What follows belongs to an exercise in optimizing a design on an open flow for small area; a production flow would make more cautious choices. The RTL was checked by simulation tests, not by an equivalence proof against the original design. Not every run is shown, and edits may drop behaviour that the tests do not exercise.

`design/flow/design.v`:
```
`timescale 1ns / 1ps
module Motor_Controller
#(
parameter
      CLK_FREQUENCY     = 8'd4,       
      PWM_PERIOD        = 16'd2016,   
      SPEED_CTRL_PERIOD = 16'd2       
)
(
    input in_rst_n,
    input in_clk,
    input in_module_en,
    input in_fwd_dir,
    input in_PID_passby,
    input in_phA,
    input in_phB,
    input [15:0] in_speed_set,
    output reg [15:0] out_cur_speed,
    input [15:0] in_kp_param,
    input [15:0] in_ki_param,
    input [15:0] in_pid_out_max,
    input [15:0] in_pid_out_min,
    input [31:0] in_pid_ui_limit,
    output reg out_reg_PWMdir,
    output out_w_PWM
);
localparam CW = (PWM_PERIOD > 16'd8192) ? 15 : (PWM_PERIOD > 16'd4096) ? 13 :
                (PWM_PERIOD > 16'd2048) ? 12 : (PWM_PERIOD > 16'd1024) ? 11 :
                (PWM_PERIOD > 16'd512) ? 10 : (PWM_PERIOD > 16'd256) ? 9 :
                (PWM_PERIOD > 16'd128) ? 8 : (PWM_PERIOD > 16'd64) ? 7 :
                (PWM_PERIOD > 16'd32) ? 6 : 5;
localparam [CW-1:0] LAST = PWM_PERIOD - 1;
localparam [2:0] P0F = 3'b000, P1 = 3'b001, P2 = 3'b011, P3 = 3'b010,
                 P4 = 3'b110, P5 = 3'b111, P6 = 3'b101, P0 = 3'b100;
reg [2:0] st;
wire idle = (st == P0F) | (st == P0);
wire s_p1 = (st == P1);
wire s_p2 = (st == P2);
wire s_p4 = (st == P4);
wire s_p5 = (st == P5);
wire spe;
always @(posedge in_clk) begin
    if (!in_rst_n) st <= P0F;
    else case (st)
        P0F, P0: if (in_module_en) st <= P1;
        P1: st <= P2;
        P2: st <= P3;
        P3: st <= P4;
        P4: st <= P5;
        P5: st <= P6;
        P6: if (spe) st <= P0;
        default: st <= P0F;
    endcase
end
reg [1:0] ph;             
reg [CW-1:0] count;       
reg started;              
wire tick = (ph == 2'd1);
wire [CW:0] cc;           
wire [CW-1:0] cnext;
assign cc[0] = tick;
genvar i;
generate for (i = 0; i < CW; i = i + 1) begin : g_cnt
    assign cnext[i] = count[i] ^ cc[i];
    assign cc[i+1] = count[i] & cc[i];
end endgenerate
wire czero = ~in_rst_n | (tick & ((count & LAST) == LAST));
always @(posedge in_clk) begin
    if (!in_rst_n) begin
        ph <= 2'd0;
        started <= 1'b0;
    end else begin
        ph <= ph + 2'd1;
        if (tick) started <= 1'b1;
    end
    count <= czero ? {CW{1'b0}} : cnext;
end
assign spe = started & tick & (count == {CW{1'b0}});
reg [CW-1:0] pwm_thres;
reg thres_big;
wire [CW:0] pc;
assign pc[0] = 1'b0;
generate for (i = 0; i < CW; i = i + 1) begin : g_pwm
    assign pc[i+1] = (pwm_thres[i] & ~count[i]) | (pwm_thres[i] & pc[i]) | (~count[i] & pc[i]);
end endgenerate
assign out_w_PWM = pc[CW] | thres_big;
reg a0, a1, b0, b1;
always @(posedge in_clk) begin
    a0 <= in_phA; a1 <= a0;
    b0 <= in_phB; b1 <= b0;
end
wire cnt_en = a0 ^ a1 ^ b0 ^ b1;
reg sA, sB, dir;
always @(posedge in_clk or negedge in_rst_n) begin
    if (!in_rst_n) begin
        sA <= 1'b0; sB <= 1'b0; dir <= 1'b0;
    end else if ((in_phA ^ sA) ^ (in_phB ^ sB)) begin
        sA <= in_phA; sB <= in_phB;
        dir <= sB ^ in_phA;
    end
end
reg [15:0] cnter;
wire enc_clr = (st == P0F) | s_p2;
wire [15:0] cbase = enc_clr ? 16'd0 : cnter;
wire [16:0] ec;
wire [15:0] enext;
assign ec[0] = 1'b0;
generate for (i = 0; i < 16; i = i + 1) begin : g_enc
    wire bi = (i == 0) ? cnt_en : (cnt_en & dir);
    assign enext[i] = cbase[i] ^ bi ^ ec[i];
    assign ec[i+1] = (cbase[i] & bi) | (cbase[i] & ec[i]) | (bi & ec[i]);
end endgenerate
wire csat = enext[15] & ~(|enext[14:0]);
wire csat_up = csat & ~dir;
always @(posedge in_clk) begin
    cnter <= {enext[15] & ~csat_up, enext[14:1] | {14{csat_up}}, enext[0] | csat};
end
reg [31:0] ui;           
reg incf;                
reg [31:0] x;            
reg lt3;                 
reg [15:0] t16;          
reg tovh, tovl;          
wire [15:0] err = t16;
wire [15:0] o5 = t16;
wire sel7 = tovh;
wire [16:0] rc;
wire [15:0] err_d;
assign rc[0] = 1'b1;
generate for (i = 0; i < 16; i = i + 1) begin : g_err
    wire bi = ~cnter[i] | in_PID_passby;
    assign err_d[i] = in_speed_set[i] ^ bi ^ rc[i];
    assign rc[i+1] = (in_speed_set[i] & bi) | (in_speed_set[i] & rc[i]) | (bi & rc[i]);
end endgenerate
wire [15:0] ki_e = in_PID_passby ? 16'd0 : in_ki_param;
wire [15:0] kp_e = in_PID_passby ? 16'd256 : in_kp_param;
wire [15:0] max_e = in_PID_passby ? PWM_PERIOD : in_pid_out_max;
wire [15:0] min_e = in_PID_passby ? (16'd0 - PWM_PERIOD) : in_pid_out_min;
wire [15:0] m_a = st[0] ? ki_e : kp_e;
wire [31:0] m_c = st[0] ? ui : 32'd0;
wire [31:0] prod;
mac16 u_mac (.a(m_a), .b(err), .c(m_c), .ci(st[0] & incf), .s(prod));
wire [31:0] lim = in_pid_ui_limit;
wire gt, lt;
slt #(32) u_gt (.a(lim), .b(ui), .y(gt));
sneg #(32) u_lt (.a(ui), .b(lim), .y(lt));
wire [31:0] clamp = gt ? lim : (lt ? ~lim : ui);
wire [16:0] oc;
wire [15:0] o3;
assign oc[0] = lt3 & (&x[7:0]);
generate for (i = 0; i < 16; i = i + 1) begin : g_o3
    assign o3[i] = x[i+8] ^ t16[i] ^ oc[i];
    assign oc[i+1] = (x[i+8] & t16[i]) | (x[i+8] & oc[i]) | (t16[i] & oc[i]);
end endgenerate
wire c9, c3, t12, t13;
slt #(16) u_c9 (.a(max_e), .b(t16), .y(c9));
slt #(16) u_c3 (.a(t16), .b(min_e), .y(c3));
slt #(16) u_12 (.a(max_e), .b(o3), .y(t12));
slt #(16) u_13 (.a(o3), .b(min_e), .y(t13));
wire t9 = tovh | (~tovl & c9);
wire t3 = tovl | (~tovh & c3);
wire cl = t9 | t3;
wire [15:0] o6 = sel7 ? max_e : o5;
wire [16:0] mc;
wire [15:0] mag;
assign mc[0] = o6[15];
generate for (i = 0; i < 16; i = i + 1) begin : g_mag
    wire v = o6[i] ^ o6[15];
    assign mag[i] = v ^ mc[i];
    assign mc[i+1] = v & mc[i];
end endgenerate
wire [15:0] thr16 = in_PID_passby ? mag : {mag[10:0], 5'd0};
always @(posedge in_clk) begin
    x <= in_PID_passby ? 32'd0 : clamp;
    lt3 <= ~in_PID_passby & ~gt & lt;
    if (~st[1]) t16 <= err_d;
    else if (~st[0]) t16 <= st[2] ? (t9 ? max_e : ((t3 | t13) ? min_e : o3)) : prod[23:8];
    tovh <= st[2] ? (t12 & ~cl) : (~prod[31] & (prod[30:23] != 8'h00));
    tovl <= prod[31] & (prod[30:23] != 8'hff);
end
always @(posedge in_clk) begin
    if (!in_rst_n) begin
        ui <= 32'd0;
        incf <= 1'b0;
    end else if (s_p2) begin
        ui <= prod;
        incf <= 1'b0;
    end else if (s_p4 & ~cl) begin
        ui <= x;
        incf <= lt3;
    end
end
always @(posedge in_clk) begin
    if (!in_rst_n) begin
        out_cur_speed <= 16'd0;
        out_reg_PWMdir <= 1'b0;
        pwm_thres <= {CW{1'b0}};
        thres_big <= 1'b0;
    end else begin
        if (s_p1) out_cur_speed <= cnter;
        if (s_p5) begin
            out_reg_PWMdir <= o6[15] ^ ~in_fwd_dir;
            pwm_thres <= thr16[CW-1:0];
            thres_big <= |thr16[15:CW];
        end else if (idle & ~in_module_en) begin
            pwm_thres <= {CW{1'b0}};
            thres_big <= 1'b0;
        end
    end
end
endmodule
module slt #(parameter N = 16) (input [N-1:0] a, input [N-1:0] b, output y);
wire [N:0] c;
assign c[0] = 1'b0;
genvar i;
generate for (i = 0; i < N; i = i + 1) begin : g
    wire ai = (i == N-1) ? ~a[i] : a[i];
    wire bi = (i == N-1) ? ~b[i] : b[i];
    assign c[i+1] = (bi & ~ai) | (bi & c[i]) | (~ai & c[i]);
end endgenerate
assign y = c[N];
endmodule
module sneg #(parameter N = 32) (input [N-1:0] a, input [N-1:0] b, output y);
wire [N:0] c;
assign c[0] = 1'b0;
genvar i;
generate for (i = 0; i < N; i = i + 1) begin : g
    assign c[i+1] = (a[i] & b[i]) | (a[i] & c[i]) | (b[i] & c[i]);
end endgenerate
assign y = a[N-1] ^ b[N-1] ^ c[N];
endmodule
module mac16(input [15:0] a, input [15:0] b, input [31:0] c, input ci, output [31:0] s);
wire pp1, pp2, pp3, pp4, pp5, pp6, pp7, pp8, pp9, pp10, pp11, pp12, pp13, pp14, pp15, pp16;
wire pp17, pp18, pp19, pp20, pp21, pp22, pp23, pp24, pp25, pp26, pp27, pp28, pp29, pp30, pp31, pp32;
wire pp33, pp34, pp35, pp36, pp37, pp38, pp39, pp40, pp41, pp42, pp43, pp44, pp45, pp46, pp47, pp48;
wire pp49, pp50, pp51, pp52, pp53, pp54, pp55, pp56, pp57, pp58, pp59, pp60, pp61, pp62, pp63, pp64;
wire pp65, pp66, pp67, pp68, pp69, pp70, pp71, pp72, pp73, pp74, pp75, pp76, pp77, pp78, pp79, pp80;
wire pp81, pp82, pp83, pp84, pp85, pp86, pp87, pp88, pp89, pp90, pp91, pp92, pp93, pp94, pp95, pp96;
wire pp97, pp98, pp99, pp100, pp101, pp102, pp103, pp104, pp105, pp106, pp107, pp108, pp109, pp110, pp111, pp112;
wire pp113, pp114, pp115, pp116, pp117, pp118, pp119, pp120, pp121, pp122, pp123, pp124, pp125, pp126, pp127, pp128;
wire pp129, pp130, pp131, pp132, pp133, pp134, pp135, pp136, pp137, pp138, pp139, pp140, pp141, pp142, pp143, pp144;
wire pp145, pp146, pp147, pp148, pp149, pp150, pp151, pp152, pp153, pp154, pp155, pp156, pp157, pp158, pp159, pp160;
wire pp161, pp162, pp163, pp164, pp165, pp166, pp167, pp168, pp169, pp170, pp171, pp172, pp173, pp174, pp175, pp176;
wire pp177, pp178, pp179, pp180, pp181, pp182, pp183, pp184, pp185, pp186, pp187, pp188, pp189, pp190, pp191, pp192;
wire pp193, pp194, pp195, pp196, pp197, pp198, pp199, pp200, pp201, pp202, pp203, pp204, pp205, pp206, pp207, pp208;
wire pp209, pp210, pp211, pp212, pp213, pp214, pp215, pp216, pp217, pp218, pp219, pp220, pp221, pp222, pp223, pp224;
wire pp225, pp226, pp227, pp228, pp229, pp230, pp231, pp232, pp233, pp234, pp235, pp236, pp237, pp238, pp239, pp240;
wire pp241, pp242, pp243, pp244, pp245, pp246, pp247, pp248, pp249, pp250, pp251, pp252, pp253, pp254, pp255, pp256;
wire s257, c258, s259, c260, s261, c262, s263, c264, s265, c266, s267, c268, s269, c270, s271, c272;
wire s273, c274, s275, c276, s277, c278, s279, c280, s281, c282, s283, c284, s285, c286, s287, c288;
wire s289, c290, s291, c292, s293, c294, s295, c296, s297, c298, s299, c300, s301, c302, s303, c304;
wire s305, c306, s307, c308, s309, c310, s311, c312, s313, c314, s315, c316, s317, c318, s319, c320;
wire s321, c322, s323, c324, s325, c326, s327, c328, s329, c330, s331, c332, s333, c334, s335, c336;
wire s337, c338, s339, c340, s341, c342, s343, c344, s345, c346, s347, c348, s349, c350, s351, c352;
wire s353, c354, s355, c356, s357, c358, s359, c360, s361, c362, s363, c364, s365, c366, s367, c368;
wire s369, c370, s371, c372, s373, c374, s375, c376, s377, c378, s379, c380, s381, c382, s383, c384;
wire s385, c386, s387, c388, s389, c390, s391, c392, s393, c394, s395, c396, s397, c398, s399, c400;
wire s401, c402, s403, c404, s405, c406, s407, c408, s409, c410, s411, c412, s413, c414, s415, c416;
wire s417, c418, s419, c420, s421, c422, s423, c424, s425, c426, s427, c428, s429, c430, s431, c432;
wire s433, c434, s435, c436, s437, c438, s439, c440, s441, c442, s443, c444, s445, c446, s447, c448;
wire s449, c450, s451, c452, s453, c454, s455, c456, s457, c458, s459, c460, s461, c462, s463, c464;
wire s465, c466, s467, c468, s469, c470, s471, c472, s473, c474, s475, c476, s477, c478, s479, c480;
wire s481, c482, s483, c484, s485, c486, s487, c488, s489, c490, s491, c492, s493, c494, s495, c496;
wire s497, c498, s499, c500, s501, c502, s503, c504, s505, c506, s507, c508, s509, c510, s511, c512;
wire s513, c514, s515, c516, s517, c518, s519, c520, s521, c522, s523, c524, s525, c526, s527, c528;
wire s529, c530, s531, c532, s533, c534, s535, c536, s537, c538, s539, c540, s541, c542, s543, c544;
wire s545, c546, s547, c548, s549, c550, s551, c552, s553, c554, s555, c556, s557, c558, s559, c560;
wire s561, c562, s563, c564, s565, c566, s567, c568, s569, c570, s571, c572, s573, c574, s575, c576;
wire s577, c578, s579, c580, s581, c582, s583, c584, s585, c586, s587, c588, s589, c590, s591, c592;
wire s593, c594, s595, c596, s597, c598, s599, c600, s601, c602, s603, c604, s605, c606, s607, c608;
wire s609, c610, s611, c612, s613, c614, s615, c616, s617, c618, s619, c620, s621, c622, s623, c624;
wire s625, c626, s627, c628, s629, c630, s631, c632, s633, c634, s635, c636, s637, c638, s639, c640;
wire s641, c642, s643, c644, s645, c646, s647, c648, s649, c650, s651, c652, s653, c654, s655, c656;
wire s657, c658, s659, c660, s661, c662, s663, c664, s665, c666, s667, c668, s669, c670, s671, c672;
wire s673, c674, s675, c676, s677, c678, s679, c680, s681, c682, s683, c684, s685, c686, s687, c688;
wire s689, c690, s691, c692, s693, c694, s695, c696, s697, c698, s699, c700, s701, c702, s703, c704;
wire s705, c706, s707, c708, s709, c710, s711, c712, s713, c714, s715, c716, s717, c718, s719, c720;
wire s721, c722, s723, c724, s725, c726, s727, c728, s729, c730, s731, c732, s733, c734, s735, c736;
wire s737, c738, s739, c740, s741, c742, s743, c744, s745, c746, s747, c748, s749, c750, s751, c752;
wire s753, c754, s755, c756, s757, c758, s759, c760, s761, c762, s763, c764, s765, c766, s767, c768;
wire s769, h770, s771, h772, s773, h774, s775, p776, c777, s778, c779, s780, c781, s782, c783, s784;
wire c785, s786, h787, s788, h789, s790, h791, s792, p793, c794, s795, c796, s797, c798, s799, c800;
wire s801, c802, s803, h804, s805, h806, s807, h808, s809, p810, c811, s812, c813, s814, c815, s816;
wire c817, s818, c819, s820, h821, s822, h823, s824, h825, s826, p827, c828, s829, c830, s831, c832;
wire s833, c834, s835, c836, s837, h838, s839, h840, s841, h842, s843, p844, c845, s846, c847, s848;
wire c849, s850, c851, s852, c853, s854, h855, s856, h857, s858, h859, s860;
assign pp1 = a[0] & b[0];
assign pp2 = a[0] & b[1];
assign pp3 = a[0] & b[2];
assign pp4 = a[0] & b[3];
assign pp5 = a[0] & b[4];
assign pp6 = a[0] & b[5];
assign pp7 = a[0] & b[6];
assign pp8 = a[0] & b[7];
assign pp9 = a[0] & b[8];
assign pp10 = a[0] & b[9];
assign pp11 = a[0] & b[10];
assign pp12 = a[0] & b[11];
assign pp13 = a[0] & b[12];
assign pp14 = a[0] & b[13];
assign pp15 = a[0] & b[14];
assign pp16 = a[1] & b[0];
assign pp17 = a[1] & b[1];
assign pp18 = a[1] & b[2];
assign pp19 = a[1] & b[3];
assign pp20 = a[1] & b[4];
assign pp21 = a[1] & b[5];
assign pp22 = a[1] & b[6];
assign pp23 = a[1] & b[7];
assign pp24 = a[1] & b[8];
assign pp25 = a[1] & b[9];
assign pp26 = a[1] & b[10];
assign pp27 = a[1] & b[11];
assign pp28 = a[1] & b[12];
assign pp29 = a[1] & b[13];
assign pp30 = a[1] & b[14];
assign pp31 = a[2] & b[0];
assign pp32 = a[2] & b[1];
assign pp33 = a[2] & b[2];
assign pp34 = a[2] & b[3];
assign pp35 = a[2] & b[4];
assign pp36 = a[2] & b[5];
assign pp37 = a[2] & b[6];
assign pp38 = a[2] & b[7];
assign pp39 = a[2] & b[8];
assign pp40 = a[2] & b[9];
assign pp41 = a[2] & b[10];
assign pp42 = a[2] & b[11];
assign pp43 = a[2] & b[12];
assign pp44 = a[2] & b[13];
assign pp45 = a[2] & b[14];
assign pp46 = a[3] & b[0];
assign pp47 = a[3] & b[1];
assign pp48 = a[3] & b[2];
assign pp49 = a[3] & b[3];
assign pp50 = a[3] & b[4];
assign pp51 = a[3] & b[5];
assign pp52 = a[3] & b[6];
assign pp53 = a[3] & b[7];
assign pp54 = a[3] & b[8];
assign pp55 = a[3] & b[9];
assign pp56 = a[3] & b[10];
assign pp57 = a[3] & b[11];
assign pp58 = a[3] & b[12];
assign pp59 = a[3] & b[13];
assign pp60 = a[3] & b[14];
assign pp61 = a[4] & b[0];
assign pp62 = a[4] & b[1];
assign pp63 = a[4] & b[2];
assign pp64 = a[4] & b[3];
assign pp65 = a[4] & b[4];
assign pp66 = a[4] & b[5];
assign pp67 = a[4] & b[6];
assign pp68 = a[4] & b[7];
assign pp69 = a[4] & b[8];
assign pp70 = a[4] & b[9];
assign pp71 = a[4] & b[10];
assign pp72 = a[4] & b[11];
assign pp73 = a[4] & b[12];
assign pp74 = a[4] & b[13];
assign pp75 = a[4] & b[14];
assign pp76 = a[5] & b[0];
assign pp77 = a[5] & b[1];
assign pp78 = a[5] & b[2];
assign pp79 = a[5] & b[3];
assign pp80 = a[5] & b[4];
assign pp81 = a[5] & b[5];
assign pp82 = a[5] & b[6];
assign pp83 = a[5] & b[7];
assign pp84 = a[5] & b[8];
assign pp85 = a[5] & b[9];
assign pp86 = a[5] & b[10];
assign pp87 = a[5] & b[11];
assign pp88 = a[5] & b[12];
assign pp89 = a[5] & b[13];
assign pp90 = a[5] & b[14];
assign pp91 = a[6] & b[0];
assign pp92 = a[6] & b[1];
assign pp93 = a[6] & b[2];
assign pp94 = a[6] & b[3];
assign pp95 = a[6] & b[4];
assign pp96 = a[6] & b[5];
assign pp97 = a[6] & b[6];
assign pp98 = a[6] & b[7];
assign pp99 = a[6] & b[8];
assign pp100 = a[6] & b[9];
assign pp101 = a[6] & b[10];
assign pp102 = a[6] & b[11];
assign pp103 = a[6] & b[12];
assign pp104 = a[6] & b[13];
assign pp105 = a[6] & b[14];
assign pp106 = a[7] & b[0];
assign pp107 = a[7] & b[1];
assign pp108 = a[7] & b[2];
assign pp109 = a[7] & b[3];
assign pp110 = a[7] & b[4];
assign pp111 = a[7] & b[5];
assign pp112 = a[7] & b[6];
assign pp113 = a[7] & b[7];
assign pp114 = a[7] & b[8];
assign pp115 = a[7] & b[9];
assign pp116 = a[7] & b[10];
assign pp117 = a[7] & b[11];
assign pp118 = a[7] & b[12];
assign pp119 = a[7] & b[13];
assign pp120 = a[7] & b[14];
assign pp121 = a[8] & b[0];
assign pp122 = a[8] & b[1];
assign pp123 = a[8] & b[2];
assign pp124 = a[8] & b[3];
assign pp125 = a[8] & b[4];
assign pp126 = a[8] & b[5];
assign pp127 = a[8] & b[6];
assign pp128 = a[8] & b[7];
assign pp129 = a[8] & b[8];
assign pp130 = a[8] & b[9];
assign pp131 = a[8] & b[10];
assign pp132 = a[8] & b[11];
assign pp133 = a[8] & b[12];
assign pp134 = a[8] & b[13];
assign pp135 = a[8] & b[14];
assign pp136 = a[9] & b[0];
assign pp137 = a[9] & b[1];
assign pp138 = a[9] & b[2];
assign pp139 = a[9] & b[3];
assign pp140 = a[9] & b[4];
assign pp141 = a[9] & b[5];
assign pp142 = a[9] & b[6];
assign pp143 = a[9] & b[7];
assign pp144 = a[9] & b[8];
assign pp145 = a[9] & b[9];
assign pp146 = a[9] & b[10];
assign pp147 = a[9] & b[11];
assign pp148 = a[9] & b[12];
assign pp149 = a[9] & b[13];
assign pp150 = a[9] & b[14];
assign pp151 = a[10] & b[0];
assign pp152 = a[10] & b[1];
assign pp153 = a[10] & b[2];
assign pp154 = a[10] & b[3];
assign pp155 = a[10] & b[4];
assign pp156 = a[10] & b[5];
assign pp157 = a[10] & b[6];
assign pp158 = a[10] & b[7];
assign pp159 = a[10] & b[8];
assign pp160 = a[10] & b[9];
assign pp161 = a[10] & b[10];
assign pp162 = a[10] & b[11];
assign pp163 = a[10] & b[12];
assign pp164 = a[10] & b[13];
assign pp165 = a[10] & b[14];
assign pp166 = a[11] & b[0];
assign pp167 = a[11] & b[1];
assign pp168 = a[11] & b[2];
assign pp169 = a[11] & b[3];
assign pp170 = a[11] & b[4];
assign pp171 = a[11] & b[5];
assign pp172 = a[11] & b[6];
assign pp173 = a[11] & b[7];
assign pp174 = a[11] & b[8];
assign pp175 = a[11] & b[9];
assign pp176 = a[11] & b[10];
assign pp177 = a[11] & b[11];
assign pp178 = a[11] & b[12];
assign pp179 = a[11] & b[13];
assign pp180 = a[11] & b[14];
assign pp181 = a[12] & b[0];
assign pp182 = a[12] & b[1];
assign pp183 = a[12] & b[2];
assign pp184 = a[12] & b[3];
assign pp185 = a[12] & b[4];
assign pp186 = a[12] & b[5];
assign pp187 = a[12] & b[6];
assign pp188 = a[12] & b[7];
assign pp189 = a[12] & b[8];
assign pp190 = a[12] & b[9];
assign pp191 = a[12] & b[10];
assign pp192 = a[12] & b[11];
assign pp193 = a[12] & b[12];
assign pp194 = a[12] & b[13];
assign pp195 = a[12] & b[14];
assign pp196 = a[13] & b[0];
assign pp197 = a[13] & b[1];
assign pp198 = a[13] & b[2];
assign pp199 = a[13] & b[3];
assign pp200 = a[13] & b[4];
assign pp201 = a[13] & b[5];
assign pp202 = a[13] & b[6];
assign pp203 = a[13] & b[7];
assign pp204 = a[13] & b[8];
assign pp205 = a[13] & b[9];
assign pp206 = a[13] & b[10];
assign pp207 = a[13] & b[11];
assign pp208 = a[13] & b[12];
assign pp209 = a[13] & b[13];
assign pp210 = a[13] & b[14];
assign pp211 = a[14] & b[0];
assign pp212 = a[14] & b[1];
assign pp213 = a[14] & b[2];
assign pp214 = a[14] & b[3];
assign pp215 = a[14] & b[4];
assign pp216 = a[14] & b[5];
assign pp217 = a[14] & b[6];
assign pp218 = a[14] & b[7];
assign pp219 = a[14] & b[8];
assign pp220 = a[14] & b[9];
assign pp221 = a[14] & b[10];
assign pp222 = a[14] & b[11];
assign pp223 = a[14] & b[12];
assign pp224 = a[14] & b[13];
assign pp225 = a[14] & b[14];
assign pp226 = a[15] & ~b[0];
assign pp227 = b[15] & ~a[0];
assign pp228 = a[15] & ~b[1];
assign pp229 = b[15] & ~a[1];
assign pp230 = a[15] & ~b[2];
assign pp231 = b[15] & ~a[2];
assign pp232 = a[15] & ~b[3];
assign pp233 = b[15] & ~a[3];
assign pp234 = a[15] & ~b[4];
assign pp235 = b[15] & ~a[4];
assign pp236 = a[15] & ~b[5];
assign pp237 = b[15] & ~a[5];
assign pp238 = a[15] & ~b[6];
assign pp239 = b[15] & ~a[6];
assign pp240 = a[15] & ~b[7];
assign pp241 = b[15] & ~a[7];
assign pp242 = a[15] & ~b[8];
assign pp243 = b[15] & ~a[8];
assign pp244 = a[15] & ~b[9];
assign pp245 = b[15] & ~a[9];
assign pp246 = a[15] & ~b[10];
assign pp247 = b[15] & ~a[10];
assign pp248 = a[15] & ~b[11];
assign pp249 = b[15] & ~a[11];
assign pp250 = a[15] & ~b[12];
assign pp251 = b[15] & ~a[12];
assign pp252 = a[15] & ~b[13];
assign pp253 = b[15] & ~a[13];
assign pp254 = a[15] & ~b[14];
assign pp255 = b[15] & ~a[14];
assign pp256 = ~(a[15] | b[15]);
assign s257 = c[12] ^ pp13;
assign c258 = c[12] & pp13;
assign s259 = c[13] ^ pp14 ^ pp28;
assign c260 = (c[13] & pp14) | (pp28 & (c[13] ^ pp14));
assign s261 = pp42 ^ pp56;
assign c262 = pp42 & pp56;
assign s263 = c[14] ^ pp15 ^ pp29;
assign c264 = (c[14] & pp15) | (pp29 & (c[14] ^ pp15));
assign s265 = pp43 ^ pp57 ^ pp71;
assign c266 = (pp43 & pp57) | (pp71 & (pp43 ^ pp57));
assign s267 = pp85 ^ pp99;
assign c268 = pp85 & pp99;
assign s269 = b[15] ^ c[15] ^ a[15];
assign c270 = (b[15] & c[15]) | (a[15] & (b[15] ^ c[15]));
assign s271 = pp30 ^ pp44 ^ pp58;
assign c272 = (pp30 & pp44) | (pp58 & (pp30 ^ pp44));
assign s273 = pp72 ^ pp86 ^ pp100;
assign c274 = (pp72 & pp86) | (pp100 & (pp72 ^ pp86));
assign s275 = pp114 ^ pp128 ^ pp142;
assign c276 = (pp114 & pp128) | (pp142 & (pp114 ^ pp128));
assign s277 = pp156 ^ pp170;
assign c278 = pp156 & pp170;
assign s279 = c[16] ^ pp45 ^ pp59;
assign c280 = (c[16] & pp45) | (pp59 & (c[16] ^ pp45));
assign s281 = pp73 ^ pp87 ^ pp101;
assign c282 = (pp73 & pp87) | (pp101 & (pp73 ^ pp87));
assign s283 = pp115 ^ pp129 ^ pp143;
assign c284 = (pp115 & pp129) | (pp143 & (pp115 ^ pp129));
assign s285 = pp157 ^ pp171 ^ pp185;
assign c286 = (pp157 & pp171) | (pp185 & (pp157 ^ pp171));
assign s287 = c[17] ^ pp60 ^ pp74;
assign c288 = (c[17] & pp60) | (pp74 & (c[17] ^ pp60));
assign s289 = pp88 ^ pp102 ^ pp116;
assign c290 = (pp88 & pp102) | (pp116 & (pp88 ^ pp102));
assign s291 = pp130 ^ pp144 ^ pp158;
assign c292 = (pp130 & pp144) | (pp158 & (pp130 ^ pp144));
assign s293 = c[18] ^ pp75 ^ pp89;
assign c294 = (c[18] & pp75) | (pp89 & (c[18] ^ pp75));
assign s295 = pp103 ^ pp117 ^ pp131;
assign c296 = (pp103 & pp117) | (pp131 & (pp103 ^ pp117));
assign s297 = c[19] ^ pp90 ^ pp104;
assign c298 = (c[19] & pp90) | (pp104 & (c[19] ^ pp90));
assign s299 = c[8] ^ pp9;
assign c300 = c[8] & pp9;
assign s301 = c[9] ^ pp10 ^ pp24;
assign c302 = (c[9] & pp10) | (pp24 & (c[9] ^ pp10));
assign s303 = pp38 ^ pp52;
assign c304 = pp38 & pp52;
assign s305 = c[10] ^ pp11 ^ pp25;
assign c306 = (c[10] & pp11) | (pp25 & (c[10] ^ pp11));
assign s307 = pp39 ^ pp53 ^ pp67;
assign c308 = (pp39 & pp53) | (pp67 & (pp39 ^ pp53));
assign s309 = pp81 ^ pp95;
assign c310 = pp81 & pp95;
assign s311 = c[11] ^ pp12 ^ pp26;
assign c312 = (c[11] & pp12) | (pp26 & (c[11] ^ pp12));
assign s313 = pp40 ^ pp54 ^ pp68;
assign c314 = (pp40 & pp54) | (pp68 & (pp40 ^ pp54));
assign s315 = pp82 ^ pp96 ^ pp110;
assign c316 = (pp82 & pp96) | (pp110 & (pp82 ^ pp96));
assign s317 = pp124 ^ pp138;
assign c318 = pp124 & pp138;
assign s319 = pp27 ^ pp41 ^ pp55;
assign c320 = (pp27 & pp41) | (pp55 & (pp27 ^ pp41));
assign s321 = pp69 ^ pp83 ^ pp97;
assign c322 = (pp69 & pp83) | (pp97 & (pp69 ^ pp83));
assign s323 = pp111 ^ pp125 ^ pp139;
assign c324 = (pp111 & pp125) | (pp139 & (pp111 ^ pp125));
assign s325 = pp153 ^ pp167 ^ pp181;
assign c326 = (pp153 & pp167) | (pp181 & (pp153 ^ pp167));
assign s327 = pp70 ^ pp84 ^ pp98;
assign c328 = (pp70 & pp84) | (pp98 & (pp70 ^ pp84));
assign s329 = pp112 ^ pp126 ^ pp140;
assign c330 = (pp112 & pp126) | (pp140 & (pp112 ^ pp126));
assign s331 = pp154 ^ pp168 ^ pp182;
assign c332 = (pp154 & pp168) | (pp182 & (pp154 ^ pp168));
assign s333 = pp196 ^ c258 ^ s261;
assign c334 = (pp196 & c258) | (s261 & (pp196 ^ c258));
assign s335 = pp113 ^ pp127 ^ pp141;
assign c336 = (pp113 & pp127) | (pp141 & (pp113 ^ pp127));
assign s337 = pp155 ^ pp169 ^ pp183;
assign c338 = (pp155 & pp169) | (pp183 & (pp155 ^ pp169));
assign s339 = pp197 ^ pp211 ^ c262;
assign c340 = (pp197 & pp211) | (c262 & (pp197 ^ pp211));
assign s341 = s267 ^ c260 ^ s263;
assign c342 = (s267 & c260) | (s263 & (s267 ^ c260));
assign s343 = pp184 ^ pp198 ^ pp212;
assign c344 = (pp184 & pp198) | (pp212 & (pp184 ^ pp198));
assign s345 = pp226 ^ pp227 ^ c268;
assign c346 = (pp226 & pp227) | (c268 & (pp226 ^ pp227));
assign s347 = s277 ^ s269 ^ c264;
assign c348 = (s277 & s269) | (c264 & (s277 ^ s269));
assign s349 = c266 ^ s271 ^ s273;
assign c350 = (c266 & s271) | (s273 & (c266 ^ s271));
assign s351 = pp199 ^ pp213 ^ pp228;
assign c352 = (pp199 & pp213) | (pp228 & (pp199 ^ pp213));
assign s353 = pp229 ^ c278 ^ c270;
assign c354 = (pp229 & c278) | (c270 & (pp229 ^ c278));
assign s355 = c272 ^ c274 ^ c276;
assign c356 = (c272 & c274) | (c276 & (c272 ^ c274));
assign s357 = s279 ^ s281 ^ s283;
assign c358 = (s279 & s281) | (s283 & (s279 ^ s281));
assign s359 = pp172 ^ pp186 ^ pp200;
assign c360 = (pp172 & pp186) | (pp200 & (pp172 ^ pp186));
assign s361 = pp214 ^ pp230 ^ pp231;
assign c362 = (pp214 & pp230) | (pp231 & (pp214 ^ pp230));
assign s363 = c280 ^ c282 ^ c284;
assign c364 = (c280 & c282) | (c284 & (c280 ^ c282));
assign s365 = c286 ^ s287 ^ s289;
assign c366 = (c286 & s287) | (s289 & (c286 ^ s287));
assign s367 = pp145 ^ pp159 ^ pp173;
assign c368 = (pp145 & pp159) | (pp173 & (pp145 ^ pp159));
assign s369 = pp187 ^ pp201 ^ pp215;
assign c370 = (pp187 & pp201) | (pp215 & (pp187 ^ pp201));
assign s371 = pp232 ^ pp233 ^ c288;
assign c372 = (pp232 & pp233) | (c288 & (pp232 ^ pp233));
assign s373 = c290 ^ c292 ^ s293;
assign c374 = (c290 & c292) | (s293 & (c290 ^ c292));
assign s375 = pp118 ^ pp132 ^ pp146;
assign c376 = (pp118 & pp132) | (pp146 & (pp118 ^ pp132));
assign s377 = pp160 ^ pp174 ^ pp188;
assign c378 = (pp160 & pp174) | (pp188 & (pp160 ^ pp174));
assign s379 = pp202 ^ pp216 ^ pp234;
assign c380 = (pp202 & pp216) | (pp234 & (pp202 ^ pp216));
assign s381 = pp235 ^ c294 ^ c296;
assign c382 = (pp235 & c294) | (c296 & (pp235 ^ c294));
assign s383 = c[20] ^ pp105 ^ pp119;
assign c384 = (c[20] & pp105) | (pp119 & (c[20] ^ pp105));
assign s385 = pp133 ^ pp147 ^ pp161;
assign c386 = (pp133 & pp147) | (pp161 & (pp133 ^ pp147));
assign s387 = pp175 ^ pp189 ^ pp203;
assign c388 = (pp175 & pp189) | (pp203 & (pp175 ^ pp189));
assign s389 = pp217 ^ pp236 ^ pp237;
assign c390 = (pp217 & pp236) | (pp237 & (pp217 ^ pp236));
assign s391 = c[21] ^ pp120 ^ pp134;
assign c392 = (c[21] & pp120) | (pp134 & (c[21] ^ pp120));
assign s393 = pp148 ^ pp162 ^ pp176;
assign c394 = (pp148 & pp162) | (pp176 & (pp148 ^ pp162));
assign s395 = pp190 ^ pp204 ^ pp218;
assign c396 = (pp190 & pp204) | (pp218 & (pp190 ^ pp204));
assign s397 = c[22] ^ pp135 ^ pp149;
assign c398 = (c[22] & pp135) | (pp149 & (c[22] ^ pp135));
assign s399 = pp163 ^ pp177 ^ pp191;
assign c400 = (pp163 & pp177) | (pp191 & (pp163 ^ pp177));
assign s401 = c[23] ^ pp150 ^ pp164;
assign c402 = (c[23] & pp150) | (pp164 & (c[23] ^ pp150));
assign s403 = c[5] ^ pp6;
assign c404 = c[5] & pp6;
assign s405 = c[6] ^ pp7 ^ pp21;
assign c406 = (c[6] & pp7) | (pp21 & (c[6] ^ pp7));
assign s407 = pp35 ^ pp49;
assign c408 = pp35 & pp49;
assign s409 = c[7] ^ pp8 ^ pp22;
assign c410 = (c[7] & pp8) | (pp22 & (c[7] ^ pp8));
assign s411 = pp36 ^ pp50 ^ pp64;
assign c412 = (pp36 & pp50) | (pp64 & (pp36 ^ pp50));
assign s413 = pp78 ^ pp92;
assign c414 = pp78 & pp92;
assign s415 = pp23 ^ pp37 ^ pp51;
assign c416 = (pp23 & pp37) | (pp51 & (pp23 ^ pp37));
assign s417 = pp65 ^ pp79 ^ pp93;
assign c418 = (pp65 & pp79) | (pp93 & (pp65 ^ pp79));
assign s419 = pp107 ^ pp121 ^ s299;
assign c420 = (pp107 & pp121) | (s299 & (pp107 ^ pp121));
assign s421 = pp66 ^ pp80 ^ pp94;
assign c422 = (pp66 & pp80) | (pp94 & (pp66 ^ pp80));
assign s423 = pp108 ^ pp122 ^ pp136;
assign c424 = (pp108 & pp122) | (pp136 & (pp108 ^ pp122));
assign s425 = c300 ^ s303 ^ s301;
assign c426 = (c300 & s303) | (s301 & (c300 ^ s303));
assign s427 = pp109 ^ pp123 ^ pp137;
assign c428 = (pp109 & pp123) | (pp137 & (pp109 ^ pp123));
assign s429 = pp151 ^ c304 ^ s309;
assign c430 = (pp151 & c304) | (s309 & (pp151 ^ c304));
assign s431 = c302 ^ s305 ^ s307;
assign c432 = (c302 & s305) | (s307 & (c302 ^ s305));
assign s433 = pp152 ^ pp166 ^ c310;
assign c434 = (pp152 & pp166) | (c310 & (pp152 ^ pp166));
assign s435 = s317 ^ c306 ^ c308;
assign c436 = (s317 & c306) | (c308 & (s317 ^ c306));
assign s437 = s311 ^ s313 ^ s315;
assign c438 = (s311 & s313) | (s315 & (s311 ^ s313));
assign s439 = c318 ^ s257 ^ c312;
assign c440 = (c318 & s257) | (c312 & (c318 ^ s257));
assign s441 = c314 ^ c316 ^ s319;
assign c442 = (c314 & c316) | (s319 & (c314 ^ c316));
assign s443 = s321 ^ s323 ^ s325;
assign c444 = (s321 & s323) | (s325 & (s321 ^ s323));
assign s445 = c320 ^ c322 ^ c324;
assign c446 = (c320 & c322) | (c324 & (c320 ^ c322));
assign s447 = c326 ^ s327 ^ s329;
assign c448 = (c326 & s327) | (s329 & (c326 ^ s327));
assign s449 = s331 ^ s259 ^ s333;
assign c450 = (s331 & s259) | (s333 & (s331 ^ s259));
assign s451 = c328 ^ c330 ^ c332;
assign c452 = (c328 & c330) | (c332 & (c328 ^ c330));
assign s453 = s335 ^ s337 ^ s265;
assign c454 = (s335 & s337) | (s265 & (s335 ^ s337));
assign s455 = c334 ^ s339 ^ s341;
assign c456 = (c334 & s339) | (s341 & (c334 ^ s339));
assign s457 = c336 ^ c338 ^ s343;
assign c458 = (c336 & c338) | (s343 & (c336 ^ c338));
assign s459 = s275 ^ c340 ^ s345;
assign c460 = (s275 & c340) | (s345 & (s275 ^ c340));
assign s461 = c342 ^ s347 ^ s349;
assign c462 = (c342 & s347) | (s349 & (c342 ^ s347));
assign s463 = c344 ^ s351 ^ s285;
assign c464 = (c344 & s351) | (s285 & (c344 ^ s351));
assign s465 = c346 ^ s353 ^ c348;
assign c466 = (c346 & s353) | (c348 & (c346 ^ s353));
assign s467 = c350 ^ s355 ^ s357;
assign c468 = (c350 & s355) | (s357 & (c350 ^ s355));
assign s469 = c352 ^ s359 ^ s361;
assign c470 = (c352 & s359) | (s361 & (c352 ^ s359));
assign s471 = s291 ^ c354 ^ c356;
assign c472 = (s291 & c354) | (c356 & (s291 ^ c354));
assign s473 = c358 ^ s363 ^ s365;
assign c474 = (c358 & s363) | (s365 & (c358 ^ s363));
assign s475 = c360 ^ c362 ^ s367;
assign c476 = (c360 & c362) | (s367 & (c360 ^ c362));
assign s477 = s369 ^ s295 ^ c364;
assign c478 = (s369 & s295) | (c364 & (s369 ^ s295));
assign s479 = c366 ^ s371 ^ s373;
assign c480 = (c366 & s371) | (s373 & (c366 ^ s371));
assign s481 = c368 ^ c370 ^ s375;
assign c482 = (c368 & c370) | (s375 & (c368 ^ c370));
assign s483 = s377 ^ s379 ^ s297;
assign c484 = (s377 & s379) | (s297 & (s377 ^ s379));
assign s485 = c372 ^ c374 ^ s381;
assign c486 = (c372 & c374) | (s381 & (c372 ^ c374));
assign s487 = c376 ^ c378 ^ c380;
assign c488 = (c376 & c378) | (c380 & (c376 ^ c378));
assign s489 = c298 ^ s383 ^ s385;
assign c490 = (c298 & s383) | (s385 & (c298 ^ s383));
assign s491 = s387 ^ s389 ^ c382;
assign c492 = (s387 & s389) | (c382 & (s387 ^ s389));
assign s493 = pp238 ^ pp239 ^ c384;
assign c494 = (pp238 & pp239) | (c384 & (pp238 ^ pp239));
assign s495 = c386 ^ c388 ^ c390;
assign c496 = (c386 & c388) | (c390 & (c386 ^ c388));
assign s497 = s391 ^ s393 ^ s395;
assign c498 = (s391 & s393) | (s395 & (s391 ^ s393));
assign s499 = pp205 ^ pp219 ^ pp240;
assign c500 = (pp205 & pp219) | (pp240 & (pp205 ^ pp219));
assign s501 = pp241 ^ c392 ^ c394;
assign c502 = (pp241 & c392) | (c394 & (pp241 ^ c392));
assign s503 = c396 ^ s397 ^ s399;
assign c504 = (c396 & s397) | (s399 & (c396 ^ s397));
assign s505 = pp178 ^ pp192 ^ pp206;
assign c506 = (pp178 & pp192) | (pp206 & (pp178 ^ pp192));
assign s507 = pp220 ^ pp242 ^ pp243;
assign c508 = (pp220 & pp242) | (pp243 & (pp220 ^ pp242));
assign s509 = c398 ^ c400 ^ s401;
assign c510 = (c398 & c400) | (s401 & (c398 ^ c400));
assign s511 = c[24] ^ pp165 ^ pp179;
assign c512 = (c[24] & pp165) | (pp179 & (c[24] ^ pp165));
assign s513 = pp193 ^ pp207 ^ pp221;
assign c514 = (pp193 & pp207) | (pp221 & (pp193 ^ pp207));
assign s515 = pp244 ^ pp245 ^ c402;
assign c516 = (pp244 & pp245) | (c402 & (pp244 ^ pp245));
assign s517 = c[25] ^ pp180 ^ pp194;
assign c518 = (c[25] & pp180) | (pp194 & (c[25] ^ pp180));
assign s519 = pp208 ^ pp222 ^ pp246;
assign c520 = (pp208 & pp222) | (pp246 & (pp208 ^ pp222));
assign s521 = c[26] ^ pp195 ^ pp209;
assign c522 = (c[26] & pp195) | (pp209 & (c[26] ^ pp195));
assign s523 = c[3] ^ pp4;
assign c524 = c[3] & pp4;
assign s525 = c[4] ^ pp5 ^ pp19;
assign c526 = (c[4] & pp5) | (pp19 & (c[4] ^ pp5));
assign s527 = pp33 ^ pp47;
assign c528 = pp33 & pp47;
assign s529 = pp20 ^ pp34 ^ pp48;
assign c530 = (pp20 & pp34) | (pp48 & (pp20 ^ pp34));
assign s531 = pp62 ^ pp76 ^ s403;
assign c532 = (pp62 & pp76) | (s403 & (pp62 ^ pp76));
assign s533 = pp63 ^ pp77 ^ pp91;
assign c534 = (pp63 & pp77) | (pp91 & (pp63 ^ pp77));
assign s535 = c404 ^ s407 ^ s405;
assign c536 = (c404 & s407) | (s405 & (c404 ^ s407));
assign s537 = pp106 ^ c408 ^ s413;
assign c538 = (pp106 & c408) | (s413 & (pp106 ^ c408));
assign s539 = c406 ^ s409 ^ s411;
assign c540 = (c406 & s409) | (s411 & (c406 ^ s409));
assign s541 = c414 ^ c410 ^ c412;
assign c542 = (c414 & c410) | (c412 & (c414 ^ c410));
assign s543 = s415 ^ s417 ^ s419;
assign c544 = (s415 & s417) | (s419 & (s415 ^ s417));
assign s545 = c416 ^ c418 ^ s421;
assign c546 = (c416 & c418) | (s421 & (c416 ^ c418));
assign s547 = s423 ^ c420 ^ s425;
assign c548 = (s423 & c420) | (s425 & (s423 ^ c420));
assign s549 = c422 ^ c424 ^ s427;
assign c550 = (c422 & c424) | (s427 & (c422 ^ c424));
assign s551 = s429 ^ c426 ^ s431;
assign c552 = (s429 & c426) | (s431 & (s429 ^ c426));
assign s553 = c428 ^ c430 ^ s433;
assign c554 = (c428 & c430) | (s433 & (c428 ^ c430));
assign s555 = c432 ^ s435 ^ s437;
assign c556 = (c432 & s435) | (s437 & (c432 ^ s435));
assign s557 = c434 ^ c436 ^ c438;
assign c558 = (c434 & c436) | (c438 & (c434 ^ c436));
assign s559 = s439 ^ s441 ^ s443;
assign c560 = (s439 & s441) | (s443 & (s439 ^ s441));
assign s561 = c440 ^ c442 ^ c444;
assign c562 = (c440 & c442) | (c444 & (c440 ^ c442));
assign s563 = s445 ^ s447 ^ s449;
assign c564 = (s445 & s447) | (s449 & (s445 ^ s447));
assign s565 = c446 ^ c448 ^ s451;
assign c566 = (c446 & c448) | (s451 & (c446 ^ c448));
assign s567 = s453 ^ c450 ^ s455;
assign c568 = (s453 & c450) | (s455 & (s453 ^ c450));
assign s569 = c452 ^ c454 ^ s457;
assign c570 = (c452 & c454) | (s457 & (c452 ^ c454));
assign s571 = s459 ^ c456 ^ s461;
assign c572 = (s459 & c456) | (s461 & (s459 ^ c456));
assign s573 = c458 ^ s463 ^ c460;
assign c574 = (c458 & s463) | (c460 & (c458 ^ s463));
assign s575 = s465 ^ c462 ^ s467;
assign c576 = (s465 & c462) | (s467 & (s465 ^ c462));
assign s577 = c464 ^ s469 ^ c466;
assign c578 = (c464 & s469) | (c466 & (c464 ^ s469));
assign s579 = s471 ^ c468 ^ s473;
assign c580 = (s471 & c468) | (s473 & (s471 ^ c468));
assign s581 = c470 ^ s475 ^ c472;
assign c582 = (c470 & s475) | (c472 & (c470 ^ s475));
assign s583 = s477 ^ c474 ^ s479;
assign c584 = (s477 & c474) | (s479 & (s477 ^ c474));
assign s585 = c476 ^ s481 ^ s483;
assign c586 = (c476 & s481) | (s483 & (c476 ^ s481));
assign s587 = c478 ^ c480 ^ s485;
assign c588 = (c478 & c480) | (s485 & (c478 ^ c480));
assign s589 = c482 ^ c484 ^ s487;
assign c590 = (c482 & c484) | (s487 & (c482 ^ c484));
assign s591 = s489 ^ c486 ^ s491;
assign c592 = (s489 & c486) | (s491 & (s489 ^ c486));
assign s593 = c488 ^ c490 ^ s493;
assign c594 = (c488 & c490) | (s493 & (c488 ^ c490));
assign s595 = s495 ^ s497 ^ c492;
assign c596 = (s495 & s497) | (c492 & (s495 ^ s497));
assign s597 = s499 ^ c494 ^ c496;
assign c598 = (s499 & c494) | (c496 & (s499 ^ c494));
assign s599 = c498 ^ s501 ^ s503;
assign c600 = (c498 & s501) | (s503 & (c498 ^ s501));
assign s601 = c500 ^ s505 ^ s507;
assign c602 = (c500 & s505) | (s507 & (c500 ^ s505));
assign s603 = c502 ^ c504 ^ s509;
assign c604 = (c502 & c504) | (s509 & (c502 ^ c504));
assign s605 = c506 ^ c508 ^ s511;
assign c606 = (c506 & c508) | (s511 & (c506 ^ c508));
assign s607 = s513 ^ c510 ^ s515;
assign c608 = (s513 & c510) | (s515 & (s513 ^ c510));
assign s609 = pp247 ^ c512 ^ c514;
assign c610 = (pp247 & c512) | (c514 & (pp247 ^ c512));
assign s611 = s517 ^ s519 ^ c516;
assign c612 = (s517 & s519) | (c516 & (s517 ^ s519));
assign s613 = pp223 ^ pp248 ^ pp249;
assign c614 = (pp223 & pp248) | (pp249 & (pp223 ^ pp248));
assign s615 = c518 ^ c520 ^ s521;
assign c616 = (c518 & c520) | (s521 & (c518 ^ c520));
assign s617 = c[27] ^ pp210 ^ pp224;
assign c618 = (c[27] & pp210) | (pp224 & (c[27] ^ pp210));
assign s619 = pp250 ^ pp251 ^ c522;
assign c620 = (pp250 & pp251) | (c522 & (pp250 ^ pp251));
assign s621 = c[28] ^ pp225 ^ pp252;
assign c622 = (c[28] & pp225) | (pp252 & (c[28] ^ pp225));
assign s623 = c[2] ^ pp3;
assign c624 = c[2] & pp3;
assign s625 = pp18 ^ pp32 ^ pp46;
assign c626 = (pp18 & pp32) | (pp46 & (pp18 ^ pp32));
assign s627 = pp61 ^ c524 ^ s527;
assign c628 = (pp61 & c524) | (s527 & (pp61 ^ c524));
assign s629 = c528 ^ c526 ^ s529;
assign c630 = (c528 & c526) | (s529 & (c528 ^ c526));
assign s631 = c530 ^ s533 ^ c532;
assign c632 = (c530 & s533) | (c532 & (c530 ^ s533));
assign s633 = c534 ^ s537 ^ c536;
assign c634 = (c534 & s537) | (c536 & (c534 ^ s537));
assign s635 = c538 ^ c540 ^ s541;
assign c636 = (c538 & c540) | (s541 & (c538 ^ c540));
assign s637 = c542 ^ s545 ^ c544;
assign c638 = (c542 & s545) | (c544 & (c542 ^ s545));
assign s639 = c546 ^ s549 ^ c548;
assign c640 = (c546 & s549) | (c548 & (c546 ^ s549));
assign s641 = c550 ^ s553 ^ c552;
assign c642 = (c550 & s553) | (c552 & (c550 ^ s553));
assign s643 = c554 ^ c556 ^ s557;
assign c644 = (c554 & c556) | (s557 & (c554 ^ c556));
assign s645 = c558 ^ c560 ^ s561;
assign c646 = (c558 & c560) | (s561 & (c558 ^ c560));
assign s647 = c562 ^ s565 ^ c564;
assign c648 = (c562 & s565) | (c564 & (c562 ^ s565));
assign s649 = c566 ^ s569 ^ c568;
assign c650 = (c566 & s569) | (c568 & (c566 ^ s569));
assign s651 = c570 ^ s573 ^ c572;
assign c652 = (c570 & s573) | (c572 & (c570 ^ s573));
assign s653 = c574 ^ s577 ^ c576;
assign c654 = (c574 & s577) | (c576 & (c574 ^ s577));
assign s655 = c578 ^ s581 ^ c580;
assign c656 = (c578 & s581) | (c580 & (c578 ^ s581));
assign s657 = s585 ^ c582 ^ c584;
assign c658 = (s585 & c582) | (c584 & (s585 ^ c582));
assign s659 = c586 ^ s589 ^ s591;
assign c660 = (c586 & s589) | (s591 & (c586 ^ s589));
assign s661 = c590 ^ s593 ^ c592;
assign c662 = (c590 & s593) | (c592 & (c590 ^ s593));
assign s663 = c594 ^ s597 ^ s599;
assign c664 = (c594 & s597) | (s599 & (c594 ^ s597));
assign s665 = s601 ^ c598 ^ c600;
assign c666 = (s601 & c598) | (c600 & (s601 ^ c598));
assign s667 = c602 ^ s605 ^ c604;
assign c668 = (c602 & s605) | (c604 & (c602 ^ s605));
assign s669 = c606 ^ s609 ^ c608;
assign c670 = (c606 & s609) | (c608 & (c606 ^ s609));
assign s671 = s613 ^ c610 ^ s615;
assign c672 = (s613 & c610) | (s615 & (s613 ^ c610));
assign s673 = c614 ^ s617 ^ c616;
assign c674 = (c614 & s617) | (c616 & (c614 ^ s617));
assign s675 = pp253 ^ c618 ^ s621;
assign c676 = (pp253 & c618) | (s621 & (pp253 ^ c618));
assign s677 = c[29] ^ pp254 ^ pp255;
assign c678 = (c[29] & pp254) | (pp255 & (c[29] ^ pp254));
assign s679 = 1'b1 ^ c[30];
assign c680 = 1'b1 & c[30];
assign s681 = c[0] ^ ci;
assign c682 = c[0] & ci;
assign s683 = c[1] ^ pp2 ^ pp16;
assign c684 = (c[1] & pp2) | (pp16 & (c[1] ^ pp2));
assign s685 = pp17 ^ pp31 ^ s623;
assign c686 = (pp17 & pp31) | (s623 & (pp17 ^ pp31));
assign s687 = c624 ^ s523 ^ s625;
assign c688 = (c624 & s523) | (s625 & (c624 ^ s523));
assign s689 = c626 ^ s525 ^ s627;
assign c690 = (c626 & s525) | (s627 & (c626 ^ s525));
assign s691 = c628 ^ s531 ^ s629;
assign c692 = (c628 & s531) | (s629 & (c628 ^ s531));
assign s693 = c630 ^ s535 ^ s631;
assign c694 = (c630 & s535) | (s631 & (c630 ^ s535));
assign s695 = s539 ^ c632 ^ s633;
assign c696 = (s539 & c632) | (s633 & (s539 ^ c632));
assign s697 = s543 ^ c634 ^ s635;
assign c698 = (s543 & c634) | (s635 & (s543 ^ c634));
assign s699 = c636 ^ s547 ^ s637;
assign c700 = (c636 & s547) | (s637 & (c636 ^ s547));
assign s701 = s551 ^ c638 ^ s639;
assign c702 = (s551 & c638) | (s639 & (s551 ^ c638));
assign s703 = s555 ^ c640 ^ s641;
assign c704 = (s555 & c640) | (s641 & (s555 ^ c640));
assign s705 = s559 ^ c642 ^ s643;
assign c706 = (s559 & c642) | (s643 & (s559 ^ c642));
assign s707 = s563 ^ c644 ^ s645;
assign c708 = (s563 & c644) | (s645 & (s563 ^ c644));
assign s709 = c646 ^ s567 ^ s647;
assign c710 = (c646 & s567) | (s647 & (c646 ^ s567));
assign s711 = s571 ^ c648 ^ s649;
assign c712 = (s571 & c648) | (s649 & (s571 ^ c648));
assign s713 = s575 ^ c650 ^ s651;
assign c714 = (s575 & c650) | (s651 & (s575 ^ c650));
assign s715 = s579 ^ c652 ^ s653;
assign c716 = (s579 & c652) | (s653 & (s579 ^ c652));
assign s717 = s583 ^ c654 ^ s655;
assign c718 = (s583 & c654) | (s655 & (s583 ^ c654));
assign s719 = s587 ^ c656 ^ s657;
assign c720 = (s587 & c656) | (s657 & (s587 ^ c656));
assign s721 = c588 ^ s659 ^ c658;
assign c722 = (c588 & s659) | (c658 & (c588 ^ s659));
assign s723 = s595 ^ c660 ^ s661;
assign c724 = (s595 & c660) | (s661 & (s595 ^ c660));
assign s725 = c596 ^ s663 ^ c662;
assign c726 = (c596 & s663) | (c662 & (c596 ^ s663));
assign s727 = s603 ^ c664 ^ s665;
assign c728 = (s603 & c664) | (s665 & (s603 ^ c664));
assign s729 = s607 ^ c666 ^ s667;
assign c730 = (s607 & c666) | (s667 & (s607 ^ c666));
assign s731 = s611 ^ s669 ^ c668;
assign c732 = (s611 & s669) | (c668 & (s611 ^ s669));
assign s733 = c612 ^ s671 ^ c670;
assign c734 = (c612 & s671) | (c670 & (c612 ^ s671));
assign s735 = s619 ^ c672 ^ s673;
assign c736 = (s619 & c672) | (s673 & (s619 ^ c672));
assign s737 = c620 ^ s675 ^ c674;
assign c738 = (c620 & s675) | (c674 & (c620 ^ s675));
assign s739 = c622 ^ s677 ^ c676;
assign c740 = (c622 & s677) | (c676 & (c622 ^ s677));
assign s741 = s679 ^ pp256 ^ c678;
assign c742 = (s679 & pp256) | (c678 & (s679 ^ pp256));
assign s743 = 1'b1 ^ c[31] ^ c680;
assign c744 = (1'b1 & c[31]) | (c680 & (1'b1 ^ c[31]));
assign s745 = s681 ^ pp1;
assign c746 = s681 & pp1;
assign s747 = c682 ^ s683 ^ c746;
assign c748 = (c682 & s683) | (c746 & (c682 ^ s683));
assign s749 = c684 ^ s685 ^ c748;
assign c750 = (c684 & s685) | (c748 & (c684 ^ s685));
assign s751 = c686 ^ s687 ^ c750;
assign c752 = (c686 & s687) | (c750 & (c686 ^ s687));
assign s753 = c688 ^ s689 ^ c752;
assign c754 = (c688 & s689) | (c752 & (c688 ^ s689));
assign s755 = c690 ^ s691 ^ c754;
assign c756 = (c690 & s691) | (c754 & (c690 ^ s691));
assign s757 = c692 ^ s693 ^ c756;
assign c758 = (c692 & s693) | (c756 & (c692 ^ s693));
assign s759 = c694 ^ s695 ^ c758;
assign c760 = (c694 & s695) | (c758 & (c694 ^ s695));
assign s761 = c696 ^ s697;
assign c762 = c696 & s697;
assign s763 = c698 ^ s699 ^ c762;
assign c764 = (c698 & s699) | (c762 & (c698 ^ s699));
assign s765 = c700 ^ s701 ^ c764;
assign c766 = (c700 & s701) | (c764 & (c700 ^ s701));
assign s767 = c702 ^ s703 ^ c766;
assign c768 = (c702 & s703) | (c766 & (c702 ^ s703));
assign s769 = s761 ^ c760;
assign h770 = s761 & c760;
assign s771 = s763 ^ h770;
assign h772 = s763 & h770;
assign s773 = s765 ^ h772;
assign h774 = s765 & h772;
assign s775 = s767 ^ h774;
assign p776 = s761 & s763 & s765 & s767;
assign c777 = c768 | (c760 & p776);
assign s778 = c704 ^ s705;
assign c779 = c704 & s705;
assign s780 = c706 ^ s707 ^ c779;
assign c781 = (c706 & s707) | (c779 & (c706 ^ s707));
assign s782 = c708 ^ s709 ^ c781;
assign c783 = (c708 & s709) | (c781 & (c708 ^ s709));
assign s784 = c710 ^ s711 ^ c783;
assign c785 = (c710 & s711) | (c783 & (c710 ^ s711));
assign s786 = s778 ^ c777;
assign h787 = s778 & c777;
assign s788 = s780 ^ h787;
assign h789 = s780 & h787;
assign s790 = s782 ^ h789;
assign h791 = s782 & h789;
assign s792 = s784 ^ h791;
assign p793 = s778 & s780 & s782 & s784;
assign c794 = c785 | (c777 & p793);
assign s795 = c712 ^ s713;
assign c796 = c712 & s713;
assign s797 = c714 ^ s715 ^ c796;
assign c798 = (c714 & s715) | (c796 & (c714 ^ s715));
assign s799 = c716 ^ s717 ^ c798;
assign c800 = (c716 & s717) | (c798 & (c716 ^ s717));
assign s801 = c718 ^ s719 ^ c800;
assign c802 = (c718 & s719) | (c800 & (c718 ^ s719));
assign s803 = s795 ^ c794;
assign h804 = s795 & c794;
assign s805 = s797 ^ h804;
assign h806 = s797 & h804;
assign s807 = s799 ^ h806;
assign h808 = s799 & h806;
assign s809 = s801 ^ h808;
assign p810 = s795 & s797 & s799 & s801;
assign c811 = c802 | (c794 & p810);
assign s812 = c720 ^ s721;
assign c813 = c720 & s721;
assign s814 = c722 ^ s723 ^ c813;
assign c815 = (c722 & s723) | (c813 & (c722 ^ s723));
assign s816 = c724 ^ s725 ^ c815;
assign c817 = (c724 & s725) | (c815 & (c724 ^ s725));
assign s818 = c726 ^ s727 ^ c817;
assign c819 = (c726 & s727) | (c817 & (c726 ^ s727));
assign s820 = s812 ^ c811;
assign h821 = s812 & c811;
assign s822 = s814 ^ h821;
assign h823 = s814 & h821;
assign s824 = s816 ^ h823;
assign h825 = s816 & h823;
assign s826 = s818 ^ h825;
assign p827 = s812 & s814 & s816 & s818;
assign c828 = c819 | (c811 & p827);
assign s829 = c728 ^ s729;
assign c830 = c728 & s729;
assign s831 = c730 ^ s731 ^ c830;
assign c832 = (c730 & s731) | (c830 & (c730 ^ s731));
assign s833 = c732 ^ s733 ^ c832;
assign c834 = (c732 & s733) | (c832 & (c732 ^ s733));
assign s835 = c734 ^ s735 ^ c834;
assign c836 = (c734 & s735) | (c834 & (c734 ^ s735));
assign s837 = s829 ^ c828;
assign h838 = s829 & c828;
assign s839 = s831 ^ h838;
assign h840 = s831 & h838;
assign s841 = s833 ^ h840;
assign h842 = s833 & h840;
assign s843 = s835 ^ h842;
assign p844 = s829 & s831 & s833 & s835;
assign c845 = c836 | (c828 & p844);
assign s846 = c736 ^ s737;
assign c847 = c736 & s737;
assign s848 = c738 ^ s739 ^ c847;
assign c849 = (c738 & s739) | (c847 & (c738 ^ s739));
assign s850 = c740 ^ s741 ^ c849;
assign c851 = (c740 & s741) | (c849 & (c740 ^ s741));
assign s852 = c742 ^ s743 ^ c851;
assign c853 = (c742 & s743) | (c851 & (c742 ^ s743));
assign s854 = s846 ^ c845;
assign h855 = s846 & c845;
assign s856 = s848 ^ h855;
assign h857 = s848 & h855;
assign s858 = s850 ^ h857;
assign h859 = s850 & h857;
assign s860 = s852 ^ h859;
assign s = {s860, s858, s856, s854, s843, s841, s839, s837, s826, s824, s822, s820, s809, s807, s805, s803, s792, s790, s788, s786, s775, s773, s771, s769, s759, s757, s755, s753, s751, s749, s747, s745};
endmodule
```
`design/flow/flow/run.sh`:
```
#!/bin/bash
# Own layout flow:
#  1. the standard synthesis (standard.sh synth);
#  2. flow/remap.py maps the combinational logic again with an area-oriented
#     ABC script (flip-flops, full/half adders and their names are kept);
#  3. flow/polopt.py removes inverters around full adders and picks gate
#     polarity twins;
#  4. the standard layout of that netlist, with the smallest port buffer.
set -euo pipefail
W=$(pwd)
R=$W/orfs/results/$FLOW_PLATFORM/Motor_Controller/base
LIB=$FLOW_HOME/platforms/$FLOW_PLATFORM/lib/sky130_fd_sc_hd__tt_025C_1v80.lib
YS=$(command -v yosys || echo $FLOW_HOME/../tools/install/yosys/bin/yosys)
bash standard.sh synth > $W/synth.log 2>&1
cp $R/1_2_yosys.v $W/1_2_yosys.std.v
python3 $W/flow/remap.py $YS $LIB $W/1_2_yosys.std.v $W/1_2_yosys.remap.v > $W/remap.log 2>&1
python3 $W/flow/polopt.py $W/1_2_yosys.remap.v $R/1_2_yosys.v $LIB > $W/polopt.log 2>&1
rm -f $R/1_synth.odb
bash standard.sh 'BUFFER_PORTS_ARGS=-buffer_cell sky130_fd_sc_hd__buf_1' finish > $W/layout.log 2>&1
```
`design/flow/flow/polopt.py`:
```
#!/usr/bin/env python3
"""Signal-polarity optimisation of a mapped sky130hd netlist (after synthesis).

Every internal inverter is dissolved; then each full adder may be used in
inverted polarity (a full adder is self-dual: FA(~a,~b,~c) = (~sum, ~cout)),
and each simple gate may be swapped for its output-inverted twin (and2 <->
nand2, a21o <-> a21oi, ...).  A local search picks the choice with the least
cell area (inverters added where a consumer needs the other polarity plus the
area change of swapped gates).  Flip-flops, ports and the logic function are
left unchanged.

usage: polopt.py in.v out.v liberty.lib"""
import re, sys, random, math

src, dst, lib = sys.argv[1], sys.argv[2], sys.argv[3]
text = open(src).read()
libtxt = open(lib).read()
AREA = {}
for m in re.finditer(r'cell \("(sky130_fd_sc_hd__\w+)"\)\s*\{(.*?)\n\s*area\s*:\s*([\d.]+)', libtxt, re.S):
    AREA[m.group(1)] = float(m.group(3))
INV_AREA = AREA['sky130_fd_sc_hd__inv_1']

PAIRS = [('and2', 'nand2'), ('and3', 'nand3'), ('and4', 'nand4'), ('or2', 'nor2'), ('or3', 'nor3'),
         ('or4', 'nor4'), ('xor2', 'xnor2'), ('xor3', 'xnor3'), ('a21o', 'a21oi'), ('o21a', 'o21ai'),
         ('a22o', 'a22oi'), ('o22a', 'o22ai'), ('a211o', 'a211oi'), ('o211a', 'o211ai'),
         ('a31o', 'a31oi'), ('o31a', 'o31ai'), ('a2bb2o', 'a2bb2oi'), ('o2bb2a', 'o2bb2ai'),
         ('a32o', 'a32oi'), ('o32a', 'o32ai'), ('a221o', 'a221oi'), ('o221a', 'o221ai'),
         ('a311o', 'a311oi'), ('o311a', 'o311ai'), ('a2111o', 'a2111oi'), ('o2111a', 'o2111ai'),
         ('and2b', 'nand2b'), ('or2b', 'nor2b'), ('and3b', 'nand3b'), ('or3b', 'nor3b'),
         ('and4b', 'nand4b'), ('or4b', 'nor4b'), ('a21bo', 'a21boi'), ('o21ba', 'o21bai'),
         ('mux2', 'mux2i'), ('and4bb', 'nand4bb'), ('or4bb', 'nor4bb'), ('a41o', 'a41oi'),
         ('o41a', 'o41ai'), ('buf', 'inv'), ('clkbuf', 'clkinv')]
TWIN = {}
for a, b in PAIRS:
    TWIN[a] = b
    TWIN[b] = a
def twin_type(typ):
    m = re.match(r'sky130_fd_sc_hd__(\w+?)_(\d+)$', typ)
    if not m or m.group(1) not in TWIN:
        return None
    t = TWIN[m.group(1)]
    for d in (m.group(2), '1', '2'):
        cand = 'sky130_fd_sc_hd__%s_%s' % (t, d)
        if cand in AREA:
            return cand
    return None

OUTPINS = {'X', 'Y', 'Q', 'Q_N', 'SUM', 'COUT', 'HI', 'LO'}
cell_re = re.compile(r'^(\s*)(sky130_fd_sc_hd__\w+)\s+(\\\S+\s|\S+)\s*\((.*?)\);\n', re.M | re.S)
pin_re = re.compile(r'\.(\w+)\(\s*(.*?)\s*\)\s*(?:,|$)', re.S)
cells = []
for m in cell_re.finditer(text):
    typ, name, body = m.group(2), m.group(3), m.group(4)
    pins = [(p, n.strip()) for p, n in pin_re.findall(body)]
    cells.append({'typ': typ, 'name': name, 'pins': pins, 'span': m.span()})

ports = set()
for m in re.finditer(r'^\s*(input|output|inout)\s+(\[[^\]]*\]\s*)?(\S+?)\s*;', text, re.M):
    ports.add(m.group(3))
fixed = set()
for m in re.finditer(r'^\s*assign\s+(.*?);', text, re.M | re.S):
    for tok in re.findall(r'\\\S+|[A-Za-z_][\w$]*(?:\[\d+\])?', m.group(1)):
        fixed.add(tok.strip())
def base(n):
    return n.lstrip('\\').strip().split('[')[0]
def is_fixed(n):
    return n in fixed or base(n) in ports or "'" in n
def is_inv(c):
    return re.match(r'sky130_fd_sc_hd__(clk)?inv_\d+$', c['typ']) is not None
def is_fa(c):
    return re.match(r'sky130_fd_sc_hd__fa_\d+$', c['typ']) is not None

drv = {}
for i, c in enumerate(cells):
    for p, n in c['pins']:
        if p in OUTPINS:
            drv[n] = (i, p)
coll = set()
for i, c in enumerate(cells):
    if is_inv(c):
        d = dict(c['pins'])
        if not is_fixed(d['A']) and not is_fixed(d['Y']):
            coll.add(i)
memo = {}
def root(n):
    if n in memo:
        return memo[n]
    if n in drv and drv[n][0] in coll:
        r, par = root(dict(cells[drv[n][0]]['pins'])['A'])
        res = (r, par ^ 1)
    else:
        res = (n, 0)
    memo[n] = res
    return res

cons = []
for i, c in enumerate(cells):
    if i in coll:
        continue
    for k, (p, n) in enumerate(c['pins']):
        if p in OUTPINS or p == 'CLK':
            continue
        r, par = root(n)
        cons.append((i, k, r, par))

# flippable cells: kind 'fa' (inputs and outputs flip) or 'gate' (output flips, type swaps)
flip = {}
kind = {}
delta = {}
for i, c in enumerate(cells):
    if i in coll:
        continue
    outs_fixed = any(is_fixed(n) for p, n in c['pins'] if p in OUTPINS)
    if outs_fixed:
        continue
    if is_fa(c):
        flip[i] = 0; kind[i] = 'fa'; delta[i] = 0.0
    else:
        t = twin_type(c['typ'])
        if t and sum(1 for p, n in c['pins'] if p in OUTPINS) == 1:
            flip[i] = 0; kind[i] = 'gate'; delta[i] = AREA[t] - AREA[c['typ']]

def q(r):
    if r in drv and drv[r][0] in flip:
        return flip[drv[r][0]]
    return 0
cnt = {}
by_cell = {}
for (i, k, r, par) in cons:
    need = par ^ (flip[i] if kind.get(i) == 'fa' else 0)
    cnt.setdefault(r, [0, 0])[need] += 1
    if kind.get(i) == 'fa':
        by_cell.setdefault(i, []).append((r, par))
outs = {i: [n for p, n in cells[i]['pins'] if p in OUTPINS] for i in flip}
def rcost(r):
    c = cnt.get(r)
    if c is None:
        return 0.0
    return INV_AREA if c[1 - q(r)] > 0 else 0.0
def ccost(i):
    return delta[i] if flip[i] else 0.0
def toggle(i):
    for (r, par) in by_cell.get(i, []):
        need = par ^ flip[i]
        cnt[r][need] -= 1
        cnt[r][need ^ 1] += 1
    flip[i] ^= 1
def total():
    return sum(rcost(r) for r in cnt) + sum(ccost(i) for i in flip)
start = total()
keys = list(flip)
aff_of = {i: set(r for r, _ in by_cell.get(i, [])) | set(outs[i]) for i in keys}
best = start
best_flip = dict(flip)
for seed in range(8):
    random.seed(seed)
    # restart from the all-zero assignment
    for i in keys:
        if flip[i]:
            toggle(i)
    cur = start
    T0 = 4.0
    steps = 300 * len(keys)
    for s_ in range(steps):
        T = max(0.02, T0 * (1 - s_ / steps))
        i = random.choice(keys)
        aff = aff_of[i]
        before = sum(rcost(r) for r in aff) + ccost(i)
        toggle(i)
        after = sum(rcost(r) for r in aff) + ccost(i)
        d = after - before
        if d <= 0 or random.random() < math.exp(-d / T):
            cur += d
            if cur < best - 1e-9:
                best = cur
                best_flip = dict(flip)
        else:
            toggle(i)
# restore best
for i in keys:
    if flip[i] != best_flip[i]:
        toggle(i)
final = total()

newinv = {}
extra_wires = []
extra_cells = []
def esc(n):
    return n + ' ' if n.startswith('\\') else n
def net_for(r, need):
    if need == q(r):
        return r
    if r not in newinv:
        k = len(newinv)
        w = 'pinv_%d_n' % k
        newinv[r] = w
        extra_wires.append('  wire %s;\n' % w)
        extra_cells.append('  sky130_fd_sc_hd__inv_1 pinv_%d (\n    .A(%s),\n    .Y(%s)\n  );\n' % (k, esc(r), w))
    return newinv[r]
newpins = {}
for (i, k, r, par) in cons:
    need = par ^ (flip[i] if kind.get(i) == 'fa' else 0)
    newpins[(i, k)] = net_for(r, need)

out = []
pos = 0
nswap = 0
for i, c in enumerate(cells):
    s, e = c['span']
    out.append(text[pos:s])
    pos = e
    if i in coll:
        continue
    typ = c['typ']
    swap = kind.get(i) == 'gate' and flip[i]
    if swap:
        typ = twin_type(typ)
        nswap += 1
    pins = []
    for k, (p, n) in enumerate(c['pins']):
        if swap and p in ('X', 'Y'):
            p = 'Y' if p == 'X' else 'X'
        pins.append('    .%s(%s)' % (p, esc(newpins.get((i, k), n))))
    name = c['name'] if c['name'].endswith(' ') or not c['name'].startswith('\\') else c['name'] + ' '
    out.append('  %s %s(\n%s\n  );\n' % (typ, name if name.endswith(' ') else name + ' ', ',\n'.join(pins)))
tail = text[pos:]
body = ''.join(out)
idx = body.find('  sky130_fd_sc_hd__')
body = body[:idx] + ''.join(extra_wires) + body[idx:]
tail = tail.replace('endmodule', ''.join(extra_cells) + 'endmodule', 1)
open(dst, 'w').write(body + tail)
print('polopt: %d cells, %d inverters dissolved, %d added, %d FAs inverted, %d gates swapped; '
      'polarity cost %.1f -> %.1f um2' % (len(cells), len(coll), len(newinv),
      sum(1 for i in flip if kind[i] == 'fa' and flip[i]), nswap, start, final))
if len(sys.argv) > 4:
    from collections import Counter
    dk = Counter(); ck = Counter()
    for r in cnt:
        if rcost(r):
            d = cells[drv[r][0]]['typ'].replace('sky130_fd_sc_hd__', '') + '.' + drv[r][1] if r in drv else 'port'
            dk[d] += 1
    for (i, k, r, par) in cons:
        need = par ^ (flip[i] if kind.get(i) == 'fa' else 0)
        if need != q(r):
            ck[cells[i]['typ'].replace('sky130_fd_sc_hd__', '') + '.' + cells[i]['pins'][k][0]] += 1
    print('drivers', dk.most_common(12))
    print('consumers', ck.most_common(16))
```
`design/flow/flow/remap.py`:
```
#!/usr/bin/env python3
"""Re-map the combinational logic of a mapped netlist with an area-oriented
ABC script. Flip-flops, full and half adders and tie cells stay as they are
(same instances and names); every other cell is read as its liberty function
and mapped again.

usage: remap.py yosys liberty in.v out.v"""
import sys, subprocess, os, re, tempfile
ys, lib, src, dst = sys.argv[1:5]
keep = set(re.findall(r'^\s*(sky130_fd_sc_hd__(?:fa|ha|df|edf|sdf|dl|conb)\w*)\s', open(src).read(), re.M))
libcells = re.findall(r'cell \("(sky130_fd_sc_hd__\w+)"\)', open(lib).read())
dont = ' '.join('-dont_use ' + c for c in libcells if 'lpflow' in c or 'probe' in c)
d = tempfile.mkdtemp(prefix='remap')
abc = os.path.join(d, 'area.abc')
open(abc, 'w').write('strash\ndc2\ndch -f\nmap -a\nmfs2\nstrash\ndch -f\nmap -a\ntopo\ndnsize\n')
script = os.path.join(d, 'remap.ys')
open(script, 'w').write('''read_liberty -ignore_miss_func %s
read_verilog %s
hierarchy -top Motor_Controller
setattr -mod -set keep_hierarchy 1 %s
flatten
opt_clean
abc -liberty %s %s -script %s Motor_Controller
opt_clean -purge
select Motor_Controller
write_verilog -noattr -noexpr -nohex -nodec -selected %s
''' % (lib, src, ' '.join(sorted(keep)), lib, dont, abc, dst))
r = subprocess.run([ys, '-q', '-l', dst + '.log', script], capture_output=True, text=True)
sys.exit(r.returncode)
```
`design/flow/standard.sh`:
```
#!/bin/bash
# synth_recipe.tcl (not shown) runs the flow's synth.tcl, then flattens the netlist and writes it again
# the make line also repeats each setting of config.mk as NAME=value (left out here)
make -C /OpenROAD-flow-scripts/flow DESIGN_CONFIG=/design/flow/config.mk WORK_HOME=/design/flow/orfs CLKGATE_MAP_FILE= SYNTH_SCRIPT=/design/flow/synth_recipe.tcl "${@:-finish}"
```
`design/flow/config.mk`:
```
export PLATFORM = sky130hd
export DESIGN_NAME = Motor_Controller
export DESIGN_NICKNAME = Motor_Controller
export VERILOG_FILES = /design/flow/design.v
export SDC_FILE = /design/flow/constraint.sdc
export NUM_CORES = 4
export LEC_CHECK = 0
export CAP_MARGIN = 0
export CORE_MARGIN = 2
export CORE_UTILIZATION = 40
export CTS_BUF_LIST = sky130_fd_sc_hd__clkbuf_4 sky130_fd_sc_hd__clkbuf_8
export SLEW_MARGIN = 0
export SYNTH_HIERARCHICAL = 1
```
`design/flow/constraint.sdc`:
```
create_clock -name core_clock -period 10.0 [get_ports {in_clk}]
set_input_delay 2.0000 -clock core_clock [delete_from_list [all_inputs] [get_ports {in_clk}]]
set_output_delay 2.0000 -clock core_clock [all_outputs]
set_load 0.01 [all_outputs]
```
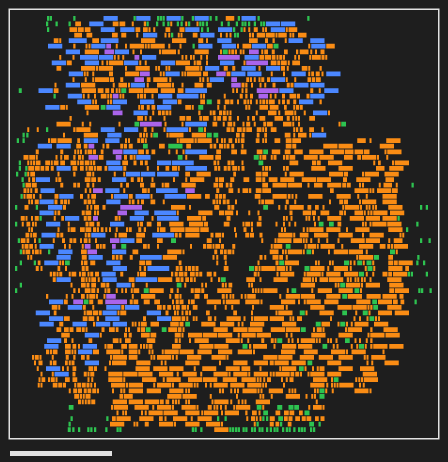
(run_1/placement_by_type.png)
Scale bar: 50 um.
orange -> combinational and other logic  # cells 1781
green -> other buffers and delay cells  # cells 211
blue -> flops  # cells 153
purple -> clock drivers and dummy loads  # cells 32
sequential cell area share: 16.9%
final core occ: 45.8%
Final Cell Area: 19200 um^2
row count: 75
core outline area: 41900 um^2

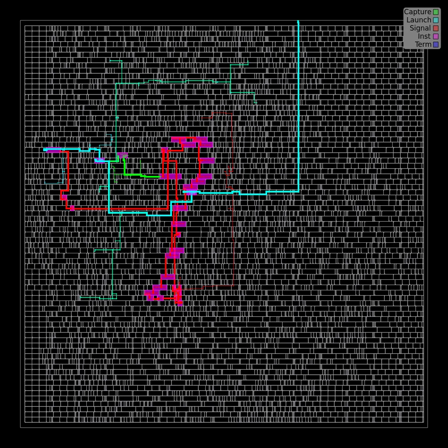
(run_1/worst_path.png)
final setup TNS: 0 ps
Non-Filler Instances: 2716

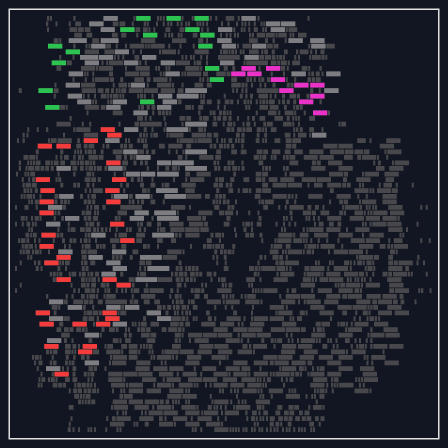
(run_1/flops_by_reg.png)
Other sequential cells in the stronger gray, the rest of the logic in the fainter gray.
magenta -> `pwm_thres`  # placed flops 11
green -> `out_cur_speed`  # placed flops 16
red -> `x`  # placed flops 32
register area: 3240 um^2

==> qor.txt, run 1 <==
Area delta synth->final: 13.4%
CTS tree: done
Tot GR Track Use: 28.8%
Root buf cell: clkbuf_8
Largest net degree at the start of global routing: 40
TritonCTS Buffers: 17
Synth Warn #: 7
DP Worst Slack: 50.7 ps
Post-layout nets: 2645
First-pass GRT wire length: 95.2 mm
Fin crit share: 95.6%
Multi-input combinational area share: 66.2%
Bufs w/o clock: 211
PortBufs: 136
Met3 wire length: 4.76 mm
CP peak stage delay: 470 ps
Final hold violations: 0
Fin Clk Skew: 15.8 ps
WS Path Type: flop to flop
Tmin final: 9560 ps
Max Freq: 105 MHz
Post-CTS Resized: 0
CP delay by family, top: adder cells
Flop2flop setup slack: 440 ps
CP Depth: 27
Placed cell areas: 18700 um^2
Comb_multi_in: 1518
# setup viols final: 0
Worst slew margin: 17.7%
Top Ports: 137
Commonest non-fill, non-tap cell in the layout: nand2_1
Capturing point of the worst reg2reg path: t16[15]
Drt pass-1 iters: 6
Synth Instances: 1934
Clock buffer cells: 18
Largest class: multi-input gates
R2R depth: 27
Vias in the first global route: 16000
Post-Route M1 WL: 26.2 mm
N_diodes: 0
Most frequent cells in the layout: nand2_1, fa_1, nor2_1
H-tree lvl count: 4
Crit end category: flop
Invs w/o clock: 263
WP data required: 10180 ps
Vias per cell: 5.81
Initial antenna violation count: 0
Die height: 209 um
Hold Crit Endpoint: b1
Slowest CP cell: fa_1
Biggest regs: ui x32, x x32
Most Crowded Layer GR: met2
HPWL Detailed: 50.8 mm
Netlist Area Pre-Place: 16900 um^2
Final ANT Viol Nets: 0
Placed cells: 2684
Clk slew on worst S/H paths: 80 ps
Detail Route met2 WL: 28.9 mm
Launching point of the worst reg2reg path: x[7]
Crit-path max FO: 12
Status: complete, no violations
Sequential cells: 153
Worst Slack Setup Final: 444 ps
GR Util met1: 40.3%
Initial Utilization: 40.4%
Hold Path Class: flop to flop
Cts-stage hold buffer count: 0
Min-delay src: b0
Placer congestion estimate: 0.999
Crit path arrival time: 9740 ps
Layout cell share with drive strength beyond 1: 6.29%
Met2 Usage GRT: 46.3%
Clock Tree Buf Depth: 2
CP Launch Point: x[7]
==> run_1/wires.png <==
Only two layers are drawn.
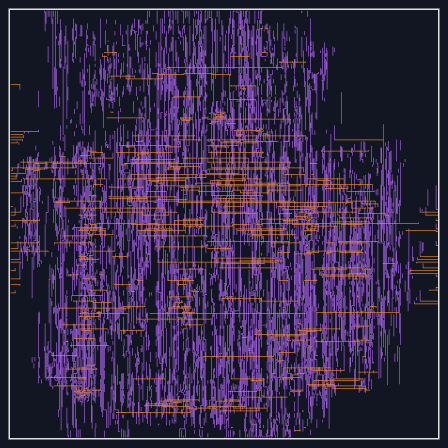

--- run 2 (diff from run 1) ---
--- a/design/flow/design.v
+++ b/design/flow/design.v
@@ -116,7 +116,6 @@
     cnter <= {enext[15] & ~csat_up, enext[14:1] | {14{csat_up}}, enext[0] | csat};
 end
 reg [31:0] ui;           
-reg incf;                
 reg [31:0] x;            
 reg lt3;                 
 reg [15:0] t16;          
@@ -136,15 +135,17 @@
 wire [15:0] kp_e = in_PID_passby ? 16'd256 : in_kp_param;
 wire [15:0] max_e = in_PID_passby ? PWM_PERIOD : in_pid_out_max;
 wire [15:0] min_e = in_PID_passby ? (16'd0 - PWM_PERIOD) : in_pid_out_min;
-wire [15:0] m_a = st[0] ? ki_e : kp_e;
-wire [31:0] m_c = st[0] ? ui : 32'd0;
+wire [15:0] m_a = st[0] ? ki_e : (st[2] ? 16'd0 : kp_e);
 wire [31:0] prod;
-mac16 u_mac (.a(m_a), .b(err), .c(m_c), .ci(st[0] & incf), .s(prod));
+mac16 u_mac (.a(m_a), .b(err), .c(x), .ci(st[2] & lt3), .s(prod));
 wire [31:0] lim = in_pid_ui_limit;
 wire gt, lt;
 slt #(32) u_gt (.a(lim), .b(ui), .y(gt));
 sneg #(32) u_lt (.a(ui), .b(lim), .y(lt));
-wire [31:0] clamp = gt ? lim : (lt ? ~lim : ui);
+wire x_zero = st[0] ? st[1] : in_PID_passby;
+wire x_lim = gt & ~st[0];
+wire x_nlim = lt & ~gt & ~st[0];
+wire [31:0] x_d = x_zero ? 32'd0 : (x_lim ? lim : (x_nlim ? ~lim : ui));
 wire [16:0] oc;
 wire [15:0] o3;
 assign oc[0] = lt3 & (&x[7:0]);
@@ -171,7 +172,7 @@
 end endgenerate
 wire [15:0] thr16 = in_PID_passby ? mag : {mag[10:0], 5'd0};
 always @(posedge in_clk) begin
-    x <= in_PID_passby ? 32'd0 : clamp;
+    x <= x_d;
     lt3 <= ~in_PID_passby & ~gt & lt;
     if (~st[1]) t16 <= err_d;
     else if (~st[0]) t16 <= st[2] ? (t9 ? max_e : ((t3 | t13) ? min_e : o3)) : prod[23:8];
@@ -179,16 +180,8 @@
     tovl <= prod[31] & (prod[30:23] != 8'hff);
 end
 always @(posedge in_clk) begin
-    if (!in_rst_n) begin
-        ui <= 32'd0;
-        incf <= 1'b0;
-    end else if (s_p2) begin
-        ui <= prod;
-        incf <= 1'b0;
-    end else if (s_p4 & ~cl) begin
-        ui <= x;
-        incf <= lt3;
-    end
+    if (!in_rst_n) ui <= 32'd0;
+    else if (s_p2 | (s_p4 & ~cl)) ui <= prod;
 end
 always @(posedge in_clk) begin
     if (!in_rst_n) begin
--- a/design/flow/config.mk
+++ b/design/flow/config.mk
@@ -5,9 +5,9 @@
 export SDC_FILE = /design/flow/constraint.sdc
 export NUM_CORES = 4
 export LEC_CHECK = 0
-export CAP_MARGIN = 0
+export CAP_MARGIN = 20
 export CORE_MARGIN = 2
 export CORE_UTILIZATION = 40
 export CTS_BUF_LIST = sky130_fd_sc_hd__clkbuf_4 sky130_fd_sc_hd__clkbuf_8
-export SLEW_MARGIN = 0
+export SLEW_MARGIN = 20
 export SYNTH_HIERARCHICAL = 1
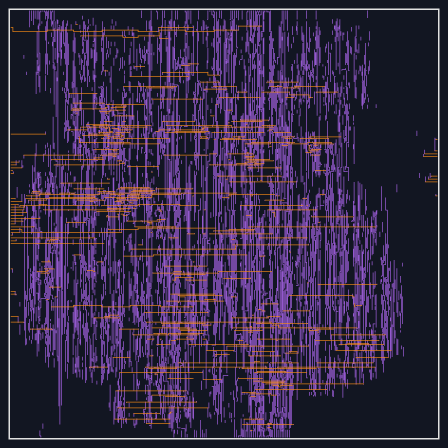
(run_2/wires.png)
Only two layers are drawn.
purple -> metal 2  # wire length 27.3 mm
orange -> metal 3  # wire length 4760 um
via count: 15000
post-DR wirelength/cell: 22.3 um
Post-Route WL: 59.3 mm
Tot GR Track Use: 28.3%

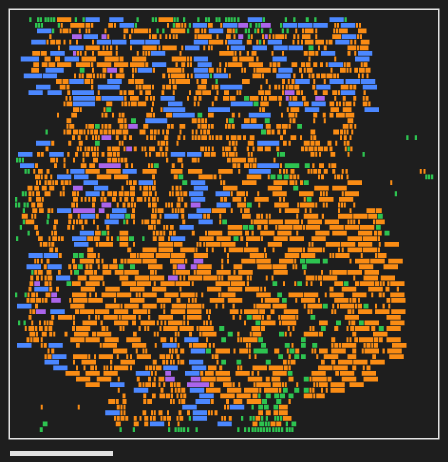
(run_2/placement_by_type.png)
Scale bar: 50 um.
final core occ: 46.4%
row count: 74
Final Cell Area: 19000 um^2

==> qor.txt, run 2 <==
Largest net degree at the start of global routing: 45 (was 40)
CP Launch Point: in_PID_passby (was x[7])
Register area: 3220 um^2 (was 3240 um^2)
Launching point of the worst reg2reg path: x[5] (was x[7])
Detail Route met2 WL: 27.3 mm (was 28.9 mm)
Crit-path max FO: 32 (was 12)
WP buf/inv: 2 (unchanged)
Invs w/o clock: 263 (unchanged)
Clk slew on worst S/H paths: 100 ps (was 80 ps)
Die height: 207 um (was 209 um)
First-pass GRT wire length: 92.6 mm (was 95.2 mm)
TritonCTS Buffers: 17 (unchanged)
Bufs w/o clock: 233 (was 211)
Drc violations: 0 (unchanged)
Initial antenna violation count: 4 (was 0)
Hold Crit Endpoint: a1 (was b1)
Crit path arrival time: 9850 ps (was 9740 ps)
Measured slew at the worst slew-check pin: 1060 ps (was 1230 ps)
CP peak stage delay: 490 ps (was 470 ps)
Critical Path, Cell by Cell: clkbuf_2, buf_4, nor2_1, ha_1, fa_1, fa_1, fa_1, fa_1, fa_1, fa_1, fa_1, fa_1, fa_1, fa_1, fa_1, fa_1, fa_1, fa_1, xnor2_1, o21ai_0, nand2_1, o221ai_1
Core outline area: 40800 um^2 (was 41900 um^2)
Most frequent cells in the layout: fa_1, nand2_1, nor2_1 (was nand2_1, fa_1, nor2_1)
Synth Warn #: 7 (unchanged)
Capturing point of the worst reg2reg path: t16[4] (was t16[15])
Vias in the first global route: 15500 (was 16000)
Fin crit share: 95.9% (was 95.6%)
Max Freq: 104 MHz (was 105 MHz)
Layout cell share with drive strength beyond 1: 7.07% (was 6.29%)
HPWL Detailed: 47.8 mm (was 50.8 mm)
H-tree lvl count: 4 (unchanged)
RSZ-0062 raised after global routing: no (unchanged)
Clock buffer cells: 19 (was 18)
Multi-input combinational area share: 65.3% (was 66.2%)
PortBufs: 136 (unchanged)
Flop2flop setup slack: 530 ps (was 440 ps)
Synth Instances: 1858 (was 1934)
Placed cells: 2623 (was 2684)
N_diodes: 3 (was 0)
Syn_nets: 2339 (was 2415)
Largest class: multi-input gates (unchanged)
CP delay by family, top: adder cells (unchanged)
Number of tapcells: 532 (was 539)
Placed cell areas: 18500 um^2 (was 18700 um^2)
Min-delay src: a0 (was b0)
Met2 Usage GRT: 44.8% (was 46.3%)
GR Util met1: 38.6% (was 40.3%)
Netlist Area Pre-Place: 16500 um^2 (was 16900 um^2)
Cts-stage hold buffer count: 0 (unchanged)
DP Worst Slack: -194 ps (was 50.7 ps)
Hold Path Class: flop to flop (unchanged)
Area delta synth->final: 14.6% (was 13.4%)
Non-Filler Instances: 2658 (was 2716)
Biggest regs: ui x32, x x32 (unchanged)
Sequential cell area share: 17.0% (was 16.9%)
R2R depth: 27 (unchanged)
Comb_multi_in: 1443 (was 1518)
Worst slew margin: 28.4% (was 17.7%)
Initial Utilization: 40.5% (was 40.4%)
Met3 wire length: 4.76 mm (about the same)
Status: complete, no violations (unchanged)
Final ANT Viol Nets: 0 (unchanged)
Most Crowded Layer GR: met2 (unchanged)
Fin Clk Skew: 23.3 ps (was 15.8 ps)
WP data required: 10260 ps (was 10180 ps)
Setup Buffers After CTS: 0 (unchanged)
Root buf cell: clkbuf_8 (unchanged)
Final hold violations: 0 (unchanged)
Commonest non-fill, non-tap cell in the layout: fa_1 (was nand2_1)
Clock Latency Late Sink: 530 ps (was 470 ps)
Final setup TNS: 0 ps (unchanged)
WS Path Type: primary input to flop (was flop to flop)
Crit end category: flop (unchanged)
Top Ports: 137 (unchanged)
CTS tree: done (unchanged)
# setup viols final: 0 (unchanged)
Vias per cell: 5.64 (was 5.81)
Drt pass-1 iters: 6 (unchanged)
Placer congestion estimate: 0.959 (was 0.999)
Post-CTS Resized: 0 (unchanged)
Sequential cells: 152 (was 153)
Post-layout nets: 2591 (was 2645)
Clock Tree Buf Depth: 2 (unchanged)
CP Depth: 22 (was 27)
Post-Route M1 WL: 25.0 mm (was 26.2 mm)
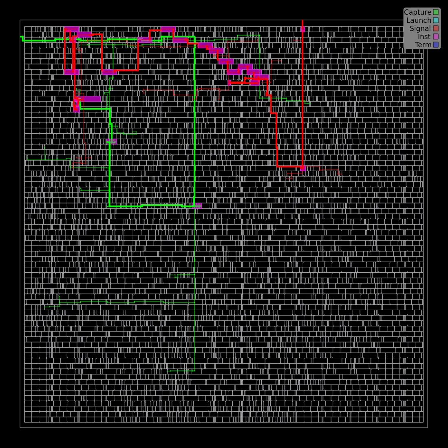
(run_2/worst_path.png)
Tmin final: 9590 ps
Worst Slack Setup Final: 414 ps

==> run_2/flops_by_reg.png <==
Other sequential cells in the stronger gray, the rest of the logic in the fainter gray.
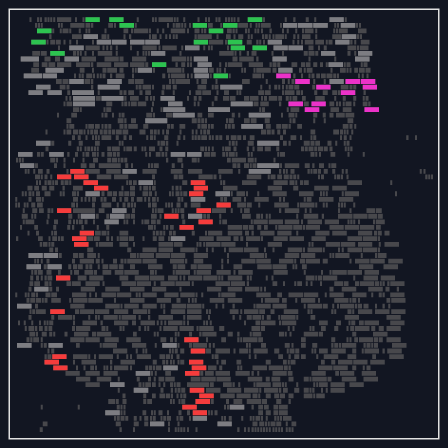

--- run 3 (diff from run 2) ---
--- a/design/flow/config.mk
+++ b/design/flow/config.mk
@@ -7,7 +7,8 @@
 export LEC_CHECK = 0
 export CAP_MARGIN = 20
 export CORE_MARGIN = 2
-export CORE_UTILIZATION = 40
+export CORE_UTILIZATION = 60
 export CTS_BUF_LIST = sky130_fd_sc_hd__clkbuf_4 sky130_fd_sc_hd__clkbuf_8
+export PLACE_DENSITY = 0.7
 export SLEW_MARGIN = 20
 export SYNTH_HIERARCHICAL = 1
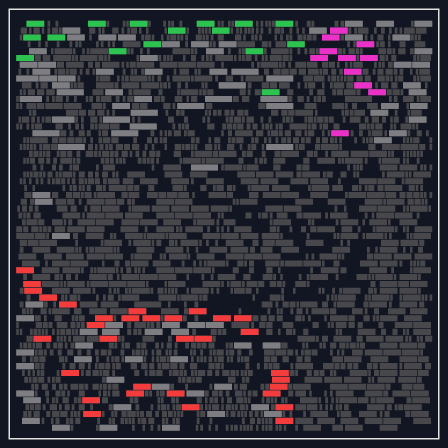
(run_3/flops_by_reg.png)
Other sequential cells in the stronger gray, the rest of the logic in the fainter gray.
magenta -> `pwm_thres`  # placed flops 11, where top right
red -> `x`  # placed flops 32
green -> `out_cur_speed`  # placed flops 16
not colored = 93
final core occ: 69.0%
sequential cell area share: 17.3%
register area: 3220 um^2

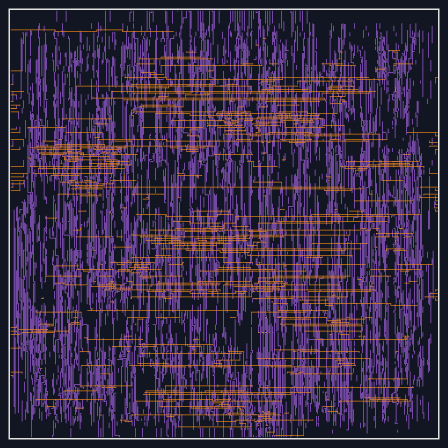
(run_3/wires.png)
Only two layers are drawn.
Tot GR Track Use: 40.4%
via count: 15200
post-DR wirelength/cell: 22.7 um
Post-Route WL: 55.9 mm

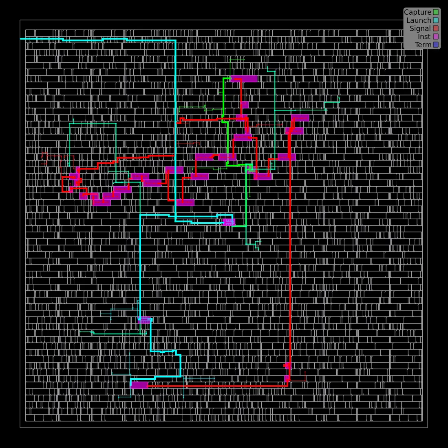
(run_3/worst_path.png)
Tmin final: 9600 ps
Worst Slack Setup Final: 401 ps
Non-Filler Instances: 2457

==> qor.txt, run 3 <==
Status: complete, no violations (unchanged)
Sequential cells: 152 (unchanged)
Row count: 60 (was 74)
Met3 wire length: 6.10 mm (was 4.76 mm)
DP Worst Slack: -435 ps (was -194 ps)
CTS sink cnt: 152 (unchanged)
Die area: 28900 um^2 (was 43000 um^2)
Final Cell Area: 18600 um^2 (was 19000 um^2)
CP Depth: 27 (was 22)
Most frequent cells in the layout: fa_1, nand2_1, nor2_1 (unchanged)
Comb_multi_in: 1443 (unchanged)
H-tree lvl count: 4 (unchanged)
Layout cell share with drive strength beyond 1: 6.85% (was 7.07%)
# fillers: 2282 (was 4028)
Die height: 170 um (was 207 um)
Highest routed layer: met4 (was met5)
Post-layout nets: 2585 (was 2591)
GR Util met1: 52.9% (was 38.6%)
Netlist Area Pre-Place: 16500 um^2 (unchanged)
Synth Warn #: 7 (unchanged)
Vias in the first global route: 15400 (was 15500)
Measured slew at the worst slew-check pin: 1160 ps (was 1060 ps)
Hold Path Stages: 0 (unchanged)
Clock Latency Late Sink: 490 ps (was 530 ps)
Syn_nets: 2339 (unchanged)
Drc violations: 0 (unchanged)
Die W: 170 um (was 207 um)
Setup crit start kind: flop (was primary input)
First-pass GRT wire length: 86.5 mm (was 92.6 mm)
Biggest regs: ui x32, x x32 (unchanged)
Post-Route M1 WL: 21.4 mm (was 25.0 mm)
Placer congestion estimate: 1.05 (was 0.959)
Crit path arrival time: 9820 ps (was 9850 ps)
Area delta synth->final: 12.7% (was 14.6%)
Capturing point of the worst reg2reg path: t16[4] (unchanged)
Most used cell, CP: fa_1 (unchanged)
Max-cap viol count: 0 (unchanged)
WP data required: 10220 ps (was 10260 ps)
Synth Instances: 1858 (unchanged)
Clk cell area share: 2.21% (was 2.20%)
Top Ports: 137 (unchanged)
Post-CTS Resized: 0 (unchanged)
Met2 Usage GRT: 62.8% (was 44.8%)
Min-delay src: a0 (unchanged)
Drt pass-1 iters: 8 (was 6)
Number of tapcells: 341 (was 532)
Area occupied by multi-input gates: 12400 um^2 (about the same)
Most Crowded Layer GR: met2 (unchanged)
Fin crit share: 96.0% (was 95.9%)
WP buf/inv: 2 (unchanged)
Gr ovfl total: 0 (unchanged)
Final ANT Viol Nets: 0 (unchanged)
Core outline area: 27000 um^2 (was 40800 um^2)
Met3 global-route usage: 9.93% (was 5.42%)
Data buffer area share: 6.48% (was 6.74%)
Launching point of the worst reg2reg path: x[1] (was x[5])
Max Freq: 104 MHz (about the same)
N_diodes: 0 (was 3)
Placed cells: 2426 (was 2623)
Worst slew margin: 22.1% (was 28.4%)
Largest net degree at the start of global routing: 45 (unchanged)
Crit-path max FO: 16 (was 32)
Clock Tree Buf Depth: 2 (unchanged)
CP peak stage delay: 480 ps (was 490 ps)
Cts-stage hold buffer count: 0 (unchanged)
PortBufs: 136 (unchanged)
Flop2flop setup slack: 400 ps (was 530 ps)
DRT iter0 DRCs: 1533 (was 1555)
Multi-input combinational area share: 66.5% (was 65.3%)
CTS tree: done (unchanged)
Setup Buffers After CTS: 0 (unchanged)
Slowest CP cell: fa_1 (unchanged)
Syn_area_per_cell: 8.90 um^2 (unchanged)
Clk slew on worst S/H paths: 110 ps (was 100 ps)
Largest class: multi-input gates (unchanged)
Clock buffer cells: 17 (was 19)
Final setup TNS: 0 ps (unchanged)
Commonest non-fill, non-tap cell in the layout: fa_1 (unchanged)
Invs w/o clock: 263 (unchanged)
Final count of pins violating max slew: 0 (unchanged)
Final hold violations: 0 (unchanged)
RSZ-0062 raised after global routing: yes (was no)
Root buf cell: clkbuf_8 (unchanged)
Hold Crit Endpoint: a1 (unchanged)
Detail Route met2 WL: 24.9 mm (was 27.3 mm)
Bufs w/o clock: 227 (was 233)
# setup viols final: 0 (unchanged)
R2R depth: 27 (unchanged)
Placed cell areas: 18200 um^2 (was 18500 um^2)
HPWL Detailed: 45.4 mm (was 47.8 mm)
Fin Clk Skew: 21.4 ps (was 23.3 ps)
WS Path Type: flop to flop (was primary input to flop)
Vias per cell: 6.18 (was 5.64)
Initial antenna violation count: 0 (was 4)
TritonCTS Buffers: 17 (unchanged)
Initial Utilization: 61.2% (was 40.5%)
CP Launch Point: x[1] (was in_PID_passby)
Worst Setup EP: t16[4] (was t16[15])
Final hold slack: 374 ps (was 367 ps)
Crit end category: flop (unchanged)
CP delay by family, top: adder cells (unchanged)
Hold Path Class: flop to flop (unchanged)

-- re-timing with driven ports --
How much do the figures lean on ideal ports? The routed layouts below were timed once more, with nothing changed but the port constraints.
Step 1 sets driving cells, clkbuf_16 on the clock port and buf_2 on the other inputs (assumed; they add their load-dependent delay and slew).
Step 2 adds t to the input delays and takes it off the output delays; t is the mean of the earliest and latest rising clock arrival at the registers after step 1. Input paths then give back, and output paths get back, about the clock's delay inside the block.
a / b / c = no drivers / after step 1 / after step 2; a / b = the first two.
run	shift t [ns]	slack for setup (ns)	pins driven straight from the clock port
run 1	0.508	0.444 / 0.444 / 0.060	1
run 2	0.569	0.414 / 0.443 / -0.125	1
run 3	0.527	0.401 / 0.401 / -0.054	1
Met with ideal ports but missed after step 2: setup timing in run 2 and run 3. The setup slack of run 2, which loses most, moves by +0.029 ns with the drivers and by -0.539 ns with both steps.
